This design comes from an exercise in tuning for small area on the open sky130 flow, not from production work.
RTL that was checked went through simulation tests only; none was proved equivalent to the original.
Not every run is shown, and edits may drop behaviour that the tests do not exercise.
For run 2, only the layout was checked, not whether the RTL still works.

## flow/design.v

```verilog
module Piano(
	input clk,
	input reset,
	input sw1,
	input sw2,
	input sw3,
	input sw4,
	input sw5,
	input sw6,
	input sw7,
	input btn1,
	input btn2,
	input btn3,
	input btn4,
	output sound
	);
	reg [4:0] bin;
	always @(posedge clk or posedge reset)
		if (reset) bin <= 0; else bin <= bin + 1'b1;
	wire tc2 = &bin[0:0];
	wire tc4 = &bin[1:0];
	wire tc8 = &bin[2:0];
	wire tc16 = &bin[3:0];
	wire tc32 = &bin[4:0];
	reg [1:0] q3;
	wire tc3 = q3[1];
	always @(posedge clk or posedge reset)
		if (reset) q3 <= 2'd0; else q3 <= {q3[0], ~(q3[1] ^ q3[0])};
	reg [2:0] q5;
	wire tc5 = ~q5[0] & q5[1];
	always @(posedge clk or posedge reset)
		if (reset) q5 <= 3'd4; else q5 <= {q5[1:0], q5[2] ^ q5[0] ^ tc5};
	reg [2:0] q7;
	wire tc7 = ~q7[0] & ~q7[2];
	always @(posedge clk or posedge reset)
		if (reset) q7 <= 3'd4; else q7 <= {q7[1:0], q7[2] ^ q7[0]};
	reg [3:0] q13;
	wire tc13 = ~q13[0] & q13[1] & ~q13[2];
	always @(posedge clk or posedge reset)
		if (reset) q13 <= 4'd4; else q13 <= {q13[2:0], ~(q13[3] ^ q13[0]) ^ tc13};
	reg [8:0] q331;
	wire tc331 = ~q331[0] & ~q331[1] & ~q331[2] & q331[3] & q331[4] & q331[5] & ~q331[7];
	always @(posedge clk or posedge reset)
		if (reset) q331 <= 9'd112; else q331 <= {q331[7:0], q331[8] ^ q331[3] ^ tc331};
	reg [8:0] q367;
	wire tc367 = ~q367[0] & ~q367[1] & ~q367[3] & ~q367[4] & q367[5] & q367[6] & ~q367[7];
	always @(posedge clk or posedge reset)
		if (reset) q367 <= 9'd192; else q367 <= {q367[7:0], ~(q367[8] ^ q367[4]) ^ tc367};
	reg [9:0] q947;
	wire tc947 = ~q947[0] & ~q947[1] & ~q947[2] & ~q947[3] & ~q947[4] & ~q947[5] & ~q947[6] & ~q947[7] & q947[8];
	always @(posedge clk or posedge reset)
		if (reset) q947 <= 10'd512; else q947 <= {q947[8:0], q947[9] ^ q947[2] ^ tc947};
	reg [10:0] q1993;
	wire tc1993 = q1993[0] & q1993[1] & ~q1993[2] & ~q1993[3] & q1993[4] & ~q1993[5] & ~q1993[6] & ~q1993[7] & q1993[8] & ~q1993[9];
	always @(posedge clk or posedge reset)
		if (reset) q1993 <= 11'd550; else q1993 <= {q1993[9:0], ~(q1993[10] ^ q1993[8]) ^ tc1993};
	reg [11:0] q3163;
	wire tc3163 = ~q3163[0] & ~q3163[1] & ~q3163[2] & ~q3163[3] & q3163[4] & ~q3163[5] & ~q3163[6] & ~q3163[7] & q3163[8] & ~q3163[9] & ~q3163[10];
	always @(posedge clk or posedge reset)
		if (reset) q3163 <= 12'd544; else q3163 <= {q3163[10:0], q3163[11] ^ q3163[0] ^ tc3163};
	reg [12:0] q4223;
	wire tc4223 = ~q4223[0] & ~q4223[1] & ~q4223[2] & ~q4223[3] & ~q4223[4] & ~q4223[6] & q4223[7] & ~q4223[8] & ~q4223[9] & ~q4223[10] & ~q4223[11];
	always @(posedge clk or posedge reset)
		if (reset) q4223 <= 13'd256; else q4223 <= {q4223[11:0], ~(q4223[12] ^ q4223[3]) ^ tc4223};
	reg [12:0] q4259;
	wire tc4259 = ~q4259[0] & q4259[1] & ~q4259[2] & q4259[3] & ~q4259[4] & ~q4259[5] & ~q4259[7] & ~q4259[8] & ~q4259[9] & ~q4259[10] & ~q4259[12];
	always @(posedge clk or posedge reset)
		if (reset) q4259 <= 13'd4244; else q4259 <= {q4259[11:0], ~(q4259[12] ^ q4259[2]) ^ tc4259};
	reg [12:0] q5669;
	wire tc5669 = ~q5669[0] & q5669[1] & ~q5669[2] & q5669[4] & ~q5669[5] & q5669[6] & ~q5669[7] & ~q5669[8] & ~q5669[9] & ~q5669[10] & ~q5669[12];
	always @(posedge clk or posedge reset)
		if (reset) q5669 <= 13'd180; else q5669 <= {q5669[11:0], ~(q5669[12] ^ q5669[8]) ^ tc5669};
	reg [12:0] q7967;
	wire tc7967 = q7967[0] & ~q7967[1] & ~q7967[2] & ~q7967[3] & q7967[4] & ~q7967[5] & ~q7967[6] & ~q7967[7] & ~q7967[8] & ~q7967[9] & ~q7967[10] & q7967[11];
	always @(posedge clk or posedge reset)
		if (reset) q7967 <= 13'd4130; else q7967 <= {q7967[11:0], ~(q7967[12] ^ q7967[2]) ^ tc7967};
	reg [13:0] q8117;
	wire tc8117 = ~q8117[0] & ~q8117[1] & q8117[2] & q8117[3] & ~q8117[4] & ~q8117[5] & q8117[6] & ~q8117[7] & ~q8117[8] & q8117[9] & ~q8117[10] & ~q8117[12];
	always @(posedge clk or posedge reset)
		if (reset) q8117 <= 14'd5272; else q8117 <= {q8117[12:0], q8117[13] ^ q8117[0] ^ tc8117};
	reg [14:0] q11939;
	wire tc11939 = q11939[0] & q11939[1] & q11939[2] & ~q11939[3] & ~q11939[5] & ~q11939[7] & ~q11939[8] & ~q11939[9] & ~q11939[10] & q11939[11] & ~q11939[13] & q11939[14];
	always @(posedge clk or posedge reset)
		if (reset) q11939 <= 15'd12430; else q11939 <= {q11939[13:0], q11939[14] ^ q11939[7] ^ tc11939};
	reg [14:0] q20081;
	wire tc20081 = ~q20081[0] & q20081[1] & q20081[2] & q20081[3] & ~q20081[5] & ~q20081[6] & ~q20081[7] & q20081[8] & ~q20081[9] & ~q20081[10] & ~q20081[11] & q20081[12] & q20081[13];
	always @(posedge clk or posedge reset)
		if (reset) q20081 <= 15'd25117; else q20081 <= {q20081[13:0], q20081[14] ^ q20081[3] ^ tc20081};
	reg [14:0] q21277;
	wire tc21277 = ~q21277[0] & ~q21277[1] & q21277[2] & ~q21277[3] & q21277[5] & ~q21277[6] & ~q21277[7] & q21277[8] & ~q21277[9] & ~q21277[10] & ~q21277[11] & ~q21277[12] & q21277[13];
	always @(posedge clk or posedge reset)
		if (reset) q21277 <= 15'd16969; else q21277 <= {q21277[13:0], ~(q21277[14] ^ q21277[13]) ^ tc21277};
	reg [14:0] q22543;
	wire tc22543 = q22543[0] & q22543[1] & ~q22543[2] & q22543[3] & q22543[4] & ~q22543[5] & ~q22543[6] & ~q22543[7] & ~q22543[8] & ~q22543[10] & ~q22543[11] & q22543[13] & q22543[14];
	always @(posedge clk or posedge reset)
		if (reset) q22543 <= 15'd17462; else q22543 <= {q22543[13:0], ~(q22543[14] ^ q22543[0]) ^ tc22543};
	reg [14:0] q26825;
	wire tc26825 = ~q26825[0] & ~q26825[1] & ~q26825[2] & ~q26825[3] & ~q26825[4] & ~q26825[5] & q26825[6] & q26825[7] & q26825[8] & ~q26825[9] & ~q26825[10] & ~q26825[11] & q26825[13];
	always @(posedge clk or posedge reset)
		if (reset) q26825 <= 15'd17281; else q26825 <= {q26825[13:0], ~(q26825[14] ^ q26825[3]) ^ tc26825};
	reg [15:0] q37879;
	wire tc37879 = ~q37879[0] & ~q37879[1] & ~q37879[2] & q37879[3] & ~q37879[4] & ~q37879[5] & ~q37879[6] & ~q37879[7] & q37879[8] & ~q37879[9] & ~q37879[10] & ~q37879[11] & ~q37879[13] & ~q37879[15];
	always @(posedge clk or posedge reset)
		if (reset) q37879 <= 16'd8721; else q37879 <= {q37879[14:0], q37879[15] ^ q37879[2] ^ tc37879};
	reg [15:0] q37937;
	wire tc37937 = q37937[0] & q37937[1] & ~q37937[2] & q37937[3] & q37937[4] & q37937[5] & q37937[6] & ~q37937[7] & ~q37937[8] & ~q37937[9] & q37937[10] & ~q37937[11] & ~q37937[13] & ~q37937[14];
	always @(posedge clk or posedge reset)
		if (reset) q37937 <= 16'd2294; else q37937 <= {q37937[14:0], q37937[15] ^ q37937[2] ^ tc37937};
	reg [15:0] q40193;
	wire tc40193 = q40193[0] & ~q40193[1] & ~q40193[2] & ~q40193[3] & q40193[4] & ~q40193[5] & q40193[6] & q40193[7] & ~q40193[8] & ~q40193[9] & q40193[11] & q40193[12] & ~q40193[13] & q40193[14];
	always @(posedge clk or posedge reset)
		if (reset) q40193 <= 16'd47522; else q40193 <= {q40193[14:0], q40193[15] ^ q40193[2] ^ tc40193};
	reg [15:0] q45127;
	wire tc45127 = ~q45127[0] & ~q45127[1] & q45127[2] & q45127[3] & ~q45127[4] & ~q45127[5] & q45127[6] & ~q45127[7] & q45127[8] & ~q45127[9] & q45127[10] & q45127[11] & ~q45127[12] & ~q45127[13] & q45127[14];
	always @(posedge clk or posedge reset)
		if (reset) q45127 <= 16'd39577; else q45127 <= {q45127[14:0], q45127[15] ^ q45127[2] ^ tc45127};
	reg [15:0] q53649;
	wire tc53649 = q53649[0] & ~q53649[1] & ~q53649[2] & q53649[3] & ~q53649[5] & q53649[6] & ~q53649[7] & q53649[8] & ~q53649[9] & ~q53649[10] & q53649[12] & q53649[13] & ~q53649[14] & q53649[15];
	always @(posedge clk or posedge reset)
		if (reset) q53649 <= 16'd29331; else q53649 <= {q53649[14:0], q53649[15] ^ q53649[6] ^ tc53649};
	reg [15:0] q60241;
	wire tc60241 = ~q60241[0] & q60241[1] & ~q60241[2] & q60241[3] & ~q60241[4] & q60241[5] & q60241[6] & ~q60241[7] & ~q60241[8] & ~q60241[9] & q60241[10] & ~q60241[11] & ~q60241[12] & q60241[13] & ~q60241[15];
	always @(posedge clk or posedge reset)
		if (reset) q60241 <= 16'd51412; else q60241 <= {q60241[14:0], q60241[15] ^ q60241[6] ^ tc60241};
	reg [16:0] q90253;
	wire tc90253 = ~q90253[0] & ~q90253[1] & ~q90253[2] & ~q90253[3] & ~q90253[5] & q90253[6] & ~q90253[7] & ~q90253[8] & q90253[9] & q90253[10] & ~q90253[11] & q90253[12] & ~q90253[13] & q90253[14] & ~q90253[15];
	always @(posedge clk or posedge reset)
		if (reset) q90253 <= 17'd44160; else q90253 <= {q90253[15:0], q90253[16] ^ q90253[13] ^ tc90253};
	reg wC4;  
	always @(posedge clk or posedge reset)
		if (reset) wC4 <= 1'b0; else if (tc4 & tc5 & tc13 & tc367) wC4 <= ~wC4;
	reg wCS4;  
	always @(posedge clk or posedge reset)
		if (reset) wCS4 <= 1'b0; else if (tc90253) wCS4 <= ~wCS4;
	reg wD4;  
	always @(posedge clk or posedge reset)
		if (reset) wD4 <= 1'b0; else if (tc3 & tc5 & tc5669) wD4 <= ~wD4;
	reg wDS4;  
	always @(posedge clk or posedge reset)
		if (reset) wDS4 <= 1'b0; else if (tc2 & tc40193) wDS4 <= ~wDS4;
	reg wE4;  
	always @(posedge clk or posedge reset)
		if (reset) wE4 <= 1'b0; else if (tc2 & tc37879) wE4 <= ~wE4;
	reg wF4;  
	always @(posedge clk or posedge reset)
		if (reset) wF4 <= 1'b0; else if (tc2 & tc3 & tc11939) wF4 <= ~wF4;
	reg wFS4;  
	always @(posedge clk or posedge reset)
		if (reset) wFS4 <= 1'b0; else if (tc16 & tc4223) wFS4 <= ~wFS4;
	reg wG4;  
	always @(posedge clk or posedge reset)
		if (reset) wG4 <= 1'b0; else if (tc32 & tc1993) wG4 <= ~wG4;
	reg wGS4;  
	always @(posedge clk or posedge reset)
		if (reset) wGS4 <= 1'b0; else if (tc60241) wGS4 <= ~wGS4;
	reg wA4;  
	always @(posedge clk or posedge reset)
		if (reset) wA4 <= 1'b0; else if (tc7 & tc8117) wA4 <= ~wA4;
	reg wAS4;  
	always @(posedge clk or posedge reset)
		if (reset) wAS4 <= 1'b0; else if (tc53649) wAS4 <= ~wAS4;
	reg wB4;  
	always @(posedge clk or posedge reset)
		if (reset) wB4 <= 1'b0; else if (tc16 & tc3163) wB4 <= ~wB4;
	reg wC5;  
	always @(posedge clk or posedge reset)
		if (reset) wC5 <= 1'b0; else if (tc2 & tc3 & tc7967) wC5 <= ~wC5;
	reg wCS5;  
	always @(posedge clk or posedge reset)
		if (reset) wCS5 <= 1'b0; else if (tc45127) wCS5 <= ~wCS5;
	reg wD5;  
	always @(posedge clk or posedge reset)
		if (reset) wD5 <= 1'b0; else if (tc2 & tc5 & tc4259) wD5 <= ~wD5;
	reg wDS5;  
	always @(posedge clk or posedge reset)
		if (reset) wDS5 <= 1'b0; else if (tc40193) wDS5 <= ~wDS5;
	reg wE5;  
	always @(posedge clk or posedge reset)
		if (reset) wE5 <= 1'b0; else if (tc37937) wE5 <= ~wE5;
	reg wF5;  
	always @(posedge clk or posedge reset)
		if (reset) wF5 <= 1'b0; else if (tc3 & tc11939) wF5 <= ~wF5;
	reg wFS5;  
	always @(posedge clk or posedge reset)
		if (reset) wFS5 <= 1'b0; else if (tc8 & tc4223) wFS5 <= ~wFS5;
	reg wG5;  
	always @(posedge clk or posedge reset)
		if (reset) wG5 <= 1'b0; else if (tc16 & tc1993) wG5 <= ~wG5;
	reg wGS5;  
	always @(posedge clk or posedge reset)
		if (reset) wGS5 <= 1'b0; else if (tc7 & tc13 & tc331) wGS5 <= ~wGS5;
	reg wA5;  
	always @(posedge clk or posedge reset)
		if (reset) wA5 <= 1'b0; else if (tc2 & tc3 & tc5 & tc947) wA5 <= ~wA5;
	reg wAS5;  
	always @(posedge clk or posedge reset)
		if (reset) wAS5 <= 1'b0; else if (tc26825) wAS5 <= ~wAS5;
	reg wB5;  
	always @(posedge clk or posedge reset)
		if (reset) wB5 <= 1'b0; else if (tc8 & tc3163) wB5 <= ~wB5;
	reg wC6;  
	always @(posedge clk or posedge reset)
		if (reset) wC6 <= 1'b0; else if (tc2 & tc11939) wC6 <= ~wC6;
	reg wCS6;  
	always @(posedge clk or posedge reset)
		if (reset) wCS6 <= 1'b0; else if (tc22543) wCS6 <= ~wCS6;
	reg wD6;  
	always @(posedge clk or posedge reset)
		if (reset) wD6 <= 1'b0; else if (tc21277) wD6 <= ~wD6;
	reg wDS6;  
	always @(posedge clk or posedge reset)
		if (reset) wDS6 <= 1'b0; else if (tc20081) wDS6 <= ~wDS6;
	wire [6:0] sw = {sw7, sw6, sw5, sw4, sw3, sw2, sw1};
	wire [3:0] btn = {btn4, btn3, btn2, btn1};
	wire sw_one = (sw != 7'd0) && ((sw & (sw - 7'd1)) == 7'd0);
	wire btn_one = (btn != 4'd0) && ((btn & (btn - 4'd1)) == 4'd0);
	assign sound = sw_one & btn_one & (
		(sw1 & ((btn1 & wC4) | (btn2 & wCS4) | (btn3 & wD4) | (btn4 & wDS4))) |
		(sw2 & ((btn1 & wE4) | (btn2 & wF4) | (btn3 & wFS4) | (btn4 & wG4))) |
		(sw3 & ((btn1 & wGS4) | (btn2 & wA4) | (btn3 & wAS4) | (btn4 & wB4))) |
		(sw4 & ((btn1 & wC5) | (btn2 & wCS5) | (btn3 & wD5) | (btn4 & wDS5))) |
		(sw5 & ((btn1 & wE5) | (btn2 & wF5) | (btn3 & wFS5) | (btn4 & wG5))) |
		(sw6 & ((btn1 & wGS5) | (btn2 & wA5) | (btn3 & wAS5) | (btn4 & wB5))) |
		(sw7 & ((btn1 & wC6) | (btn2 & wCS6) | (btn3 & wD6) | (btn4 & wDS6))));
endmodule
```

## flow/run.sh

```bash
#!/bin/bash
# synth_recipe.tcl (not shown) runs the flow's synth.tcl, then flattens the netlist and writes it again
# the make line also repeats each setting of config.mk as NAME=value (left out here)
make -C /OpenROAD-flow-scripts/flow DESIGN_CONFIG=/design/flow/config.mk WORK_HOME=/design/flow/orfs CLKGATE_MAP_FILE= SYNTH_SCRIPT=/design/flow/synth_recipe.tcl finish
```

## flow/config.mk

```make
export PLATFORM = sky130hd
export DESIGN_NAME = Piano
export DESIGN_NICKNAME = Piano
export VERILOG_FILES = /design/flow/design.v
export SDC_FILE = /design/flow/constraint.sdc
export NUM_CORES = 4
export LEC_CHECK = 0
export CAP_MARGIN = 20
export CORE_MARGIN = 2
export CORE_UTILIZATION = 40
export SLEW_MARGIN = 20
```

## flow/constraint.sdc

```tcl
create_clock -name core_clock -period 6.0 [get_ports {clk}]
set_input_delay 1.2000 -clock core_clock [delete_from_list [all_inputs] [get_ports {clk}]]
set_output_delay 1.2000 -clock core_clock [all_outputs]
set_load 0.01 [all_outputs]
```

==> run_1/final_worst_path.png <==
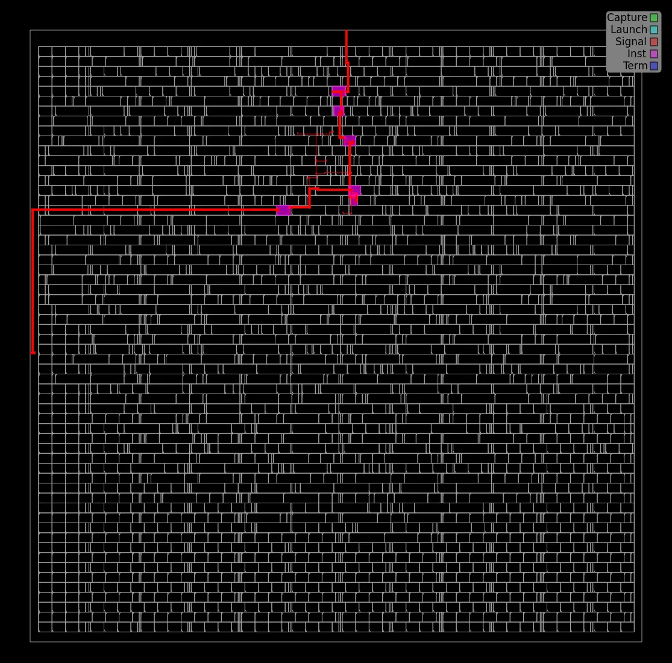
post-route insts no fill: 1007
setup_tns: 0 ns
fin worst setup slack: 1.43 ns

==> run_1/met1.png <==
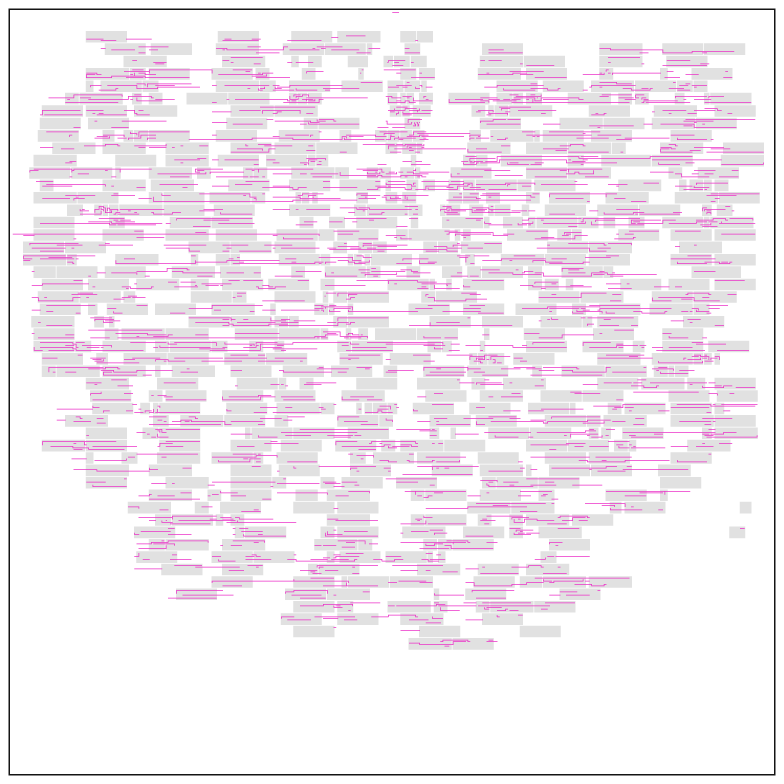
longest straight run	67.2 um
nets with wire on the layer	639
main direction	horizontal
wire length on this layer	7540 um
GR Util met1: 17.4%
Vias: 4832
Routed WL: 16.0 mm

==> key figures, run 1 <==
Logic synthesis
  • Register bit count reported by yosys: 350
  • Number of enable flip-flop cells after synthesis: 0
  • Synth Cell Area: between 10000 and 15000 um2
  • Cells after Synth: about 600
  • Synth top cells by count: dfrtp_1, dfstp_2, xnor2_1, xor2_1, nor4bb_1
  • Synth Flop Type: dfrtp_1

Critical path
  • Critical Path Sink Type: output pin
  • Reg-to-reg startpoint: q1993[3]
  • WS Path Type: in2out
  • CP Max Fanout: 10

Global routing
  • Global-route wire length before repair: 27.9 mm

Drt
  • DRT met1 WL: roughly 7.5 mm
  • Met2 routed WL: approximately 7.3 mm
  • Top Layer Used: met5
  • Vias per cell: between 4 and 5

Min path
  • WHS Path Cells: 0
  • Hold EP: q22543[13]

Cells and area
  • Post-Layout Inst Area: roughly 12000 um2
  • Multi-In Gates: approximately 240
  • Register area: just under 9000 um2
  • Final core utilization: 47.4%
  • Biggest Area Class: registers

Status
  • Status: timing/DRC/antenna clean

Clock tree
  • Clock slew at the register clock pins of the worst setup and hold paths: about 0.06 ns
  • Worst skew pair latency: about 0.50 ns

Floorplan
  • Initial Util: between 40% and 50%

Job
  • Max Cap Viol: 0

STA
  • Rel. slew slack: between 30% and 40%
==> run_1/metal_stack.png <==
Two of the layers only.
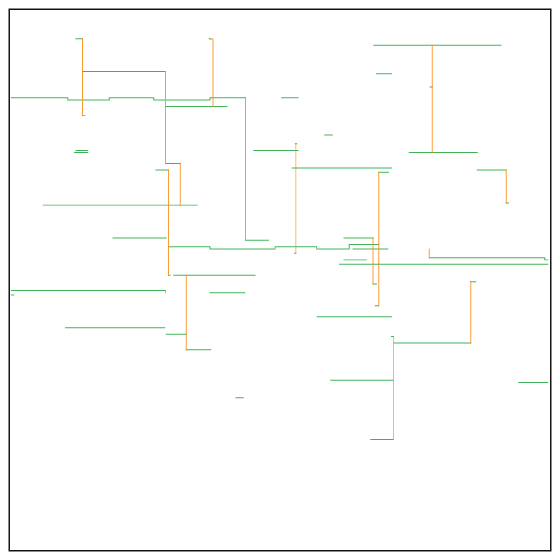
layer	colour	wire length
met4	orange	375 um
met3	green	759 um
GRT Overall Usage: 12.2%
DR WL/cell: 15.9 um

run 1: cell families (layout without fill, tap and decap cells):
logic type,count (synthesis),in the layout,synth area share (%)
AND/OR/NAND/NOR,133,133,8.44
other,0,1,0
AO/OA/AOI/OAI,29,29,2.00
XOR/XNOR,69,69,5.64
buffers and inverters,11,85,0.397
adder cells (fa/ha/maj),5,5,0.560
flip-flops,350,350,83.0
run 1: state kept, by name (all words and copies together) (netlist names), 12 cells and up:
signal / count
q37879: 16
q4259: 13
q45127: 16
q21277: 15
q3163: 12
q22543: 15
q7967: 13
q8117: 14
q90253: 17
q60241: 16
q11939: 15
q40193: 16
q5669: 13
q53649: 16
q37937: 16
q26825: 15
q4223: 13
q20081: 15
run 1: placed cells by master, fill, tap and decap left out, drive strengths merged, types with 2 or more instances in the layout:
| cell | netlist | routed |
|---|---|---|
| inv | 7 | 7 |
| xor2 | 22 | 22 |
| nor4b | 12 | 12 |
| a21oi | 2 | 2 |
| and4b | 4 | 4 |
| bufinv | 0 | 2 |
| dfrtp | 242 | 242 |
| nor4bb | 18 | 18 |
| nand4b | 6 | 6 |
| nand2 | 17 | 17 |
| nor4 | 16 | 16 |
| nand3 | 11 | 11 |
| clkbuf | 2 | 51 |
| or4b | 2 | 2 |
| nor3b | 5 | 5 |
| dfstp | 108 | 108 |
| nand4 | 10 | 10 |
| buf | 2 | 3 |
| ha | 4 | 4 |
| xnor2 | 47 | 47 |
| clkinv | 0 | 8 |
| a22oi | 14 | 14 |
| nor3 | 8 | 8 |
| and3 | 3 | 3 |
| a21boi | 3 | 3 |
| a211oi | 2 | 2 |
| clkdlybuf4s50 | 0 | 13 |
| nor2 | 10 | 10 |
| nand2b | 4 | 4 |
| a31oi | 2 | 2 |
run 1: per-stage QoR:
step	cells
after global placement	944
after CTS	1006
after detailed placement	944
after global routing	1006
after floorplan	597
final	1007
run 1: worst register-to-register path: cells and delay by family (launching register included):
kind | cells | cell delay (ns)
xor+xnor | 1 | 0.14
simple gates | 3 | 1.00
flops | 1 | 0.37
--- run 2 (changed files replaced; the others as in run 1) ---
==> flow/design.v <==
`timescale 1ns / 1ps
module NoteA4(
    input clk,
    input reset,
    output reg ClkRedu  
    );
	reg [24:0] conteo;  
	always @ (posedge clk, posedge reset)
		begin
		if(reset)
			begin
				conteo <= 0;
				ClkRedu <= 0;
			end
		else
			begin
				conteo <= conteo + 1;
			if(conteo == 25000000/440) 
				begin
					ClkRedu <= ClkRedu + 1;
					conteo <= 0;
				end
			end
		end
endmodule
`timescale 1ns / 1ps
module NoteA5(
    input clk,
    input reset,
    output reg ClkRedu  
    );
	reg [24:0] conteo;  
	always @ (posedge clk, posedge reset)
		begin
		if(reset)
			begin
				conteo <= 0;
				ClkRedu <= 0;
			end
		else
			begin
				conteo <= conteo + 1;
			if(conteo == 25000000/880) 
				begin
					ClkRedu <= ClkRedu + 1;
					conteo <= 0;
				end
			end
		end
endmodule
`timescale 1ns / 1ps
module NoteAS4(
    input clk,
    input reset,
    output reg ClkRedu  
    );
	reg [24:0] conteo;  
	always @ (posedge clk, posedge reset)
		begin
		if(reset)
			begin
				conteo <= 0;
				ClkRedu <= 0;
			end
		else
			begin
				conteo <= conteo + 1;
			if(conteo == 25000000/466) 
				begin
					ClkRedu <= ClkRedu + 1;
					conteo <= 0;
				end
			end
		end
endmodule
`timescale 1ns / 1ps
module NoteAS5(
    input clk,
    input reset,
    output reg ClkRedu  
    );
	reg [24:0] conteo;  
	always @ (posedge clk, posedge reset)
		begin
		if(reset)
			begin
				conteo <= 0;
				ClkRedu <= 0;
			end
		else
			begin
				conteo <= conteo + 1;
			if(conteo == 25000000/932) 
				begin
					ClkRedu <= ClkRedu + 1;
					conteo <= 0;
				end
			end
		end
endmodule
`timescale 1ns / 1ps
module NoteB4(
    input clk,
    input reset,
    output reg ClkRedu  
    );
	reg [24:0] conteo;  
	always @ (posedge clk, posedge reset)
		begin
		if(reset)
			begin
				conteo <= 0;
				ClkRedu <= 0;
			end
		else
			begin
				conteo <= conteo + 1;
			if(conteo == 25000000/494) 
				begin
					ClkRedu <= ClkRedu + 1;
					conteo <= 0;
				end
			end
		end
endmodule
`timescale 1ns / 1ps
module NoteB5(
    input clk,
    input reset,
    output reg ClkRedu  
    );
	reg [24:0] conteo;  
	always @ (posedge clk, posedge reset)
		begin
		if(reset)
			begin
				conteo <= 0;
				ClkRedu <= 0;
			end
		else
			begin
				conteo <= conteo + 1;
			if(conteo == 25000000/988) 
				begin
					ClkRedu <= ClkRedu + 1;
					conteo <= 0;
				end
			end
		end
endmodule
`timescale 1ns / 1ps
module NoteC4(
    input clk,
    input reset,
    output reg ClkRedu  
    );
	reg [24:0] conteo;  
	always @ (posedge clk, posedge reset)
		begin
		if(reset)
			begin
				conteo <= 0;
				ClkRedu <= 0;
			end
		else
			begin
				conteo <= conteo + 1;
			if(conteo == 25000000/262) 
				begin
					ClkRedu <= ClkRedu + 1;
					conteo <= 0;
				end
			end
		end
endmodule
`timescale 1ns / 1ps
module NoteC5(
    input clk,
    input reset,
    output reg ClkRedu  
    );
	reg [24:0] conteo;  
	always @ (posedge clk, posedge reset)
		begin
		if(reset)
			begin
				conteo <= 0;
				ClkRedu <= 0;
			end
		else
			begin
				conteo <= conteo + 1;
			if(conteo == 25000000/523) 
				begin
					ClkRedu <= ClkRedu + 1;
					conteo <= 0;
				end
			end
		end
endmodule
`timescale 1ns / 1ps
module NoteC6(
    input clk,
    input reset,
    output reg ClkRedu  
    );
	reg [24:0] conteo;  
	always @ (posedge clk, posedge reset)
		begin
		if(reset)
			begin
				conteo <= 0;
				ClkRedu <= 0;
			end
		else
			begin
				conteo <= conteo + 1;
			if(conteo == 25000000/1047) 
				begin
					ClkRedu <= ClkRedu + 1;
					conteo <= 0;
				end
			end
		end
endmodule
`timescale 1ns / 1ps
module NoteCS4(
    input clk,
    input reset,
    output reg ClkRedu  
    );
	reg [24:0] conteo;  
	always @ (posedge clk, posedge reset)
		begin
		if(reset)
			begin
				conteo <= 0;
				ClkRedu <= 0;
			end
		else
			begin
				conteo <= conteo + 1;
			if(conteo == 25000000/277) 
				begin
					ClkRedu <= ClkRedu + 1;
					conteo <= 0;
				end
			end
		end
endmodule
`timescale 1ns / 1ps
module NoteCS5(
    input clk,
    input reset,
    output reg ClkRedu  
    );
	reg [24:0] conteo;  
	always @ (posedge clk, posedge reset)
		begin
		if(reset)
			begin
				conteo <= 0;
				ClkRedu <= 0;
			end
		else
			begin
				conteo <= conteo + 1;
			if(conteo == 25000000/554) 
				begin
					ClkRedu <= ClkRedu + 1;
					conteo <= 0;
				end
			end
		end
endmodule
`timescale 1ns / 1ps
module NoteCS6(
    input clk,
    input reset,
    output reg ClkRedu  
    );
	reg [24:0] conteo;  
	always @ (posedge clk, posedge reset)
		begin
		if(reset)
			begin
				conteo <= 0;
				ClkRedu <= 0;
			end
		else
			begin
				conteo <= conteo + 1;
			if(conteo == 25000000/1109) 
				begin
					ClkRedu <= ClkRedu + 1;
					conteo <= 0;
				end
			end
		end
endmodule
`timescale 1ns / 1ps
module NoteD4(
    input clk,
    input reset,
    output reg ClkRedu  
    );
	reg [24:0] conteo;  
	always @ (posedge clk, posedge reset)
		begin
		if(reset)
			begin
				conteo <= 0;
				ClkRedu <= 0;
			end
		else
			begin
				conteo <= conteo + 1;
			if(conteo == 25000000/294) 
				begin
					ClkRedu <= ClkRedu + 1;
					conteo <= 0;
				end
			end
		end
endmodule
`timescale 1ns / 1ps
module NoteD5(
    input clk,
    input reset,
    output reg ClkRedu  
    );
	reg [24:0] conteo;  
	always @ (posedge clk, posedge reset)
		begin
		if(reset)
			begin
				conteo <= 0;
				ClkRedu <= 0;
			end
		else
			begin
				conteo <= conteo + 1;
			if(conteo == 25000000/587) 
				begin
					ClkRedu <= ClkRedu + 1;
					conteo <= 0;
				end
			end
		end
endmodule
`timescale 1ns / 1ps
module NoteD6(
    input clk,
    input reset,
    output reg ClkRedu  
    );
	reg [24:0] conteo;  
	always @ (posedge clk, posedge reset)
		begin
		if(reset)
			begin
				conteo <= 0;
				ClkRedu <= 0;
			end
		else
			begin
				conteo <= conteo + 1;
			if(conteo == 25000000/1175) 
				begin
					ClkRedu <= ClkRedu + 1;
					conteo <= 0;
				end
			end
		end
endmodule
`timescale 1ns / 1ps
module NoteDS4(
    input clk,
    input reset,
    output reg ClkRedu  
    );
	reg [24:0] conteo;  
	always @ (posedge clk, posedge reset)
		begin
		if(reset)
			begin
				conteo <= 0;
				ClkRedu <= 0;
			end
		else
			begin
				conteo <= conteo + 1;
			if(conteo == 25000000/311) 
				begin
					ClkRedu <= ClkRedu + 1;
					conteo <= 0;
				end
			end
		end
endmodule
`timescale 1ns / 1ps
module NoteDS5(
    input clk,
    input reset,
    output reg ClkRedu  
    );
	reg [24:0] conteo;  
	always @ (posedge clk, posedge reset)
		begin
		if(reset)
			begin
				conteo <= 0;
				ClkRedu <= 0;
			end
		else
			begin
				conteo <= conteo + 1;
			if(conteo == 25000000/622) 
				begin
					ClkRedu <= ClkRedu + 1;
					conteo <= 0;
				end
			end
		end
endmodule
`timescale 1ns / 1ps
module NoteDS6(
    input clk,
    input reset,
    output reg ClkRedu  
    );
	reg [24:0] conteo;  
	always @ (posedge clk, posedge reset)
		begin
		if(reset)
			begin
				conteo <= 0;
				ClkRedu <= 0;
			end
		else
			begin
				conteo <= conteo + 1;
			if(conteo == 25000000/1245) 
				begin
					ClkRedu <= ClkRedu + 1;
					conteo <= 0;
				end
			end
		end
endmodule
`timescale 1ns / 1ps
module NoteE4(
    input clk,
    input reset,
    output reg ClkRedu  
    );
	reg [24:0] conteo;  
	always @ (posedge clk, posedge reset)
		begin
		if(reset)
			begin
				conteo <= 0;
				ClkRedu <= 0;
			end
		else
			begin
				conteo <= conteo + 1;
			if(conteo == 25000000/330) 
				begin
					ClkRedu <= ClkRedu + 1;
					conteo <= 0;
				end
			end
		end
endmodule
`timescale 1ns / 1ps
module NoteE5(
    input clk,
    input reset,
    output reg ClkRedu  
    );
	reg [24:0] conteo;  
	always @ (posedge clk, posedge reset)
		begin
		if(reset)
			begin
				conteo <= 0;
				ClkRedu <= 0;
			end
		else
			begin
				conteo <= conteo + 1;
			if(conteo == 25000000/659) 
				begin
					ClkRedu <= ClkRedu + 1;
					conteo <= 0;
				end
			end
		end
endmodule
`timescale 1ns / 1ps
module NoteF4(
    input clk,
    input reset,
    output reg ClkRedu  
    );
	reg [24:0] conteo;  
	always @ (posedge clk, posedge reset)
		begin
		if(reset)
			begin
				conteo <= 0;
				ClkRedu <= 0;
			end
		else
			begin
				conteo <= conteo + 1;
			if(conteo == 25000000/349) 
				begin
					ClkRedu <= ClkRedu + 1;
					conteo <= 0;
				end
			end
		end
endmodule
`timescale 1ns / 1ps
module NoteF5(
    input clk,
    input reset,
    output reg ClkRedu  
    );
	reg [24:0] conteo;  
	always @ (posedge clk, posedge reset)
		begin
		if(reset)
			begin
				conteo <= 0;
				ClkRedu <= 0;
			end
		else
			begin
				conteo <= conteo + 1;
			if(conteo == 25000000/698) 
				begin
					ClkRedu <= ClkRedu + 1;
					conteo <= 0;
				end
			end
		end
endmodule
`timescale 1ns / 1ps
module NoteFS4(
    input clk,
    input reset,
    output reg ClkRedu  
    );
	reg [24:0] conteo;  
	always @ (posedge clk, posedge reset)
		begin
		if(reset)
			begin
				conteo <= 0;
				ClkRedu <= 0;
			end
		else
			begin
				conteo <= conteo + 1;
			if(conteo == 25000000/370) 
				begin
					ClkRedu <= ClkRedu + 1;
					conteo <= 0;
				end
			end
		end
endmodule
`timescale 1ns / 1ps
module NoteFS5(
    input clk,
    input reset,
    output reg ClkRedu  
    );
	reg [24:0] conteo;  
	always @ (posedge clk, posedge reset)
		begin
		if(reset)
			begin
				conteo <= 0;
				ClkRedu <= 0;
			end
		else
			begin
				conteo <= conteo + 1;
			if(conteo == 25000000/740) 
				begin
					ClkRedu <= ClkRedu + 1;
					conteo <= 0;
				end
			end
		end
endmodule
`timescale 1ns / 1ps
module NoteG4(
    input clk,
    input reset,
    output reg ClkRedu  
    );
	reg [24:0] conteo;  
	always @ (posedge clk, posedge reset)
		begin
		if(reset)
			begin
				conteo <= 0;
				ClkRedu <= 0;
			end
		else
			begin
				conteo <= conteo + 1;
			if(conteo == 25000000/392) 
				begin
					ClkRedu <= ClkRedu + 1;
					conteo <= 0;
				end
			end
		end
endmodule
`timescale 1ns / 1ps
module NoteG5(
    input clk,
    input reset,
    output reg ClkRedu  
    );
	reg [24:0] conteo;  
	always @ (posedge clk, posedge reset)
		begin
		if(reset)
			begin
				conteo <= 0;
				ClkRedu <= 0;
			end
		else
			begin
				conteo <= conteo + 1;
			if(conteo == 25000000/784) 
				begin
					ClkRedu <= ClkRedu + 1;
					conteo <= 0;
				end
			end
		end
endmodule
`timescale 1ns / 1ps
module NoteGS4(
    input clk,
    input reset,
    output reg ClkRedu  
    );
	reg [24:0] conteo;  
	always @ (posedge clk, posedge reset)
		begin
		if(reset)
			begin
				conteo <= 0;
				ClkRedu <= 0;
			end
		else
			begin
				conteo <= conteo + 1;
			if(conteo == 25000000/415) 
				begin
					ClkRedu <= ClkRedu + 1;
					conteo <= 0;
				end
			end
		end
endmodule
`timescale 1ns / 1ps
module NoteGS5(
    input clk,
    input reset,
    output reg ClkRedu  
    );
	reg [24:0] conteo;  
	always @ (posedge clk, posedge reset)
		begin
		if(reset)
			begin
				conteo <= 0;
				ClkRedu <= 0;
			end
		else
			begin
				conteo <= conteo + 1;
			if(conteo == 25000000/830) 
				begin
					ClkRedu <= ClkRedu + 1;
					conteo <= 0;
				end
			end
		end
endmodule
`timescale 1ns / 1ps
module Bus(
	input sw1,
	input sw2,
	input sw3,
	input sw4,
	input sw5,
	input sw6,
	input sw7,
   input btn1,
   input btn2,
   input btn3,
	input btn4,
	output [6:0] swBus,
   output [3:0] noteBus
   );
	assign swBus[0] = sw7;
	assign swBus[1] = sw6;
	assign swBus[2] = sw5;
	assign swBus[3] = sw4;
	assign swBus[4] = sw3;
	assign swBus[5] = sw2;
	assign swBus[6] = sw1;
	assign noteBus[0] = btn4;
	assign noteBus[1] = btn3;
	assign noteBus[2] = btn2;
	assign noteBus[3] = btn1;
endmodule
`timescale 1ns / 1ps
module Notes(
	input clk,
	input reset,
	input [6:0] swBus,
	input [3:0] noteBus,
	output clkNote
	);
	wire notaC4, notaC5, notaC6, notaCS4, notaCS5, notaCS6, notaD4, notaD5,
	notaD6, notaDS4, notaDS5, notaDS6, notaE4, notaE5, notaF4, notaF5, notaFS4,
	notaFS5, notaG4, notaG5, notaGS4, notaGS5, notaA4, notaA5, notaAS4, notaAS5,
	notaB4, notaB5;
	NoteC4	 	NoteC4	(.clk(clk),.reset(reset),.ClkRedu(	notaC4	));
	NoteC5	 	NoteC5	(.clk(clk),.reset(reset),.ClkRedu(	notaC5	));
	NoteC6	 	NoteC6	(.clk(clk),.reset(reset),.ClkRedu(	notaC6	));
	NoteCS4	 	NoteCS4	(.clk(clk),.reset(reset),.ClkRedu(	notaCS4	));
	NoteCS5	 	NoteCS5	(.clk(clk),.reset(reset),.ClkRedu(	notaCS5	));
	NoteCS6	 	NoteCS6	(.clk(clk),.reset(reset),.ClkRedu(	notaCS6	));
	NoteD4	 	NoteD4	(.clk(clk),.reset(reset),.ClkRedu(	notaD4	));
	NoteD5	 	NoteD5	(.clk(clk),.reset(reset),.ClkRedu(	notaD5	));
	NoteD6	 	NoteD6	(.clk(clk),.reset(reset),.ClkRedu(	notaD6	));
	NoteDS4	 	NoteDS4	(.clk(clk),.reset(reset),.ClkRedu(	notaDS4	));
	NoteDS5	 	NoteDS5	(.clk(clk),.reset(reset),.ClkRedu(	notaDS5	));
	NoteDS6	 	NoteDS6	(.clk(clk),.reset(reset),.ClkRedu(	notaDS6	));
	NoteE4	 	NoteE4	(.clk(clk),.reset(reset),.ClkRedu(	notaE4	));
	NoteE5	 	NoteE5	(.clk(clk),.reset(reset),.ClkRedu(	notaE5	));
	NoteF4	 	NoteF4	(.clk(clk),.reset(reset),.ClkRedu(	notaF4	));
	NoteF5	 	NoteF5	(.clk(clk),.reset(reset),.ClkRedu(	notaF5	));
	NoteFS4	 	NoteFS4	(.clk(clk),.reset(reset),.ClkRedu(	notaFS4	));
	NoteFS5	 	NoteFS5	(.clk(clk),.reset(reset),.ClkRedu(	notaFS5	));
	NoteG4	 	NoteG4	(.clk(clk),.reset(reset),.ClkRedu(	notaG4	));
	NoteG5	 	NoteG5	(.clk(clk),.reset(reset),.ClkRedu(	notaG5	));
	NoteGS4	 	NoteGS4	(.clk(clk),.reset(reset),.ClkRedu(	notaGS4	));
	NoteGS5	 	NoteGS5	(.clk(clk),.reset(reset),.ClkRedu(	notaGS5	));
	NoteA4	 	NoteA4	(.clk(clk),.reset(reset),.ClkRedu(	notaA4	));
	NoteA5	 	NoteA5	(.clk(clk),.reset(reset),.ClkRedu(	notaA5	));
	NoteAS4	 	NoteAS4	(.clk(clk),.reset(reset),.ClkRedu(	notaAS4	));
	NoteAS5	 	NoteAS5	(.clk(clk),.reset(reset),.ClkRedu(	notaAS5	));
	NoteB4	 	NoteB4	(.clk(clk),.reset(reset),.ClkRedu(	notaB4	));
	NoteB5	 	NoteB5	(.clk(clk),.reset(reset),.ClkRedu(	notaB5	));
	assign clkNote  =
	(swBus == 	1	 && noteBus == 	1	) ? 	notaDS6	:
	(swBus == 	1	 && noteBus == 	2	) ? 	notaD6	:
	(swBus == 	1	 && noteBus == 	4	) ? 	notaCS6	:
	(swBus == 	1	 && noteBus == 	8	) ? 	notaC6	:
	(swBus == 	2	 && noteBus == 	1	) ? 	notaB5	:
	(swBus == 	2	 && noteBus == 	2	) ? 	notaAS5	:
	(swBus == 	2	 && noteBus == 	4	) ? 	notaA5	:
	(swBus == 	2	 && noteBus == 	8	) ? 	notaGS5	:
	(swBus == 	4	 && noteBus == 	1	) ? 	notaG5	:
	(swBus == 	4	 && noteBus == 	2	) ? 	notaFS5	:
	(swBus == 	4	 && noteBus == 	4	) ? 	notaF5	:
	(swBus == 	4	 && noteBus == 	8	) ? 	notaE5	:
	(swBus == 	8	 && noteBus == 	1	) ? 	notaDS5	:
	(swBus == 	8	 && noteBus == 	2	) ? 	notaD5	:
	(swBus == 	8	 && noteBus == 	4	) ? 	notaCS5	:
	(swBus == 	8	 && noteBus == 	8	) ? 	notaC5	:
	(swBus == 	16	 && noteBus == 	1	) ? 	notaB4	:
	(swBus == 	16	 && noteBus == 	2	) ? 	notaAS4	:
	(swBus == 	16	 && noteBus == 	4	) ? 	notaA4	:
	(swBus == 	16	 && noteBus == 	8	) ? 	notaGS4	:
	(swBus == 	32	 && noteBus == 	1	) ? 	notaG4	:
	(swBus == 	32	 && noteBus == 	2	) ? 	notaFS4	:
	(swBus == 	32	 && noteBus == 	4	) ? 	notaF4	:
	(swBus == 	32	 && noteBus == 	8	) ? 	notaE4	:
	(swBus == 	64	 && noteBus == 	1	) ? 	notaDS4	:
	(swBus == 	64	 && noteBus == 	2	) ? 	notaD4	:
	(swBus == 	64	 && noteBus == 	4	) ? 	notaCS4	:
	(swBus == 	64	 && noteBus == 	8	) ? 	notaC4	:
															0			;
endmodule
`timescale 1ns / 1ps
module Piano(
	input clk,
	input reset,
	input sw1,
	input sw2,
	input sw3,
	input sw4,
	input sw5,
	input sw6,
	input sw7,
	input btn1,
	input btn2,
	input btn3,
	input btn4,
	output sound
	);
	wire [6:0] swBus;
	wire [3:0] noteBus;
	Bus Bus (.sw1(sw1),.sw2(sw2),.sw3(sw3),.sw4(sw4),.sw5(sw5),.sw6(sw6),.sw7(sw7),
		.btn1(btn1),.btn2(btn2),.btn3(btn3),.btn4(btn4),
		.swBus(swBus),.noteBus(noteBus));
	Notes Notes (.clk(clk),.reset(reset),.swBus(swBus),.noteBus(noteBus),.clkNote(sound));
endmodule
==> run_2/clock_map.png <==
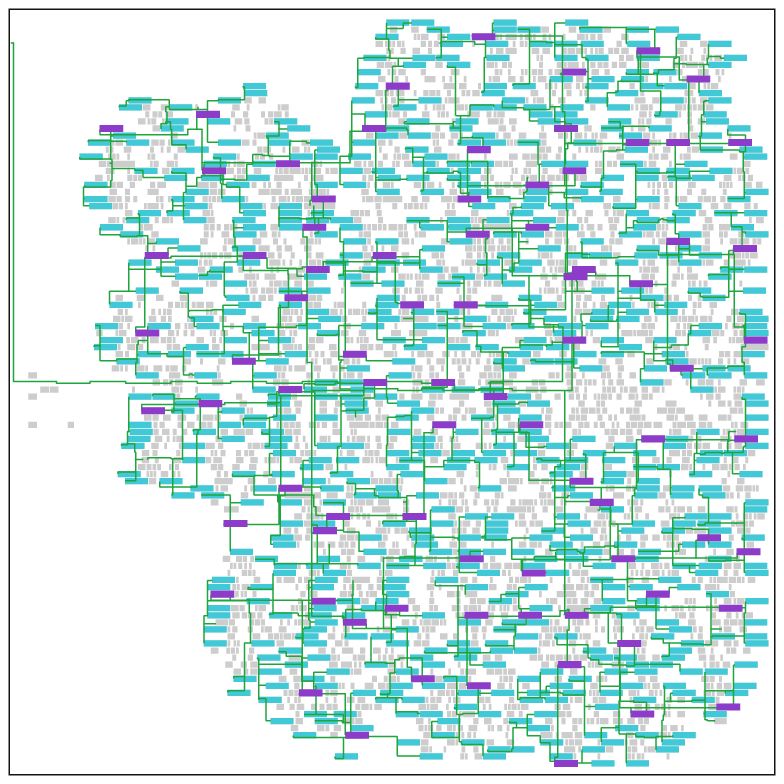
[flip-flops] cyan | count: 728
[clock wires] green | length: 9580 um
[cells driving clock nets] purple | count: 80
routed clock nets	81
flops lie	widely spread
Fin Clk Skew: 0.0244 ns
worst skew pair latency: 0.63 ns

==> run_2/met1.png <==
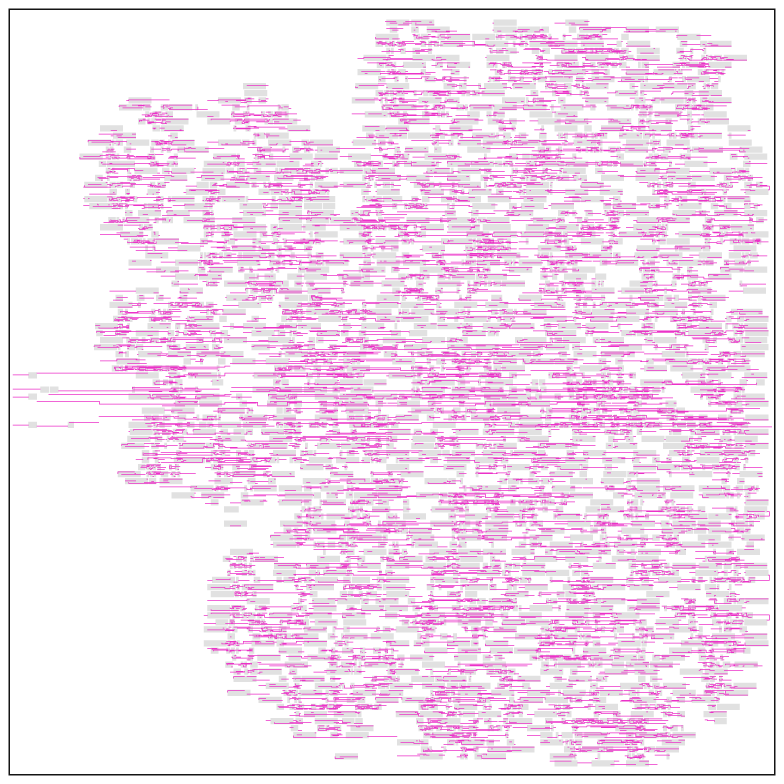
share of all routed wire	52%
nets with wire on the layer	3201
main direction	horizontal
GR Util met1: 21.3%
Routed WL: 61.1 mm

==> run 2 against run 1 <==
  * Design area increased to 3.1 times the previous value
  * Flip-flop and latch count increased by 378
  * Cell count increased to 4.5 times the previous value
  * Synthesized cell count increased to 5.4 times the previous value
  * Register-to-register slack got worse by 0.89 ns
  * Clock skew increased by 0.011 ns
  * Critical path type unchanged
==> key figures, run 2 <==
Cells and area
  • Post-route insts no fill: 4508 (+350%)
  • Most frequent cells in the layout: dfrtp_1, nor2_1, xnor2_1, xor2_1, nand2_1
  • Post-Layout Inst Area: 38200 um2 (+210%)
  • Final core utilization: 45.6% (-1.8 points)
  • Most common cell after layout, fill and taps aside: dfrtp_1

Drt
  • Vias: 22400 (+360%)
  • DR WL/cell: 13.6 um (-15%)
  • Vias per cell: 4.97 (+3.7%)

Clock tree
  • CTS Sinks: about 730
  • CTS tree: built
  • Clock slew at the register clock pins of the worst setup and hold paths: 0.05 ns (about the same)

STA
  • Final setup vio count: 0
  • Setup_tns: 0 ns (unchanged)
  • Rel. slew slack: 29.9% (-7.5 points)
  • Slew Limit Fails: 0
  • RSZ-0062 raised after global routing: no

Logic synthesis
  • Synth Flop Type: dfrtp_1
  • Distinct cells, synth: between 60 and 70
  • Synth top cells by count: dfrtp_1, nor2_1, xnor2_1, xor2_1, nand2_1
  • Cells after Synth: 3229 (+440%)
  • Register bit count reported by yosys: 728 (+110%)
  • Synth Cell Area: 33800 um2 (+220%)
  • Number of enable flip-flop cells after synthesis: 0 (unchanged)

Critical path
  • WS Path Type: in2out
  • Critical Path Sink Type: output pin
  • Reg-to-reg startpoint: Notes.NoteAS4.conteo[0]
  • CP Max Fanout: 6 (-4)

Floorplan
  • Die W: about 300 um
  • Core area: between 80000 and 90000 um2
  • Initial Util: 40.4% (-0.55 points)

Placement
  • Cells after DPL: 4361 (+360%)
  • DP HPWL: ~40 mm

Status
  • Status: timing/DRC/antenna clean

Job
  • Max Cap Viol: 0 (unchanged)

Global routing
  • GRT Overall Usage: 14.5% (+2.3 points)
  • Global-route wire length before repair: 107 mm (+280%)
  • Largest net degree at the start of global routing: 163
-- run 2: layout make-up --
cell class / instances / area [um2]
inverters: 78 / 297
repair buffers: 41 / 388
clock inverters: 27 / 375
fillers: 7825 / 45500
clock buffers: 117 / 2330
flip-flops and latches: 728 / 18200
well taps: 1134 / 1420
diodes: 2 / 5.00
multi-input cells: 2381 / 15200
-- run 2: critical path, stage by stage --
cell	delay (ns)
clkdlybuf4s50_1	0.51
or4_4	0.58
nor4b_1	0.43
o311ai_0	0.23
o311ai_0	0.15
o211ai_1	0.16
a2bb2oi_1	0.31
clkdlybuf4s50_1	0.60
-- run 2: final timing paths --
path / to / slack, ns / cells past startpoint
setup / recovery: sound / 0.64 / 8
hold / removal: Notes.NoteG5.conteo[24] / 0.46 / 1
setup reg to reg: Notes.NoteAS4.conteo[15] / 3.48 / 8
hold reg to reg: Notes.NoteG5.conteo[24] / 0.46 / 1
max in group asynchronous: Notes.NoteFS5.conteo[6] / 3.70 / 3
min in group asynchronous: Notes.NoteCS4.conteo[13] / 1.02 / 2
-- run 2: cell families after synthesis --
logic type | after synthesis | share of synthesized area (%)
buf+inv | 120 | 1.35
simple gates | 1582 | 24.4
flops | 728 | 53.9
xor+xnor | 635 | 16.5
mux | 3 | 0.0963
compound gates | 112 | 1.93
fa+ha+maj | 49 | 1.82
-- run 2: through the flow --
step                setup slack, ns  hold WS, ns
floorplan                     -5.17        0.425
global placement              0.699        0.451
detailed placement            0.717        0.458
CTS                           0.705        0.466
global route                  0.525        0.475
finish                        0.636        0.462
-- run 2: routing by layer --
layer  vias to the layer above  wire [um]  GRT usage [%]
met5                         -          0              0
met4                         0       1210           4.21
met3                        86       1920           2.28
met2                       185      26300           22.0
met1                     10900      31700           21.3
li1                      11300          -              -
==> run 3: a larger rewrite; changed files in full <==
==> flow/design.v <==
module Piano(
	input clk,
	input reset,
	input sw1,
	input sw2,
	input sw3,
	input sw4,
	input sw5,
	input sw6,
	input sw7,
	input btn1,
	input btn2,
	input btn3,
	input btn4,
	output sound
	);
	reg run;
	always @(posedge clk or posedge reset)
		if (reset) run <= 1'b0; else run <= 1'b1;
	reg [4:0] bin;
	always @(posedge clk)
		if (!run) bin <= 5'd1; else bin <= bin + 1'b1;
	wire tc2 = &bin[0:0];
	wire tc4 = &bin[1:0];
	wire tc8 = &bin[2:0];
	wire tc16 = &bin[3:0];
	wire tc32 = &bin[4:0];
	reg [1:0] y3;
	wire [1:0] x3 = y3 ^ 2'd2;
	wire tc3 = ~x3[1];   
	wire fb3 = x3[1] ^ x3[0];
	always @(posedge clk)
		if (!run) y3 <= 2'd0; else y3 <= {x3[0:0], fb3} ^ 2'd2;
	reg [2:0] y5;
	wire [2:0] x5 = y5 ^ 3'd2;
	wire tc5 = ~x5[0] & x5[1];   
	wire fb5 = ~(x5[2] ^ (x5[1] & ~tc5));
	always @(posedge clk)
		if (!run) y5 <= 3'd2; else y5 <= {x5[1:0], fb5} ^ 3'd2;
	reg [2:0] y7;
	wire [2:0] x7 = y7 ^ 3'd2;
	wire tc7 = x7[1] & x7[2];   
	wire fb7 = ~(x7[2] ^ x7[1]);
	always @(posedge clk)
		if (!run) y7 <= 3'd0; else y7 <= {x7[1:0], fb7} ^ 3'd2;
	reg [3:0] y13;
	wire [3:0] x13 = y13 ^ 4'd10;
	wire tc13 = x13[0] & ~x13[1] & x13[2];   
	wire fb13 = x13[3] ^ (x13[2] & ~tc13);
	always @(posedge clk)
		if (!run) y13 <= 4'd13; else y13 <= {x13[2:0], fb13} ^ 4'd10;
	reg [8:0] y331;
	wire [8:0] x331 = y331 ^ 9'd170;
	wire tc331 = x331[0] & x331[1] & x331[2] & ~x331[3] & ~x331[4] & ~x331[5] & x331[7];   
	wire fb331 = ~(x331[8] ^ (x331[3] | tc331));
	always @(posedge clk)
		if (!run) y331 <= 9'd437; else y331 <= {x331[7:0], fb331} ^ 9'd170;
	reg [8:0] y367;
	wire [8:0] x367 = y367 ^ 9'd170;
	wire tc367 = ~x367[0] & ~x367[1] & ~x367[3] & ~x367[4] & x367[5] & x367[6] & ~x367[7];   
	wire fb367 = ~(x367[8] ^ (x367[4] | tc367));
	always @(posedge clk)
		if (!run) y367 <= 9'd299; else y367 <= {x367[7:0], fb367} ^ 9'd170;
	reg [9:0] y947;
	wire [9:0] x947 = y947 ^ 10'd682;
	wire tc947 = x947[1] & x947[2] & x947[3] & x947[4] & x947[5] & x947[6] & x947[7] & x947[8] & x947[9];   
	wire fb947 = ~(x947[9] ^ (x947[6] & ~tc947));
	always @(posedge clk)
		if (!run) y947 <= 10'd339; else y947 <= {x947[8:0], fb947} ^ 10'd682;
	reg [10:0] y1993;
	wire [10:0] x1993 = y1993 ^ 11'd682;
	wire tc1993 = x1993[0] & ~x1993[1] & x1993[2] & x1993[3] & x1993[4] & ~x1993[5] & x1993[6] & x1993[7] & ~x1993[8] & ~x1993[9];   
	wire fb1993 = x1993[10] ^ (x1993[1] | tc1993);
	always @(posedge clk)
		if (!run) y1993 <= 11'd479; else y1993 <= {x1993[9:0], fb1993} ^ 11'd682;
	reg [11:0] y3163;
	wire [11:0] x3163 = y3163 ^ 12'd2730;
	wire tc3163 = ~x3163[0] & ~x3163[1] & ~x3163[2] & ~x3163[3] & x3163[4] & ~x3163[5] & ~x3163[6] & ~x3163[7] & x3163[8] & ~x3163[9] & ~x3163[10];   
	wire fb3163 = x3163[11] ^ (x3163[0] | tc3163);
	always @(posedge clk)
		if (!run) y3163 <= 12'd3818; else y3163 <= {x3163[10:0], fb3163} ^ 12'd2730;
	reg [12:0] y4223;
	wire [12:0] x4223 = y4223 ^ 13'd2730;
	wire tc4223 = x4223[0] & ~x4223[1] & ~x4223[2] & x4223[3] & ~x4223[4] & ~x4223[5] & ~x4223[7] & x4223[8] & x4223[9] & ~x4223[10];   
	wire fb4223 = x4223[12] ^ (x4223[4] | tc4223);
	always @(posedge clk)
		if (!run) y4223 <= 13'd1935; else y4223 <= {x4223[11:0], fb4223} ^ 13'd2730;
	reg [12:0] y4259;
	wire [12:0] x4259 = y4259 ^ 13'd2730;
	wire tc4259 = ~x4259[0] & x4259[1] & x4259[2] & ~x4259[3] & ~x4259[4] & ~x4259[5] & x4259[7] & ~x4259[8] & x4259[11] & x4259[12];   
	wire fb4259 = x4259[12] ^ (x4259[3] | tc4259);
	always @(posedge clk)
		if (!run) y4259 <= 13'd4530; else y4259 <= {x4259[11:0], fb4259} ^ 13'd2730;
	reg [12:0] y5669;
	wire [12:0] x5669 = y5669 ^ 13'd2730;
	wire tc5669 = x5669[0] & ~x5669[1] & x5669[2] & ~x5669[4] & x5669[5] & ~x5669[6] & x5669[7] & x5669[8] & x5669[9] & x5669[10] & x5669[12];   
	wire fb5669 = x5669[12] ^ (x5669[8] & ~tc5669);
	always @(posedge clk)
		if (!run) y5669 <= 13'd5180; else y5669 <= {x5669[11:0], fb5669} ^ 13'd2730;
	reg [12:0] y7967;
	wire [12:0] x7967 = y7967 ^ 13'd2730;
	wire tc7967 = x7967[0] & ~x7967[1] & ~x7967[2] & ~x7967[3] & ~x7967[4] & ~x7967[5] & ~x7967[6] & x7967[7] & ~x7967[8] & ~x7967[9] & ~x7967[10] & x7967[11];   
	wire fb7967 = ~(x7967[12] ^ (x7967[9] | tc7967));
	always @(posedge clk)
		if (!run) y7967 <= 13'd2222; else y7967 <= {x7967[11:0], fb7967} ^ 13'd2730;
	reg [12:0] y8117;
	wire [12:0] x8117 = y8117 ^ 13'd2730;
	wire tc8117 = x8117[0] & ~x8117[1] & x8117[2] & ~x8117[3] & x8117[4] & x8117[5] & x8117[6] & ~x8117[7] & x8117[8] & x8117[9] & ~x8117[10] & ~x8117[11];   
	wire fb8117 = ~(x8117[12] ^ ((~x8117[5] & ~x8117[9]) | tc8117));
	always @(posedge clk)
		if (!run) y8117 <= 13'd1919; else y8117 <= {x8117[11:0], fb8117} ^ 13'd2730;
	reg [13:0] y11939;
	wire [13:0] x11939 = y11939 ^ 14'd10922;
	wire tc11939 = ~x11939[0] & ~x11939[1] & x11939[2] & x11939[3] & x11939[4] & ~x11939[5] & ~x11939[6] & ~x11939[7] & x11939[8] & ~x11939[9] & ~x11939[10] & x11939[11];   
	wire fb11939 = ~(x11939[13] ^ ((x11939[6] & ~x11939[8]) | tc11939));
	always @(posedge clk)
		if (!run) y11939 <= 14'd3802; else y11939 <= {x11939[12:0], fb11939} ^ 14'd10922;
	reg [14:0] y20081;
	wire [14:0] x20081 = y20081 ^ 15'd10922;
	wire tc20081 = ~x20081[0] & ~x20081[2] & x20081[3] & x20081[4] & x20081[5] & x20081[6] & ~x20081[7] & ~x20081[8] & x20081[9] & ~x20081[10] & x20081[12] & ~x20081[13] & ~x20081[14];   
	wire fb20081 = x20081[14] ^ (x20081[6] & ~tc20081);
	always @(posedge clk)
		if (!run) y20081 <= 15'd17219; else y20081 <= {x20081[13:0], fb20081} ^ 15'd10922;
	reg [14:0] y21277;
	wire [14:0] x21277 = y21277 ^ 15'd10922;
	wire tc21277 = ~x21277[0] & ~x21277[1] & x21277[2] & x21277[3] & x21277[4] & ~x21277[5] & ~x21277[6] & x21277[8] & x21277[9] & x21277[10] & ~x21277[11] & ~x21277[12] & ~x21277[13];   
	wire fb21277 = x21277[14] ^ (x21277[7] & ~tc21277);
	always @(posedge clk)
		if (!run) y21277 <= 15'd13528; else y21277 <= {x21277[13:0], fb21277} ^ 15'd10922;
	reg [14:0] y22543;
	wire [14:0] x22543 = y22543 ^ 15'd10922;
	wire tc22543 = x22543[0] & x22543[1] & ~x22543[2] & x22543[3] & x22543[4] & ~x22543[5] & ~x22543[6] & ~x22543[7] & ~x22543[8] & ~x22543[10] & ~x22543[11] & x22543[13] & x22543[14];   
	wire fb22543 = ~(x22543[14] ^ (x22543[0] & ~tc22543));
	always @(posedge clk)
		if (!run) y22543 <= 15'd8902; else y22543 <= {x22543[13:0], fb22543} ^ 15'd10922;
	reg [14:0] y26825;
	wire [14:0] x26825 = y26825 ^ 15'd10922;
	wire tc26825 = ~x26825[0] & ~x26825[1] & ~x26825[2] & ~x26825[3] & ~x26825[4] & ~x26825[5] & x26825[6] & x26825[7] & x26825[8] & ~x26825[9] & ~x26825[10] & ~x26825[11] & x26825[13];   
	wire fb26825 = ~(x26825[14] ^ (x26825[3] | tc26825));
	always @(posedge clk)
		if (!run) y26825 <= 15'd11688; else y26825 <= {x26825[13:0], fb26825} ^ 15'd10922;
	reg [15:0] y37879;
	wire [15:0] x37879 = y37879 ^ 16'd43690;
	wire tc37879 = ~x37879[0] & ~x37879[1] & ~x37879[2] & x37879[3] & x37879[4] & ~x37879[6] & ~x37879[7] & ~x37879[8] & ~x37879[9] & ~x37879[10] & ~x37879[11] & x37879[13] & x37879[14] & ~x37879[15];   
	wire fb37879 = x37879[15] ^ (x37879[6] | tc37879);
	always @(posedge clk)
		if (!run) y37879 <= 16'd10824; else y37879 <= {x37879[14:0], fb37879} ^ 16'd43690;
	reg [15:0] y37937;
	wire [15:0] x37937 = y37937 ^ 16'd43690;
	wire tc37937 = ~x37937[0] & ~x37937[1] & x37937[2] & ~x37937[3] & ~x37937[4] & ~x37937[5] & ~x37937[6] & x37937[7] & x37937[8] & x37937[9] & ~x37937[10] & x37937[11] & x37937[13] & x37937[14];   
	wire fb37937 = ~(x37937[15] ^ (x37937[2] & ~tc37937));
	always @(posedge clk)
		if (!run) y37937 <= 16'd17592; else y37937 <= {x37937[14:0], fb37937} ^ 16'd43690;
	reg [15:0] y40193;
	wire [15:0] x40193 = y40193 ^ 16'd43690;
	wire tc40193 = x40193[0] & ~x40193[1] & ~x40193[2] & ~x40193[3] & ~x40193[4] & ~x40193[5] & x40193[6] & x40193[7] & ~x40193[8] & x40193[9] & ~x40193[10] & x40193[11] & ~x40193[12] & x40193[13];   
	wire fb40193 = ~(x40193[15] ^ (x40193[8] | tc40193));
	always @(posedge clk)
		if (!run) y40193 <= 16'd429; else y40193 <= {x40193[14:0], fb40193} ^ 16'd43690;
	reg [15:0] y45127;
	wire [15:0] x45127 = y45127 ^ 16'd43690;
	wire tc45127 = x45127[0] & ~x45127[1] & ~x45127[2] & x45127[3] & x45127[4] & ~x45127[5] & x45127[6] & ~x45127[7] & ~x45127[9] & ~x45127[10] & x45127[11] & x45127[12] & ~x45127[13] & ~x45127[14] & x45127[15];   
	wire fb45127 = x45127[15] ^ (x45127[12] & ~tc45127);
	always @(posedge clk)
		if (!run) y45127 <= 16'd53197; else y45127 <= {x45127[14:0], fb45127} ^ 16'd43690;
	reg [15:0] y53649;
	wire [15:0] x53649 = y53649 ^ 16'd43690;
	wire tc53649 = ~x53649[0] & x53649[1] & x53649[2] & ~x53649[3] & x53649[5] & ~x53649[6] & x53649[7] & ~x53649[8] & x53649[9] & x53649[10] & ~x53649[12] & ~x53649[13] & x53649[14] & ~x53649[15];   
	wire fb53649 = ~(x53649[15] ^ (x53649[6] | tc53649));
	always @(posedge clk)
		if (!run) y53649 <= 16'd45171; else y53649 <= {x53649[14:0], fb53649} ^ 16'd43690;
	reg [15:0] y60241;
	wire [15:0] x60241 = y60241 ^ 16'd43690;
	wire tc60241 = x60241[0] & x60241[1] & ~x60241[2] & ~x60241[3] & x60241[4] & ~x60241[5] & ~x60241[6] & ~x60241[7] & x60241[8] & x60241[9] & ~x60241[10] & x60241[11] & ~x60241[12] & x60241[13] & ~x60241[14];   
	wire fb60241 = x60241[15] ^ (x60241[8] & ~tc60241);
	always @(posedge clk)
		if (!run) y60241 <= 16'd1766; else y60241 <= {x60241[14:0], fb60241} ^ 16'd43690;
	reg [16:0] y90253;
	wire [16:0] x90253 = y90253 ^ 17'd43690;
	wire tc90253 = x90253[0] & ~x90253[1] & x90253[2] & ~x90253[3] & x90253[4] & ~x90253[5] & ~x90253[6] & x90253[7] & x90253[8] & ~x90253[9] & x90253[10] & x90253[12] & x90253[13] & x90253[14] & x90253[15];   
	wire fb90253 = ~(x90253[16] ^ (x90253[2] & ~tc90253));
	always @(posedge clk)
		if (!run) y90253 <= 17'd89342; else y90253 <= {x90253[15:0], fb90253} ^ 17'd43690;
	reg wC4;  
	always @(posedge clk or posedge reset)
		if (reset) wC4 <= 1'b0; else if (run & tc4 & tc5 & tc13 & tc367) wC4 <= ~wC4;
	reg wCS4;  
	always @(posedge clk or posedge reset)
		if (reset) wCS4 <= 1'b0; else if (run & tc90253) wCS4 <= ~wCS4;
	reg wD4;  
	always @(posedge clk or posedge reset)
		if (reset) wD4 <= 1'b0; else if (run & tc3 & tc5 & tc5669) wD4 <= ~wD4;
	reg wDS4;  
	always @(posedge clk or posedge reset)
		if (reset) wDS4 <= 1'b0; else if (run & tc2 & tc40193) wDS4 <= ~wDS4;
	reg wE4;  
	always @(posedge clk or posedge reset)
		if (reset) wE4 <= 1'b0; else if (run & tc2 & tc37879) wE4 <= ~wE4;
	reg wF4;  
	always @(posedge clk or posedge reset)
		if (reset) wF4 <= 1'b0; else if (run & tc2 & tc3 & tc11939) wF4 <= ~wF4;
	reg wFS4;  
	always @(posedge clk or posedge reset)
		if (reset) wFS4 <= 1'b0; else if (run & tc16 & tc4223) wFS4 <= ~wFS4;
	reg wG4;  
	always @(posedge clk or posedge reset)
		if (reset) wG4 <= 1'b0; else if (run & tc32 & tc1993) wG4 <= ~wG4;
	reg wGS4;  
	always @(posedge clk or posedge reset)
		if (reset) wGS4 <= 1'b0; else if (run & tc60241) wGS4 <= ~wGS4;
	reg wA4;  
	always @(posedge clk or posedge reset)
		if (reset) wA4 <= 1'b0; else if (run & tc7 & tc8117) wA4 <= ~wA4;
	reg wAS4;  
	always @(posedge clk or posedge reset)
		if (reset) wAS4 <= 1'b0; else if (run & tc53649) wAS4 <= ~wAS4;
	reg wB4;  
	always @(posedge clk or posedge reset)
		if (reset) wB4 <= 1'b0; else if (run & tc16 & tc3163) wB4 <= ~wB4;
	reg wC5;  
	always @(posedge clk or posedge reset)
		if (reset) wC5 <= 1'b0; else if (run & tc2 & tc3 & tc7967) wC5 <= ~wC5;
	reg wCS5;  
	always @(posedge clk or posedge reset)
		if (reset) wCS5 <= 1'b0; else if (run & tc45127) wCS5 <= ~wCS5;
	reg wD5;  
	always @(posedge clk or posedge reset)
		if (reset) wD5 <= 1'b0; else if (run & tc2 & tc5 & tc4259) wD5 <= ~wD5;
	reg wDS5;  
	always @(posedge clk or posedge reset)
		if (reset) wDS5 <= 1'b0; else if (run & tc40193) wDS5 <= ~wDS5;
	reg wE5;  
	always @(posedge clk or posedge reset)
		if (reset) wE5 <= 1'b0; else if (run & tc37937) wE5 <= ~wE5;
	reg wF5;  
	always @(posedge clk or posedge reset)
		if (reset) wF5 <= 1'b0; else if (run & tc3 & tc11939) wF5 <= ~wF5;
	reg wFS5;  
	always @(posedge clk or posedge reset)
		if (reset) wFS5 <= 1'b0; else if (run & tc8 & tc4223) wFS5 <= ~wFS5;
	reg wG5;  
	always @(posedge clk or posedge reset)
		if (reset) wG5 <= 1'b0; else if (run & tc16 & tc1993) wG5 <= ~wG5;
	reg wGS5;  
	always @(posedge clk or posedge reset)
		if (reset) wGS5 <= 1'b0; else if (run & tc7 & tc13 & tc331) wGS5 <= ~wGS5;
	reg wA5;  
	always @(posedge clk or posedge reset)
		if (reset) wA5 <= 1'b0; else if (run & tc2 & tc3 & tc5 & tc947) wA5 <= ~wA5;
	reg wAS5;  
	always @(posedge clk or posedge reset)
		if (reset) wAS5 <= 1'b0; else if (run & tc26825) wAS5 <= ~wAS5;
	reg wB5;  
	always @(posedge clk or posedge reset)
		if (reset) wB5 <= 1'b0; else if (run & tc8 & tc3163) wB5 <= ~wB5;
	reg wC6;  
	always @(posedge clk or posedge reset)
		if (reset) wC6 <= 1'b0; else if (run & tc2 & tc11939) wC6 <= ~wC6;
	reg wCS6;  
	always @(posedge clk or posedge reset)
		if (reset) wCS6 <= 1'b0; else if (run & tc22543) wCS6 <= ~wCS6;
	reg wD6;  
	always @(posedge clk or posedge reset)
		if (reset) wD6 <= 1'b0; else if (run & tc21277) wD6 <= ~wD6;
	reg wDS6;  
	always @(posedge clk or posedge reset)
		if (reset) wDS6 <= 1'b0; else if (run & tc20081) wDS6 <= ~wDS6;
	wire [6:0] sw = {sw7, sw6, sw5, sw4, sw3, sw2, sw1};
	wire [3:0] btn = {btn4, btn3, btn2, btn1};
	wire sw_one = (sw != 7'd0) && ((sw & (sw - 7'd1)) == 7'd0);
	wire btn_one = (btn != 4'd0) && ((btn & (btn - 4'd1)) == 4'd0);
	assign sound = sw_one & btn_one & (
		(sw1 & ((btn1 & wC4) | (btn2 & wCS4) | (btn3 & wD4) | (btn4 & wDS4))) |
		(sw2 & ((btn1 & wE4) | (btn2 & wF4) | (btn3 & wFS4) | (btn4 & wG4))) |
		(sw3 & ((btn1 & wGS4) | (btn2 & wA4) | (btn3 & wAS4) | (btn4 & wB4))) |
		(sw4 & ((btn1 & wC5) | (btn2 & wCS5) | (btn3 & wD5) | (btn4 & wDS5))) |
		(sw5 & ((btn1 & wE5) | (btn2 & wF5) | (btn3 & wFS5) | (btn4 & wG5))) |
		(sw6 & ((btn1 & wGS5) | (btn2 & wA5) | (btn3 & wAS5) | (btn4 & wB5))) |
		(sw7 & ((btn1 & wC6) | (btn2 & wCS6) | (btn3 & wD6) | (btn4 & wDS6))));
endmodule
==> flow/config.mk <==
export PLATFORM = sky130hd
export DESIGN_NAME = Piano
export DESIGN_NICKNAME = Piano
export VERILOG_FILES = /design/flow/design.v
export SDC_FILE = /design/flow/constraint.sdc
export NUM_CORES = 4
export LEC_CHECK = 0
export CAP_MARGIN = 20
export CORE_MARGIN = 2
export CORE_UTILIZATION = 40
export CTS_BUF_LIST = sky130_fd_sc_hd__clkbuf_4 sky130_fd_sc_hd__clkbuf_8
export CTS_CLUSTER_DIAMETER = 50
export CTS_CLUSTER_SIZE = 16
export SLEW_MARGIN = 20
==> run_3/met1.png <==
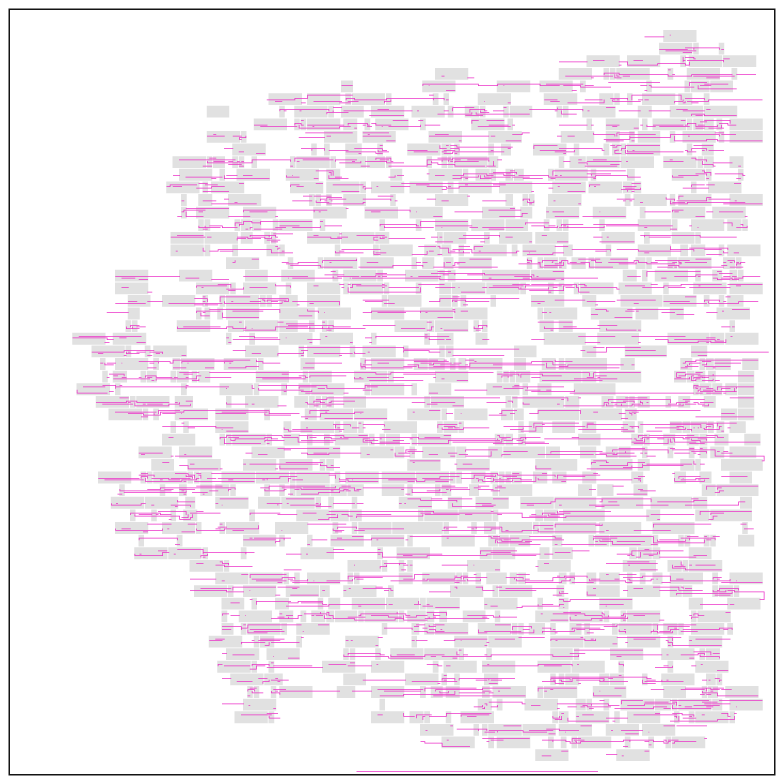
share of all routed wire	53%
longest straight run	61.6 um
wire length on this layer	8790 um
Vias: 6194
GR Util met1: 18.3%
Routed WL: 16.6 mm

==> run_3/zoom.png <==
Window x 16 to 66, y 16 to 66 um. Cells in grey, sequential cells in the stronger grey; small squares are vias.
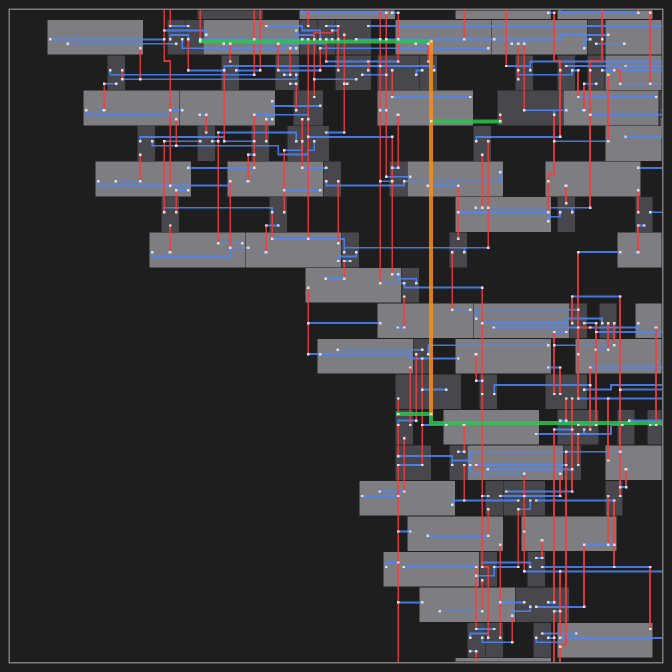
layer	colour
met1	blue
met4	orange
met2	red
met3	green
netlist names of flops here include	`y26825` (13), `y53649` (13), `y5669` (7)
cells with their middle in the window	85
most frequent	dfxtp_1 (33), nand2_1 (20), nor2_1 (18)
sequential cells in the window	33

==> run 3 against run 2 <==
  * Still clean
  * Design area fell by 70%
  * Cell count fell by 70%
  * Clock skew rose by 0.0014 ns
  * First-iteration DRC count fell by 71%
  * Area after synthesis fell by 69%
  * Die area fell by 69%
==> key figures, run 3 <==
Critical path
  • Critical Path Sink Type: output pin
  • Slowest stage cell on the critical path: clkdlybuf4s50_1
  • Most frequent CP cell: clkdlybuf4s50_1
  • WS Path Type: in2out
  • CP Buf/Inv Count: 2 (unchanged)
  • Crit-path cells: clkdlybuf4s50_1 > a22oi_1 > nand2_1 > a222oi_1 > nand3_1 > and4_1 > clkdlybuf4s50_1
  • CP max stage delay: 0.58 ns (-0.02 ns)
  • Family with the most delay on the worst path: buffers and inverters
  • CP Max Fanout: 9 (+3)

Clock tree
  • Worst skew pair latency: 0.59 ns (-0.04 ns)
  • CTS Sinks: 349 (-52%)
  • CTS tree: built

Logic synthesis
  • Cells after Synth: 975 (-70%)
  • Register bit count reported by yosys: 349 (-52%)
  • Portion of netlist area occupied by mux cells: 0.109% (+0.013 points)
  • Number of enable flip-flop cells after synthesis: 0 (unchanged)
  • Synth Flop Type: dfxtp_1
  • Synth top cells by count: dfxtp_1, nand2_1, nor2_1, clkbuf_1, dfrtp_1
  • Adder-cell share of the synthesized area: 0.484% (-1.3 points)
  • Largest family of logic cells by synthesized area: simple AND/OR/NAND/NOR gates
  • Compound-Gate Fraction of Synth Area: 2.94% (+1.0 points)
  • Share of synthesized cell area in and, or, nand and nor gates: 22.0% (-2.4 points)
  • Distinct cells, synth: 48 (-24%)
  • Post-synthesis xor/xnor area fraction: 3.56% (-13 points)

Global routing
  • GRT Overall Usage: 12.7% (-1.7 points)
  • Global-route wire length before repair: 28.8 mm (-73%)
  • Largest net degree at the start of global routing: 75 (-54%)

Cells and area
  • Post-route insts no fill: 1330 (-70%)
  • FILL cells: 2420 (-69%)
  • Most frequent cells in the layout: dfxtp_1, nand2_1, nor2_1, clkbuf_8, dfrtp_1
  • Ant diodes: 0 (-2)
  • Most common cell after layout, fill and taps aside: dfxtp_1

Floorplan
  • Initial Util: 40.9% (+0.56 points)
  • Core area: 25300 um2 (-70%)

Placement
  • DP HPWL: 10.5 mm (-74%)

Drt
  • Vias per cell: 4.66 (-6.4%)

STA
  • Rel. slew slack: 53.0% (+23 points)
  • Setup_tns: 0 ns (unchanged)
  • Tightest hold margin: 0.362 ns (-0.0999 ns)

Status
  • Status: timing/DRC/antenna clean
==> run 3: cell families after synthesis <==
group           Yosys count
buf+inv                  50
xor+xnor                 42
flops                   349
compound gates           45
fa+ha+maj                 4
mux                       1
simple gates            483
other cells               1
==> run 3: final timing paths <==
path	start	end	slack (ns)	depth (start not counted)
max	btn3	sound	1.63	7
min	y90253[11]	y90253[12]	0.36	1
max reg2reg	run	wA5	3.66	4
min reg2reg	y90253[11]	y90253[12]	0.36	1
min in group asynchronous	reset	wD4	0.97	3
max in group asynchronous	reset	run	4.73	3
==> run 3: cell type report <==
class	count	area [um2]	share of cell area [%]
Inverter	9	36.3	0.320
Sequential cell	349	7140	62.9
Clock buffer	32	428	3.77
Tap cell	330	413	3.64
Clock inverter	16	154	1.36
Timing Repair Buffer	18	168	1.48
Multi-Input combinational cell	576	3010	26.5
==> run 3: per-layer routing <==
metal	vias to the layer above	part of all wire (%)	global-route usage [%]
li1	3203	-	-
met1	2897	53	18.3
met2	62	41	19.6
met3	32	3.5	2.41
met4	0	2.2	3.60
met5	-	0	0
==> run 3: metrics by stage <==
stage	utilization [%]	worst slack [ns]	cell area (um2)
finish	44.9	1.63	11300
global route	44.9	1.49	11300
CTS	44.9	1.61	11300
detailed placement	42.6	1.61	10800
global placement	42.6	1.63	10800
floorplan	-	2.59	10300
==> run 3 -> run 4 <==
--- a/flow/config.mk
+++ b/flow/config.mk
@@ -10,5 +10,5 @@
 export CORE_UTILIZATION = 40
 export CTS_BUF_LIST = sky130_fd_sc_hd__clkbuf_4 sky130_fd_sc_hd__clkbuf_8
-export CTS_CLUSTER_DIAMETER = 50
-export CTS_CLUSTER_SIZE = 16
+export CTS_CLUSTER_DIAMETER = 60
+export CTS_CLUSTER_SIZE = 22
 export SLEW_MARGIN = 20
==> run_4/met1.png <==
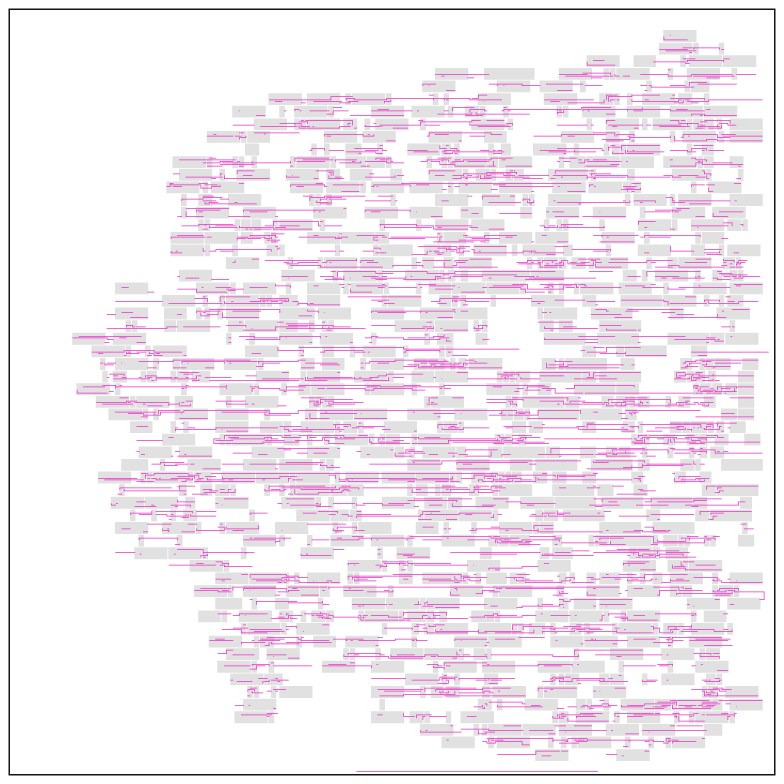
nets with wire on the layer	959
share of all routed wire	54%
main direction	horizontal
longest straight run	62.6 um
wire length on this layer	8910 um
Vias: 6139
Routed WL: 16.5 mm

==> run_4/zoom.png <==
Window x 16 to 66, y 16 to 66 um. Cells in grey, sequential cells in the stronger grey; small squares are vias.
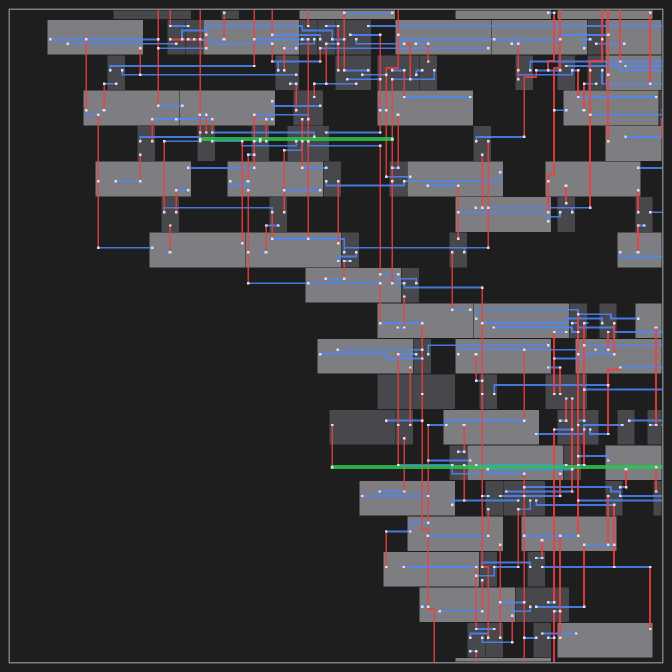
layer	colour
met3	green
met2	red
met1	blue
cells with their middle in the window	83
most frequent	dfxtp_1 (33), nand2_1 (20), nor2_1 (17)
sequential cells in the window	33
netlist names of flops here include	`y26825` (13), `y53649` (13), `y5669` (7)

==> run 4 against run 3 <==
  * Utilization fell by 0.50 points
  * First-iteration DRC count unchanged
  * Hold slack got worse by 0.0047 ns
  * Fmax barely moved
  * Register-to-register slack barely moved
  * Critical endpoint unchanged
==> key figures, run 4 <==
Placement
  • Pre-CTS setup slack: 1.61 ns (unchanged)

Drt
  • DRT met1 WL: 8.91 mm (+1.3%)
  • Vias per cell: 4.66 (about the same)
  • Top Layer Used: met4

STA
  • Tightest hold margin: 0.357 ns (-0.00472 ns)
  • Fin worst setup slack: 1.63 ns (+0.000130 ns)
  • Setup_tns: 0 ns (unchanged)
  • Rel. slew slack: 52.1% (-0.83 points)

Cells and area
  • Most frequent cells in the layout: dfxtp_1, nand2_1, nor2_1, dfrtp_1

Critical path
  • WS Path Type: in2out
  • Family with the most delay on the worst path: buffers and inverters
  • Slowest stage cell on the critical path: clkdlybuf4s50_1
  • CP Buf/Inv Count: 2 (unchanged)
  • Most frequent CP cell: clkdlybuf4s50_1
  • CP max stage delay: 0.58 ns (about the same)

Logic synthesis
  • Portion of netlist area occupied by mux cells: 0.109% (unchanged)
  • Share of synthesized cell area in and, or, nand and nor gates: 22.0% (unchanged)
  • Cells after Synth: 975 (unchanged)
  • Distinct cells, synth: 48 (unchanged)
  • Largest family of logic cells by synthesized area: simple AND/OR/NAND/NOR gates
  • Number of enable flip-flop cells after synthesis: 0 (unchanged)
  • Post-synthesis xor/xnor area fraction: 3.56% (unchanged)

Global routing
  • Largest net degree at the start of global routing: 75 (unchanged)

Clock tree
  • CTS tree: built
  • Worst skew pair latency: 0.56 ns (-0.03 ns)

Floorplan
  • Core area: 25300 um2 (unchanged)

Status
  • Status: timing/DRC/antenna clean
[run 4: layer usage]
layer  GRT usage (%)  vias up
li1                -     3175
met1            18.3     2900
met2            19.4       48
met3            2.44       16
met4            2.96        0
met5               0        -
[run 4: metrics by stage]
stage | area (um2)
3_5_place_dp | 10800
2_1_floorplan | 10300
5_1_grt | 11200
6_report | 11200
4_1_cts | 11200
3_3_place_gp | 10800
[run 4: area by class of cell]
cell class | instances | area [um2]
fill | 2416 | 14000
multi-input combinational | 576 | 3010
timing repair buffer | 18 | 168
clock inverter | 9 | 110
tap | 330 | 413
inverter | 9 | 36.3
sequential | 349 | 7140
clock buffer | 27 | 347
[run 4: worst register-to-register path, cell delays in order (launching register included)]
cell	delay, ns
dfrtp_4	0.75
buf_4	0.68
nand3_1	0.28
nor4_1	0.39
xor2_1	0.17
[run 4: final timing paths]
check                           startpoint        end  slack (ns)  cells after the start
worst max-delay path                  btn3      sound        1.63                      7
worst min-delay path             y53649[4]  y53649[5]        0.36                      1
worst max register to register         run        wA5        3.65                      4
worst min register to register   y53649[4]  y53649[5]        0.36                      1
max in group asynchronous            reset        run        4.70                      3
min in group asynchronous            reset        wF5        1.01                      3
[run 4: cell families (layout without fill, tap and decap cells)]
group           Yosys count  after routing
simple gates            483            483
flops                   349            349
buf+inv                  50             63
compound gates           45             45
xor+xnor                 42             42
fa+ha+maj                 4              4
other cells               1              1
mux                       1              1
==> run 4 -> run 5 <==
--- a/flow/config.mk
+++ b/flow/config.mk
@@ -9,6 +9,3 @@
 export CORE_MARGIN = 2
 export CORE_UTILIZATION = 40
-export CTS_BUF_LIST = sky130_fd_sc_hd__clkbuf_4 sky130_fd_sc_hd__clkbuf_8
-export CTS_CLUSTER_DIAMETER = 60
-export CTS_CLUSTER_SIZE = 22
 export SLEW_MARGIN = 20
==> run_5/final_worst_path.png <==
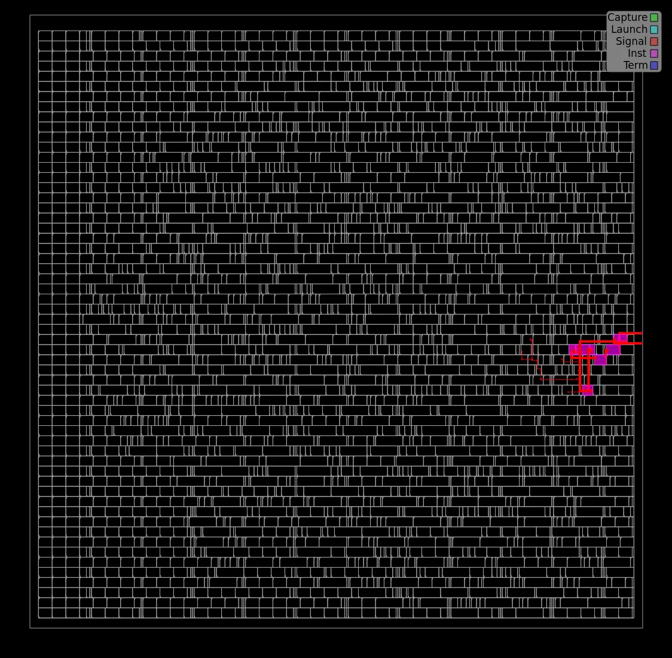
final core utilization: 46.9%
Final min period: 4.37 ns

==> run_5/metal_stack.png <==
Two of the layers only.
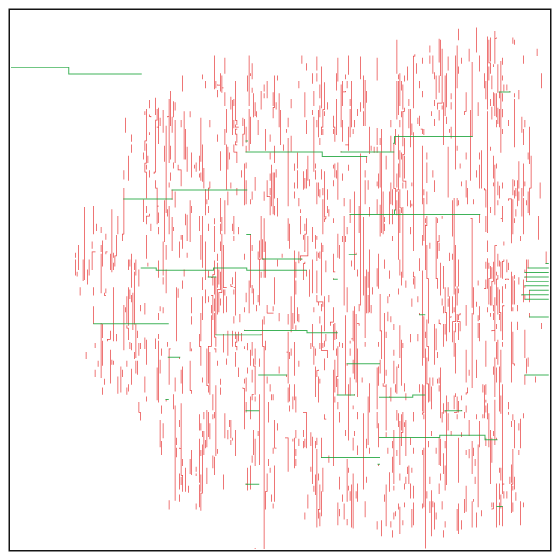
layer	colour	wire length
met3	green	524 um
met2	red	7040 um
Routed WL: 17.0 mm
Vias: 6250
DR WL/cell: 12.7 um
GRT Overall Usage: 13.2%

==> run 5 against run 4 <==
  * Hold slack better by 0.0040 ns
  * Fmax hardly changed
  * Global-route usage grew 0.58 points
  * Routed wire length grew 3.4%
  * Sequential share of layout area is 3.4 points lower
  * Register-to-register slack gained 0.04 ns
  * Flip-flop and latch count is the same
  * Clock-buffer cell count increased by 28
==> key figures, run 5 <==
Cells and area
  • Max reg flops: 17
  • Most common cell after layout, fill and taps aside: dfxtp_1
  • Most frequent cells in the layout: dfxtp_1, nand2_1, nor2_1, clkbuf_16, dfrtp_1
  • Post-route insts no fill: between 1000 and 1500
  • Ant diodes: 0

Logic synthesis
  • Synth top area share: between 60% and 70%
  • Syn Nets: 992
  • Register bit count reported by yosys: between 300 and 400
  • Number of enable flip-flop cells after synthesis: 0 (unchanged)
  • Synth area leader: dfxtp_1
  • Synth Cell Area: 10300 um2
  • Distinct cells, synth: 48 (unchanged)
  • Cells after Synth: 975 (unchanged)

Drt
  • Vias per cell: 4.65 (-0.16%)
  • DR iter-0 viols: between 300 and 400

Clock tree
  • Cts-stage hold buffer count: 0
  • Worst skew pair latency: 0.50 ns (-0.06 ns)
  • Post-CTS Resized: 0
  • CTS tree: built

Global routing
  • Initial antenna violation count: 0
  • Vias in the first global route: 6118
  • Largest net degree at the start of global routing: 75 (unchanged)

STA
  • RSZ-0062 raised after global routing: no
  • Setup_tns: 0 ns (unchanged)
  • Slew Limit Fails: 0
  • Rel. slew slack: 52.5% (+0.32 points)

Floorplan
  • Ports: 14
  • Core area: 25300 um2 (unchanged)

Job
  • Max Cap Viol: 0

Critical path
  • R2r setup slk: 3.69 ns (+0.04 ns)
  • CP Max Fanout: 9
  • WS Path Type: in2out
  • WP data arrival: 3.17 ns

Placement
  • Cells after DPL: between 1000 and 1500

Status
  • Status: timing/DRC/antenna clean
[run 5: cell counts after synthesis]
No cell type changed its count.
[run 5: stage by stage]
step                      instance area, um2  util [%]  hold WS (ns)  setup slack (ns)
after floorplan                        10300         -         0.343              2.59
after global placement                 10800      42.6         0.345              1.63
after detailed placement               10800      42.6         0.352              1.61
after CTS                              11900      46.9         0.366              1.61
after global routing                   11900      46.9         0.372              1.49
final                                  11900      46.9         0.361              1.63
[run 5: cells by family after synthesis]
group / after synthesis / synth area share (%)
adders and majority gates: 4 / 0.484
and+or+nand+nor: 483 / 22.0
buffers and inverters: 50 / 1.85
DFF: 349 / 69.0
xor gates and xnor gates: 42 / 3.56
muxes: 1 / 0.109
AOI/OAI and AO/OA: 45 / 2.94
other: 1 / 0.0363
[run 5: layer usage]
layer | part of all wire (%) | global-route usage (%) | vias to the layer above
li1 | - | - | 3220
met1 | 54 | 18.6 | 2949
met2 | 41 | 20.0 | 54
met3 | 3.1 | 2.86 | 27
met4 | 2.0 | 4.58 | 0
met5 | 0 | 0 | -
[run 5: final timing paths]
kind,end,cells after the start,from
max,sound,7,btn3
min,y45127[9],1,y45127[8]
max reg2reg,wA5,4,run
min reg2reg,y45127[9],1,y45127[8]
max in group asynchronous,run,3,reset
min in group asynchronous,wB4,3,reset
[run 5: critical path, cell delays in order]
cell and delay [ns]:
clkdlybuf4s50_1 0.58, a22oi_1 0.27, nand2_1 0.07, a222oi_1 0.32, nand3_1 0.11, and4_1 0.15, clkdlybuf4s50_1 0.47
[run 5: final cells by class]
class | instances | area (um2)
clock buffers | 55 | 1050
clock inverters | 7 | 41.3
fillers | 2363 | 13400
inverters | 9 | 36.3
multi-input cells | 576 | 3010
flip-flops and latches | 349 | 7140
well taps | 330 | 413
repair buffers | 18 | 168
## Run 6: large edit since run 5, in outline
flow/design.v: 280 -> 306 lines; modules unchanged: 0
  Piano: edited, 280 -> 306 lines
--- a/flow/config.mk
+++ b/flow/config.mk
@@ -9,3 +9,6 @@
 export CORE_MARGIN = 2
 export CORE_UTILIZATION = 40
+export CTS_BUF_LIST = sky130_fd_sc_hd__clkbuf_4 sky130_fd_sc_hd__clkbuf_8
+export CTS_CLUSTER_DIAMETER = 50
+export CTS_CLUSTER_SIZE = 16
 export SLEW_MARGIN = 20
==> run_6/zoom.png <==
Window x 15 to 65, y 15 to 65 um. Cells in grey, sequential cells in the stronger grey; small squares are vias.
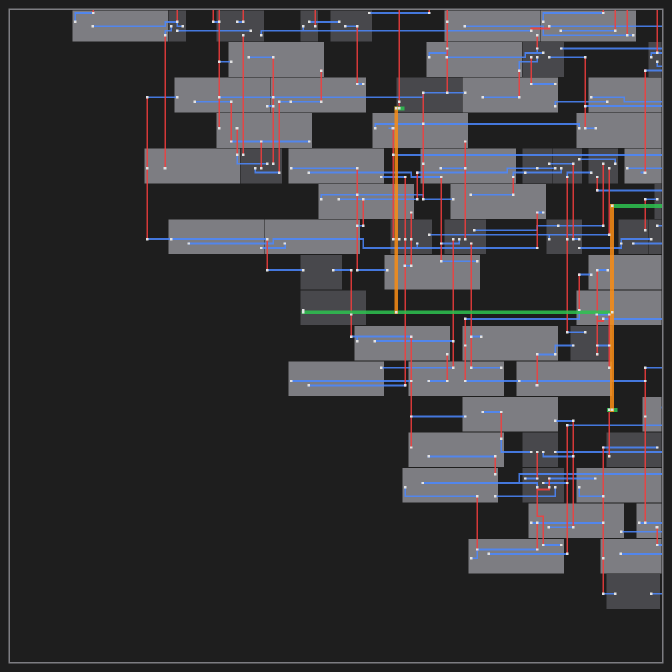

==> run_6/metal_stack.png <==
Two of the layers only.
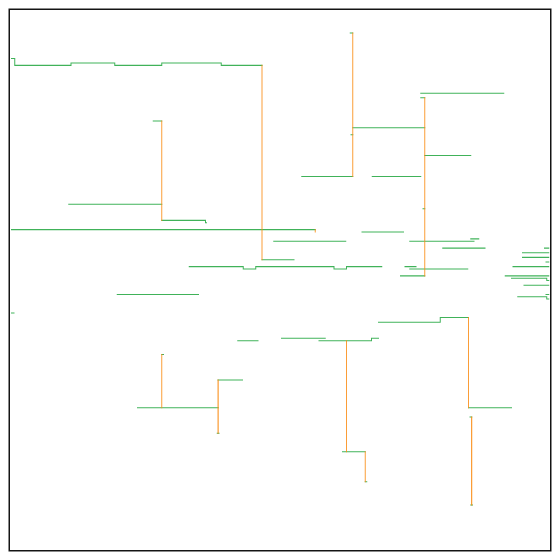
layer	colour	wire length
met4	orange	307 um
met3	green	676 um
DR WL/cell: 13.9 um
GRT Overall Usage: 12.1%
Routed WL: 15.2 mm

==> run 6 against run 5 <==
  * Still clean
  * Register-to-register slack worse by 0.12 ns
  * Clock-buffer cell count is 23 lower
  * First-iteration DRC count fell by 31%
  * Flip-flop and latch count stayed put
  * Utilization shrank 1.8 points
  * Worst setup slack worse by 0.36 ns
  * Fmax fell by 7.6%
  * Via count down 19%
  * Die area shrank 7.1%
  * Largest cell class unchanged
==> key figures, run 6 <==
Global routing
  • Largest net degree at the start of global routing: 76 (+1.3%)
  • Vias in the first global route: 4935 (-19%)
  • Initial antenna violation count: 1 (+1)

Critical path
  • R2R depth: 7 (+3)
  • Crit-path cells: clkdlybuf4s50_1 > or3b_2 > o21ai_0 > o2111ai_1 > a31o_2 > a31oi_1 > clkdlybuf4s50_1
  • WS Path Type: in2out
  • Most frequent CP cell: clkdlybuf4s50_1
  • WP data arrival: 3.53 ns (+0.36 ns)
  • Slowest stage cell on the critical path: clkdlybuf4s50_1
  • Family with the most delay on the worst path: buffers and inverters

Clock tree
  • Post-CTS Resized: 0 (unchanged)
  • Worst skew pair latency: 0.59 ns (+0.09 ns)

Min path
  • Hold EP: x367[7]

Logic synthesis
  • Number of enable flip-flop cells after synthesis: 0 (unchanged)
  • Cells after Synth: 736 (-25%)
  • Synth Cell Area: 9580 um2 (-7.3%)

Status
  • Status: timing/DRC/antenna clean

Cells and area
  • Max reg flops: 17 (unchanged)
  • Post-Layout Inst Area: 10600 um2 (-11%)
  • Post-route insts no fill: 1096 (-18%)
  • Register area: 7020 um2 (-1.6%)

Placement
  • Cells after DPL: 1052 (-18%)
  • DP Area: 10000 um2 (-6.6%)

Drt
  • DR iter-0 viols: 265 (-31%)
  • Vias per cell: 4.60 (-1.1%)

STA
  • RSZ-0062 raised after global routing: no
  • Setup_tns: 0 ns (unchanged)

Job
  • Max Cap Viol: 0 (unchanged)
[run 6: worst max path at each step]
stage / depth (start not counted) / start / end
6_report: 7 / btn2 / sound
3_5_place_dp: 7 / btn2 / sound
2_1_floorplan: 6 / btn4 / sound
5_1_grt: 7 / btn2 / sound
3_3_place_gp: 7 / btn2 / sound
4_1_cts: 7 / btn2 / sound
[run 6: layout make-up]
type | count | share of cell area, %
sequential | 349 | 66.2
multi-input combinational | 362 | 23.2
clock buffer | 32 | 4.04
tap | 319 | 3.77
timing repair buffer | 14 | 1.30
clock inverter | 12 | 1.16
inverter | 8 | 0.283
[run 6: through the flow]
stage,util [%],setup WS [ns]
after floorplan,-,2.37
after global placement,42.8,1.32
after detailed placement,42.8,1.27
after CTS,45.1,1.26
after global routing,45.1,1.12
final,45.1,1.27
[run 6: per-layer routing]
metal  vias up  track usage [%]  part of all wire (%)
met5         -                0                 0.086
met4         2             3.38                   2.0
met3        29             3.21                   4.4
met2        66             17.0                    40
met1      2341             18.1                    54
li1       2602                -                     -
[run 6: cell families after synthesis]
| kind of cell | after synthesis | share of synthesized area [%] |
|---|---|---|
| fa+ha+maj | 9 | 1.18 |
| flops | 349 | 73.3 |
| simple gates | 218 | 13.9 |
| mux | 6 | 0.653 |
| buf+inv | 25 | 1.03 |
| xor+xnor | 49 | 4.48 |
| compound gates | 80 | 5.49 |
==> run 6 -> run 7 <==
==> flow/flow/run.sh (new file) <==
#!/bin/bash
# Own flow: the standard layout (standard.sh, unchanged synthesis), with two CTS and
# port-buffer options that ORFS only takes from the environment:
#  - clock tree from clkbuf_4/clkbuf_8 with sink clusters of 16 within 50 um, and no dummy
#    loads (cells CTS adds only to balance the tree's load)
#  - port buffers of the smallest buffer, buf_1
# Each tool's output goes to standard.log here; ORFS's own logs stay under orfs/logs.
set -euo pipefail
export CTS_ARGS="-sink_clustering_enable -repair_clock_nets -sink_clustering_size 16 -sink_clustering_max_diameter 50 -buf_list {sky130_fd_sc_hd__clkbuf_4 sky130_fd_sc_hd__clkbuf_8} -dont_use_dummy_load"
export BUFFER_PORTS_ARGS="-buffer_cell sky130_fd_sc_hd__buf_1"
bash standard.sh > standard.log 2>&1
==> flow/standard.sh (new file) <==
#!/bin/bash
# synth_recipe.tcl (not shown) runs the flow's synth.tcl, then flattens the netlist and writes it again
# the make line also repeats each setting of config.mk as NAME=value (left out here)
make -C /OpenROAD-flow-scripts/flow DESIGN_CONFIG=/design/flow/config.mk WORK_HOME=/design/flow/orfs CLKGATE_MAP_FILE= SYNTH_SCRIPT=/design/flow/synth_recipe.tcl "${@:-finish}"
removed: flow/run.sh
==> run_7/metal_stack.png <==
Two of the layers only.
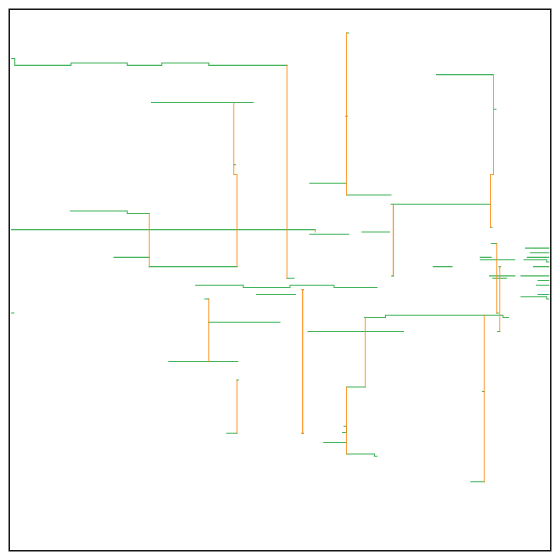
GRT Overall Usage: 11.8%
Vias: 5007

==> run_7/zoom.png <==
Window x 15 to 65, y 15 to 65 um. Cells in grey, sequential cells in the stronger grey; small squares are vias.
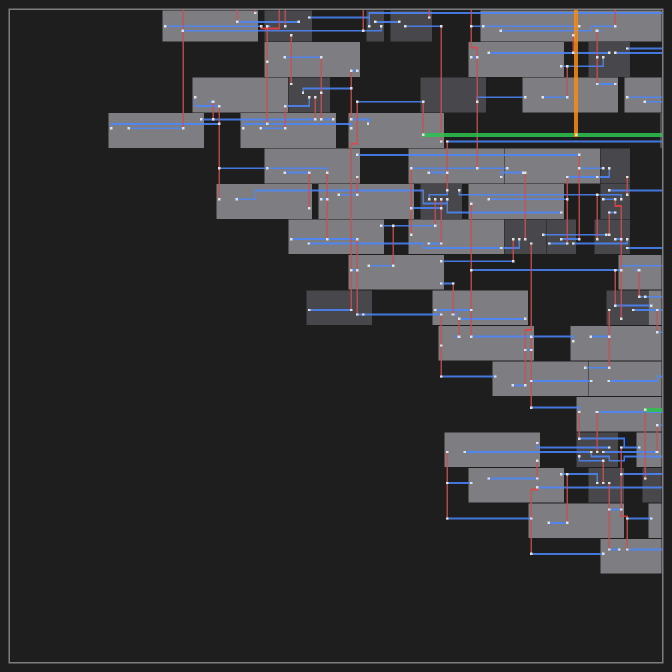

==> run 7 against run 6 <==
  * Utilization decreased by 0.90 points
  * Via count decreased by 0.65%
  * Routed wire length decreased by 3.2%
  * Design area decreased by 2.0%
  * Cell count decreased by 1.2%
  * Clock-buffer cell count decreased by 2
  * Worst setup slack improved by 0.78 ns
  * Largest cell class unchanged
==> key figures, run 7 <==
Logic synthesis
  • Adder-cell share of the synthesized area: 1.18% (unchanged)
  • Register bit count reported by yosys: ~350
  • Synth Cell Area: 9580 um2 (unchanged)
  • Compound-Gate Fraction of Synth Area: 5.49% (unchanged)
  • Largest family of logic cells by synthesized area: simple AND/OR/NAND/NOR gates
  • Syn Nets: between 700 and 800
  • Number of enable flip-flop cells after synthesis: 0 (unchanged)
  • Most area-consuming cells after synthesis: dfxtp_1, xnor2_1, and2_1
  • Synth Flop Type: dfxtp_1
  • Synth area leader: dfxtp_1
  • Share of synthesized cell area in and, or, nand and nor gates: 13.9% (unchanged)
  • Portion of netlist area occupied by mux cells: 0.653% (unchanged)
  • Post-synthesis xor/xnor area fraction: 4.48% (unchanged)
  • Cells after Synth: 736 (unchanged)

Global routing
  • Gr busiest metal: met1
  • Met3 Use GR: 3.03% (-0.18 points)
  • Initial antenna violation count: 1 (unchanged)
  • GR met2 Demand/Resource: 16.8% (-0.22 points)
  • Largest net degree at the start of global routing: 76 (unchanged)
  • Vias in the first global route: 4991 (+1.1%)
  • GR Util met1: 17.4% (-0.71 points)

STA
  • Fin worst setup slack: 2.04 ns (+0.775 ns)
  • Final period utilization: between 60% and 70%
  • Slew Limit Fails: 0
  • Setup_tns: 0 ns (unchanged)
  • RSZ-0062 raised after global routing: no

Critical path
  • WS Path Type: in2out
  • WP data arrival: 2.76 ns (-0.77 ns)
  • Critical Path Start Type: input pin

Cells and area
  • Max reg flops: 17 (unchanged)
  • Largest register by flop count: x90253
  • Post-route insts no fill: 1083 (-1.2%)
  • Final core utilization: 44.2% (-0.90 points)

Clock tree
  • CTS tree: built
  • Root Buffer: clkbuf_8
  • Worst skew pair latency: 0.60 ns (about the same)
  • Post-CTS Resized: 0 (unchanged)
  • Clock slew at the register clock pins of the worst setup and hold paths: 0.09 ns

Drt
  • DR iter-0 viols: 234 (-12%)
  • Routed WL: 14.7 mm (-3.2%)
  • DR WL/cell: 13.6 um (-2.0%)
  • Vias per cell: 4.62 (+0.54%)

Job
  • Max Cap Viol: 0 (unchanged)

Status
  • Status: timing/DRC/antenna clean

Floorplan
  • Die W: approximately 160 um
  • Core area: between 20000 and 25000 um2

Placement
  • Pre-CTS setup slack: 2.06 ns (+0.793 ns)
  • Cells after DPL: 1053 (+0.095%)
  • # port buffers: 13
==> run 7: cell count changes in the layout (fill, tap and decap cells not counted), sizes merged <==
cell           delta
buf              +14
inv               -6
clkinv            -2
bufinv            -1
clkdlybuf4s50    -13
clkbuf            -2
clkinvlp          -3
==> run 7: logic make-up (layout without fill, tap and decap cells) <==
kind of cell	Yosys count	after routing
compound gates	80	80
xor+xnor	49	49
fa+ha+maj	9	9
buf+inv	25	53
flops	349	349
mux	6	6
simple gates	218	218
==> run 7: path summary, 6_finish.rpt <==
path,start,to,slack (ns),cells after the start
setup / recovery,btn2,sound,2.04,7
hold / removal,x45127[5],x45127[6],0.24,0
setup reg to reg,bin[3],wG4,3.76,6
hold reg to reg,x45127[5],x45127[6],0.24,0
max in group asynchronous,reset,bin[2],5.15,2
min in group asynchronous,reset,bin[4],0.57,2
==> run 7: cell type report <==
class                      instances  area, um2  area share (%)
clock buffer                      30        413            3.98
timing repair buffer              15       63.8           0.614
multi-input combinational        362       2460            23.7
sequential                       349       7020            67.6
tap                              319        399            3.84
inverter                           8       30.0           0.289
==> run 7: critical path, cell delays in order <==
cell and delay, ns:
buf_1 0.31, or3b_2 0.47, o21ai_0 0.09, o2111ai_1 0.14
a31o_2 0.23, a31oi_1 0.14, buf_1 0.17
==> run 7: through the flow <==
stage | hold WS, ns | cell area [um2]
final | 0.245 | 10400
after detailed placement | 0.312 | 9970
after CTS | 0.255 | 10400
after floorplan | 0.310 | 9580
after global routing | 0.261 | 10400
after global placement | 0.310 | 9970
==> run 7: layer usage <==
| metal | vias up | wire [um] |
|---|---|---|
| met4 | 2 | 447 |
| li1 | 2597 | - |
| met1 | 2297 | 7940 |
| met5 | - | 13 |
| met3 | 39 | 664 |
| met2 | 72 | 5640 |
==> run 7 -> run 8 <==
--- a/flow/design.v
+++ b/flow/design.v
@@ -16,6 +16,4 @@
 	);
 	reg [4:0] bin;
-	always @(posedge clk or posedge reset)
-		if (reset) bin <= 5'd0; else bin <= bin + 1'b1;
 	wire tc2 = &bin[0:0];
 	wire tc4 = &bin[1:0];
@@ -23,4 +21,6 @@
 	wire tc16 = &bin[3:0];
 	wire tc32 = &bin[4:0];
+	always @(posedge clk or posedge reset)
+		if (reset) bin <= 5'd0; else bin <= {bin[4] ^ tc16, bin[3] ^ tc8, bin[2] ^ tc4, bin[1] ^ tc2, ~bin[0]};
 	reg done;
 	always @(posedge clk or posedge reset)
@@ -294,6 +294,13 @@
 	wire [6:0] sw = {sw7, sw6, sw5, sw4, sw3, sw2, sw1};
 	wire [3:0] btn = {btn4, btn3, btn2, btn1};
-	wire sw_one = (sw != 7'd0) && ((sw & (sw - 7'd1)) == 7'd0);
-	wire btn_one = (btn != 4'd0) && ((btn & (btn - 4'd1)) == 4'd0);
+	wire [6:0] sw_a, sw_m;
+	assign sw_a[0] = sw[0]; assign sw_m[0] = 1'b0;
+	genvar gi;
+	generate for (gi = 1; gi < 7; gi = gi + 1) begin : sw_scan
+		assign sw_a[gi] = sw_a[gi-1] | sw[gi];
+		assign sw_m[gi] = sw_m[gi-1] | (sw_a[gi-1] & sw[gi]);
+	end endgenerate
+	wire sw_one = sw_a[6] & ~sw_m[6];
+	wire btn_one = (btn == 4'b0001) | (btn == 4'b0010) | (btn == 4'b0100) | (btn == 4'b1000);
 	assign sound = done & sw_one & btn_one & (
 		(sw1 & ((btn1 & wC4) | (btn2 & wCS4) | (btn3 & wD4) | (btn4 & wDS4))) |
--- a/flow/config.mk
+++ b/flow/config.mk
@@ -8,5 +8,5 @@
 export CAP_MARGIN = 20
 export CORE_MARGIN = 2
-export CORE_UTILIZATION = 40
+export CORE_UTILIZATION = 55
 export CTS_BUF_LIST = sky130_fd_sc_hd__clkbuf_4 sky130_fd_sc_hd__clkbuf_8
 export CTS_CLUSTER_DIAMETER = 50
==> run_8/final_worst_path.png <==
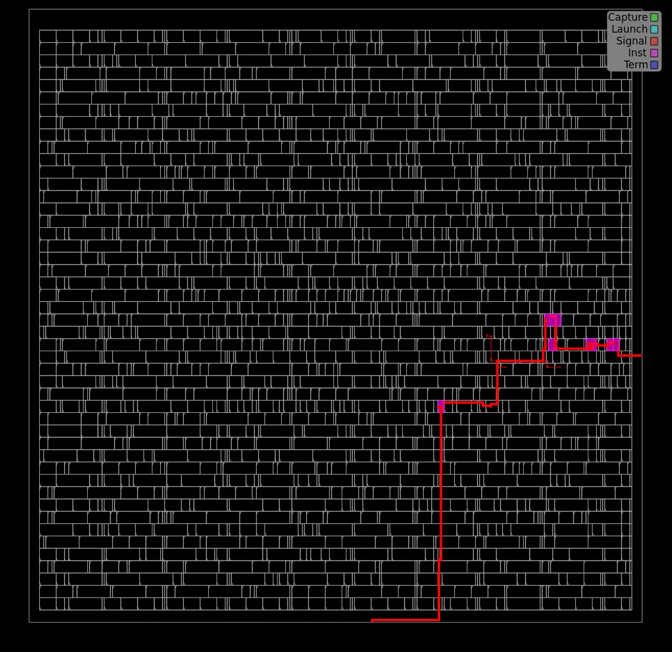
final core utilization: 60.6%
post-route insts no fill: 978

==> run_8/zoom.png <==
Window x 9 to 59, y 9 to 59 um. Cells in grey, sequential cells in the stronger grey; small squares are vias.
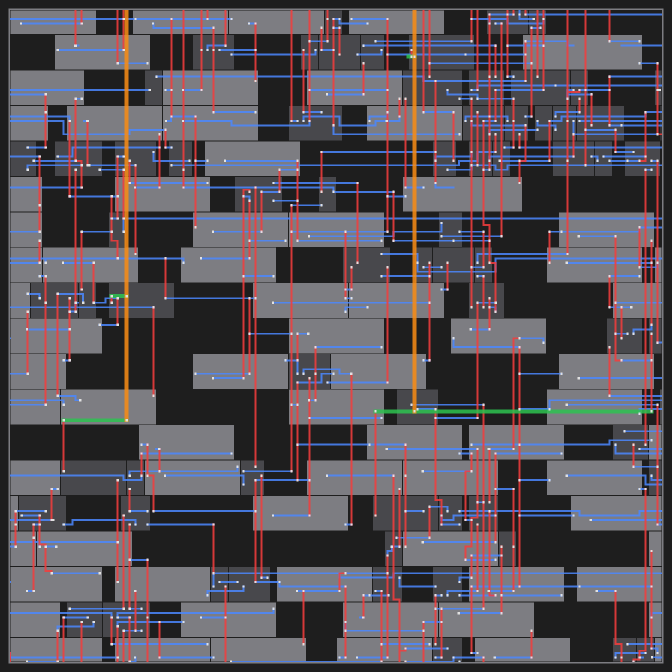
layer	colour
met3	green
met4	orange
met2	red
met1	blue
most frequent	dfxtp_1 (59), nor2_1 (12), a21oi_1 (7)
cells with their middle in the window	126
netlist names of flops here include	`x20081` (13), `x1993` (11), `x21277` (10)
sequential cells in the window	61

==> run 8 against run 7 <==
  * Die area is 27% lower
  * Highest routed layer is now met4
  * Critical path depth down 1
  * Routed wire length increased by 5.2%
  * Hold slack better by 0.073 ns
  * Fmax grew 4.7%
  * Clock-buffer cell count fell by 2
==> key figures, run 8 <==
Placement
  • DP Area: 9740 um2 (-2.3%)
  • DP HPWL: 10.4 mm
  • # port buffers: 13 (unchanged)

Logic synthesis
  • Synth Flop Type: dfxtp_1
  • Register bit count reported by yosys: 349 (unchanged)
  • Number of enable flip-flop cells after synthesis: 0 (unchanged)
  • Synth warnings: 1
  • Syn Nets: 754 (-0.53%)
  • Most area-consuming cells after synthesis: dfxtp_1, xor2_1, nor2_1
  • Avg Cell Area, Syn: about 13 um2
  • Cells after Synth: 732 (-0.54%)
  • Synth Cell Area: 9470 um2 (-1.2%)
  • Synth area leader: dfxtp_1

Global routing
  • GR met2 Demand/Resource: 27.5% (+11 points)
  • Met3 Use GR: 3.22% (+0.19 points)
  • GRT Overall Usage: 17.6% (+5.8 points)
  • GR Util met1: 25.3% (+7.9 points)
  • Initial antenna violation count: 0 (-1)
  • Gr busiest metal: met2
  • Largest net degree at the start of global routing: 39 (-49%)
  • Vias in the first global route: 5216 (+4.5%)

Clock tree
  • Worst skew pair latency: 0.58 ns (-0.02 ns)
  • Post-CTS Resized: 0 (unchanged)
  • CTS tree: built
  • Root Buffer: clkbuf_8
  • Clock slew at the register clock pins of the worst setup and hold paths: 0.09 ns (about the same)

Critical path
  • WP data arrival: 2.58 ns (-0.18 ns)
  • R2r setup slk: 3.45 ns (-0.31 ns)
  • WS Path Type: in2out
  • Critical path launch point: btn3
  • Critical Path Start Type: input pin
  • Reg-to-reg startpoint: bin[3]
  • R2r endpoint: wG4
  • R2R depth: 6 (unchanged)

Floorplan
  • Core area: 16700 um2 (-29%)
  • Die W: 135 um (-15%)

Cells and area
  • Post-Layout Inst Area: 10100 um2 (-2.5%)
  • Largest register by flop count: x90253
  • Most frequent cells in the layout: dfxtp_1, nor2_1, nand2_1, xor2_1, clkbuf_8
  • Share of cells above drive strength 1: under 10%
  • Max reg flops: 17 (unchanged)

STA
  • Final period utilization: 63.0% (-3.0 points)
  • Slew Limit Fails: 0 (unchanged)
  • Max Freq: 0.265 GHz
  • RSZ-0062 raised after global routing: no
  • Setup_tns: 0 ns (unchanged)

Drt
  • DR WL/cell: 15.8 um (+16%)
  • DR iter-0 viols: 232 (-0.85%)
  • Vias per cell: 5.16 (+12%)
  • Vias: 5044 (+0.74%)
  • Routed WL: 15.5 mm (+5.2%)

Min path
  • Hold EP: x13[3]
  • Worst min-delay path startpoint: x13[2]
  • WHS Path Cells: 0 (unchanged)

Status
  • Status: timing/DRC/antenna clean

Job
  • Max Cap Viol: 0 (unchanged)
==> run 8: cell types whose count changed after synthesis, sizes merged, moves of 5 or more <==
| cell | before | now |
|---|---|---|
| and2 | 30 | 2 |
| xnor2 | 32 | 17 |
| xor2 | 17 | 36 |
| buf | 7 | 2 |
| clkbuf | 10 | 15 |
| nor2 | 30 | 56 |
==> run 8: kinds of logic (layout without fill, tap and decap cells) <==
| family | count (synthesis) | after routing | synth area share, % |
|---|---|---|---|
| buffers and inverters | 28 | 54 | 1.12 |
| multiplexers | 4 | 4 | 0.436 |
| AND/OR/NAND/NOR | 212 | 212 | 12.9 |
| adder cells (fa/ha/maj) | 10 | 10 | 1.30 |
| flip-flops | 349 | 349 | 74.1 |
| XOR/XNOR | 53 | 53 | 4.90 |
| AO/OA/AOI/OAI | 76 | 76 | 5.21 |
==> run 8: worst max-delay path by stage <==
| stage | endpoint | slack [ns] | cells past startpoint |
|---|---|---|---|
| 2_1_floorplan | sound | 2.41 | 5 |
| 3_3_place_gp | sound | 2.28 | 6 |
| 3_5_place_dp | sound | 2.24 | 6 |
| 4_1_cts | sound | 2.24 | 6 |
| 5_1_grt | sound | 2.07 | 7 |
| 6_report | sound | 2.22 | 6 |
==> run 8: critical path, cell delays in order <==
cell and delay (ns):
buf_1 0.29, or4b_2 0.62, o21ai_0 0.11, nand4_1 0.12, nor2_1 0.09, buf_1 0.16
==> run 8: per-stage QoR <==
step	std cells	hold slack [ns]	worst slack, ns	util, %
final	978	0.317	2.22	60.6
after global routing	978	0.326	2.07	60.6
after CTS	978	0.319	2.24	60.6
after detailed placement	950	0.312	2.24	58.3
after global placement	950	0.312	2.28	58.3
after floorplan	732	0.310	2.41	-
==> run 8: layout make-up <==
class / count / area, um2
clock buffer: 28 / 385
tap: 220 / 275
sequential: 349 / 7020
fill: 1365 / 6580
inverter: 11 / 41.3
timing repair buffer: 15 / 63.8
multi-input combinational: 355 / 2340
==> run 8: metal layers <==
layer,part of all wire (%),vias to the layer above
li1,-,2554
met5,0,-
met2,45,54
met4,1.7,0
met3,3.0,20
met1,50,2416

==> screenshots <==
Clock network drawn from the DEF.
shot_01.png
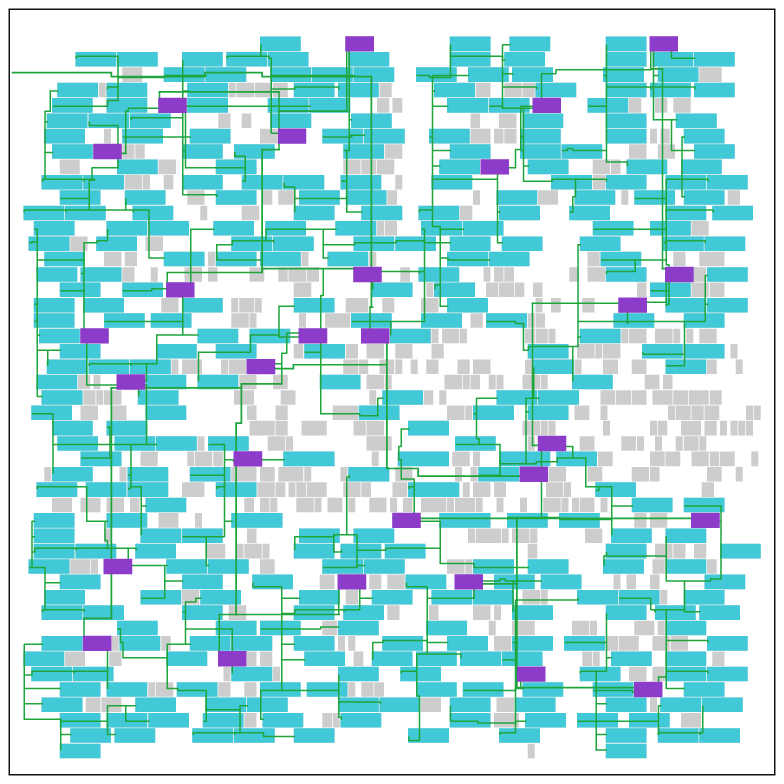
shot_02.png
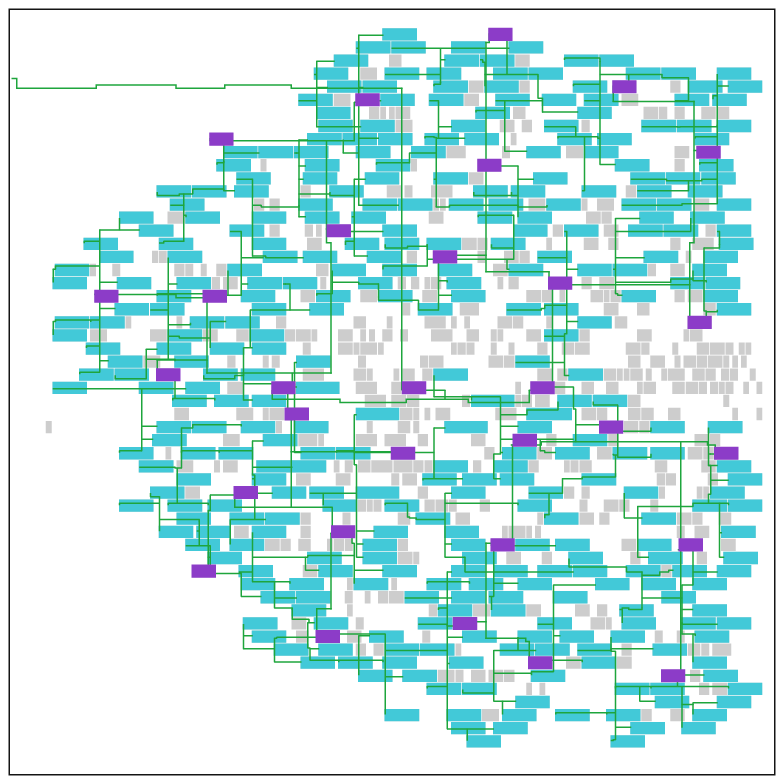
shot_03.png
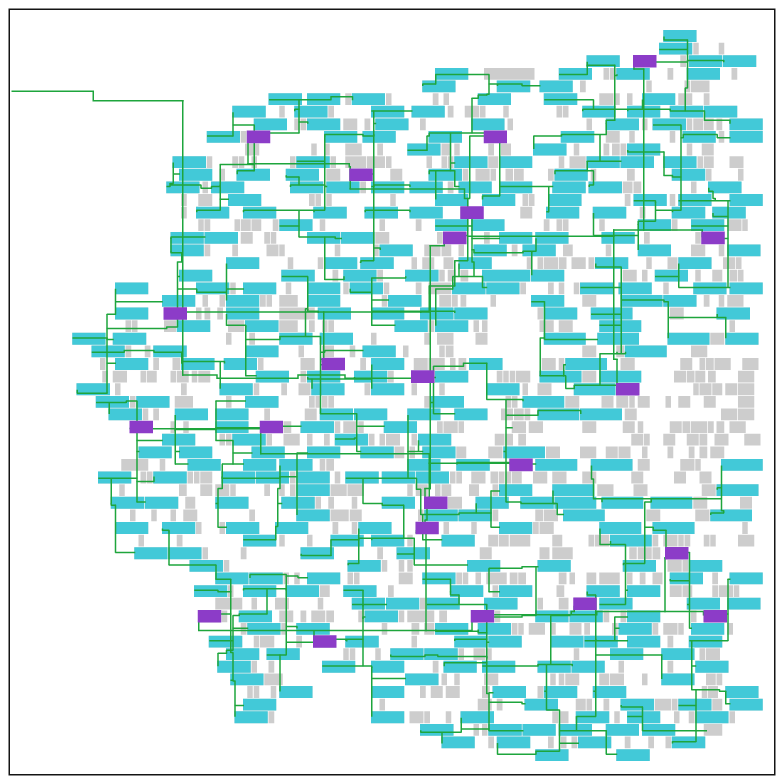
shot_04.png
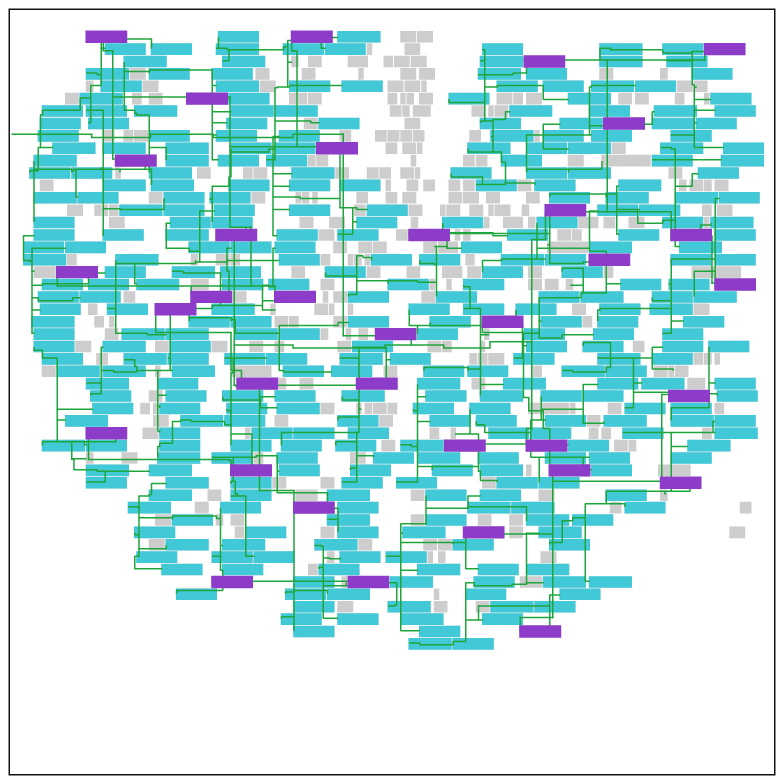
| from | picture |
|---|---|
| run 8 | shot_01.png |
| run 4 | shot_03.png |
| run 1 | shot_04.png |
| run 7 | shot_02.png |


==> gallery <==
Metal layers overlaid.
Two of the layers only.
(a)
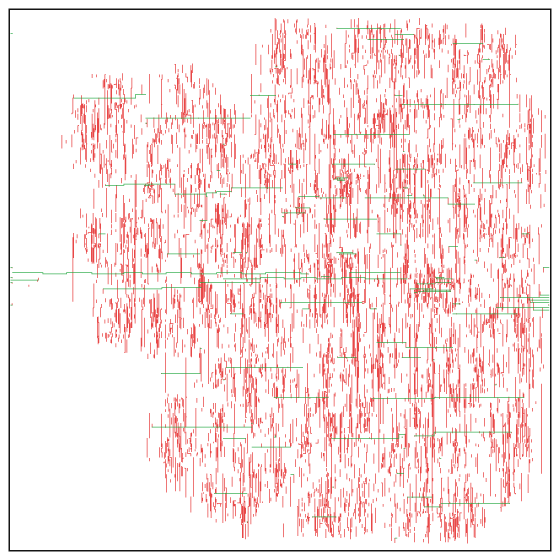
(b)
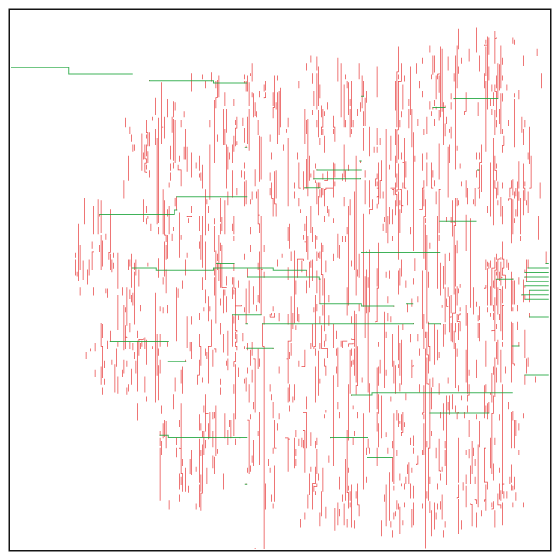
(c)
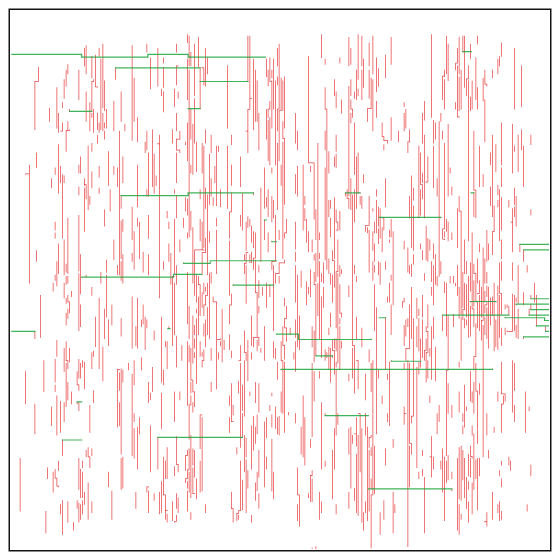
The one with the most wire is (a).
run 8 -> (c)
run 2 -> (a)
run 3 -> (b)

afterwards: timing with drivers on the ports:
The results above use ideal ports. As a check the final layouts listed here were re-extracted and re-timed, cells and wires unchanged.
Step 1, drivers: a clkbuf_16 drives clk and a buf_2 each remaining input, both assumed.
Step 2 moves the port delays by t, midway between the first and last clock arrival at a register: inputs arrive t later, outputs are due t later. That takes back most of the time a late clock gives input paths.
a / b / c = no drivers / after step 1 / after step 2; a / b = the first two.
run	shift t [ns]	setup WS [ns]	worst hold slack (ns)	pins driven straight from the clock port
run 1	0.540	1.426 / 1.349 / 1.349	0.342 / 0.342 / 0.342	1
run 2	0.677	0.636 / 0.598 / 0.598	0.462 / 0.462 / 0.462	1
run 3	0.620	1.628 / 1.604 / 1.604	0.362 / 0.362 / 0.362	1
run 4	0.585	1.628 / 1.601 / 1.601	0.357 / 0.357 / 0.357	1
run 5	0.538	1.630 / 1.605 / 1.605	0.361 / 0.361 / 0.361	1
run 6	0.609	1.269 / 1.240 / 1.240	0.309 / 0.309 / 0.309	1
run 7	0.595	2.044 / 2.016 / 2.016	0.245 / 0.245 / 0.245	1
run 8	0.587	2.221 / 2.154 / 2.154	0.317 / 0.317 / 0.317	1
After both steps setup and hold are still met in every run listed. For run 1, which loses most, drivers alone change the setup slack by -0.077 ns; drivers and shift together by -0.077 ns.
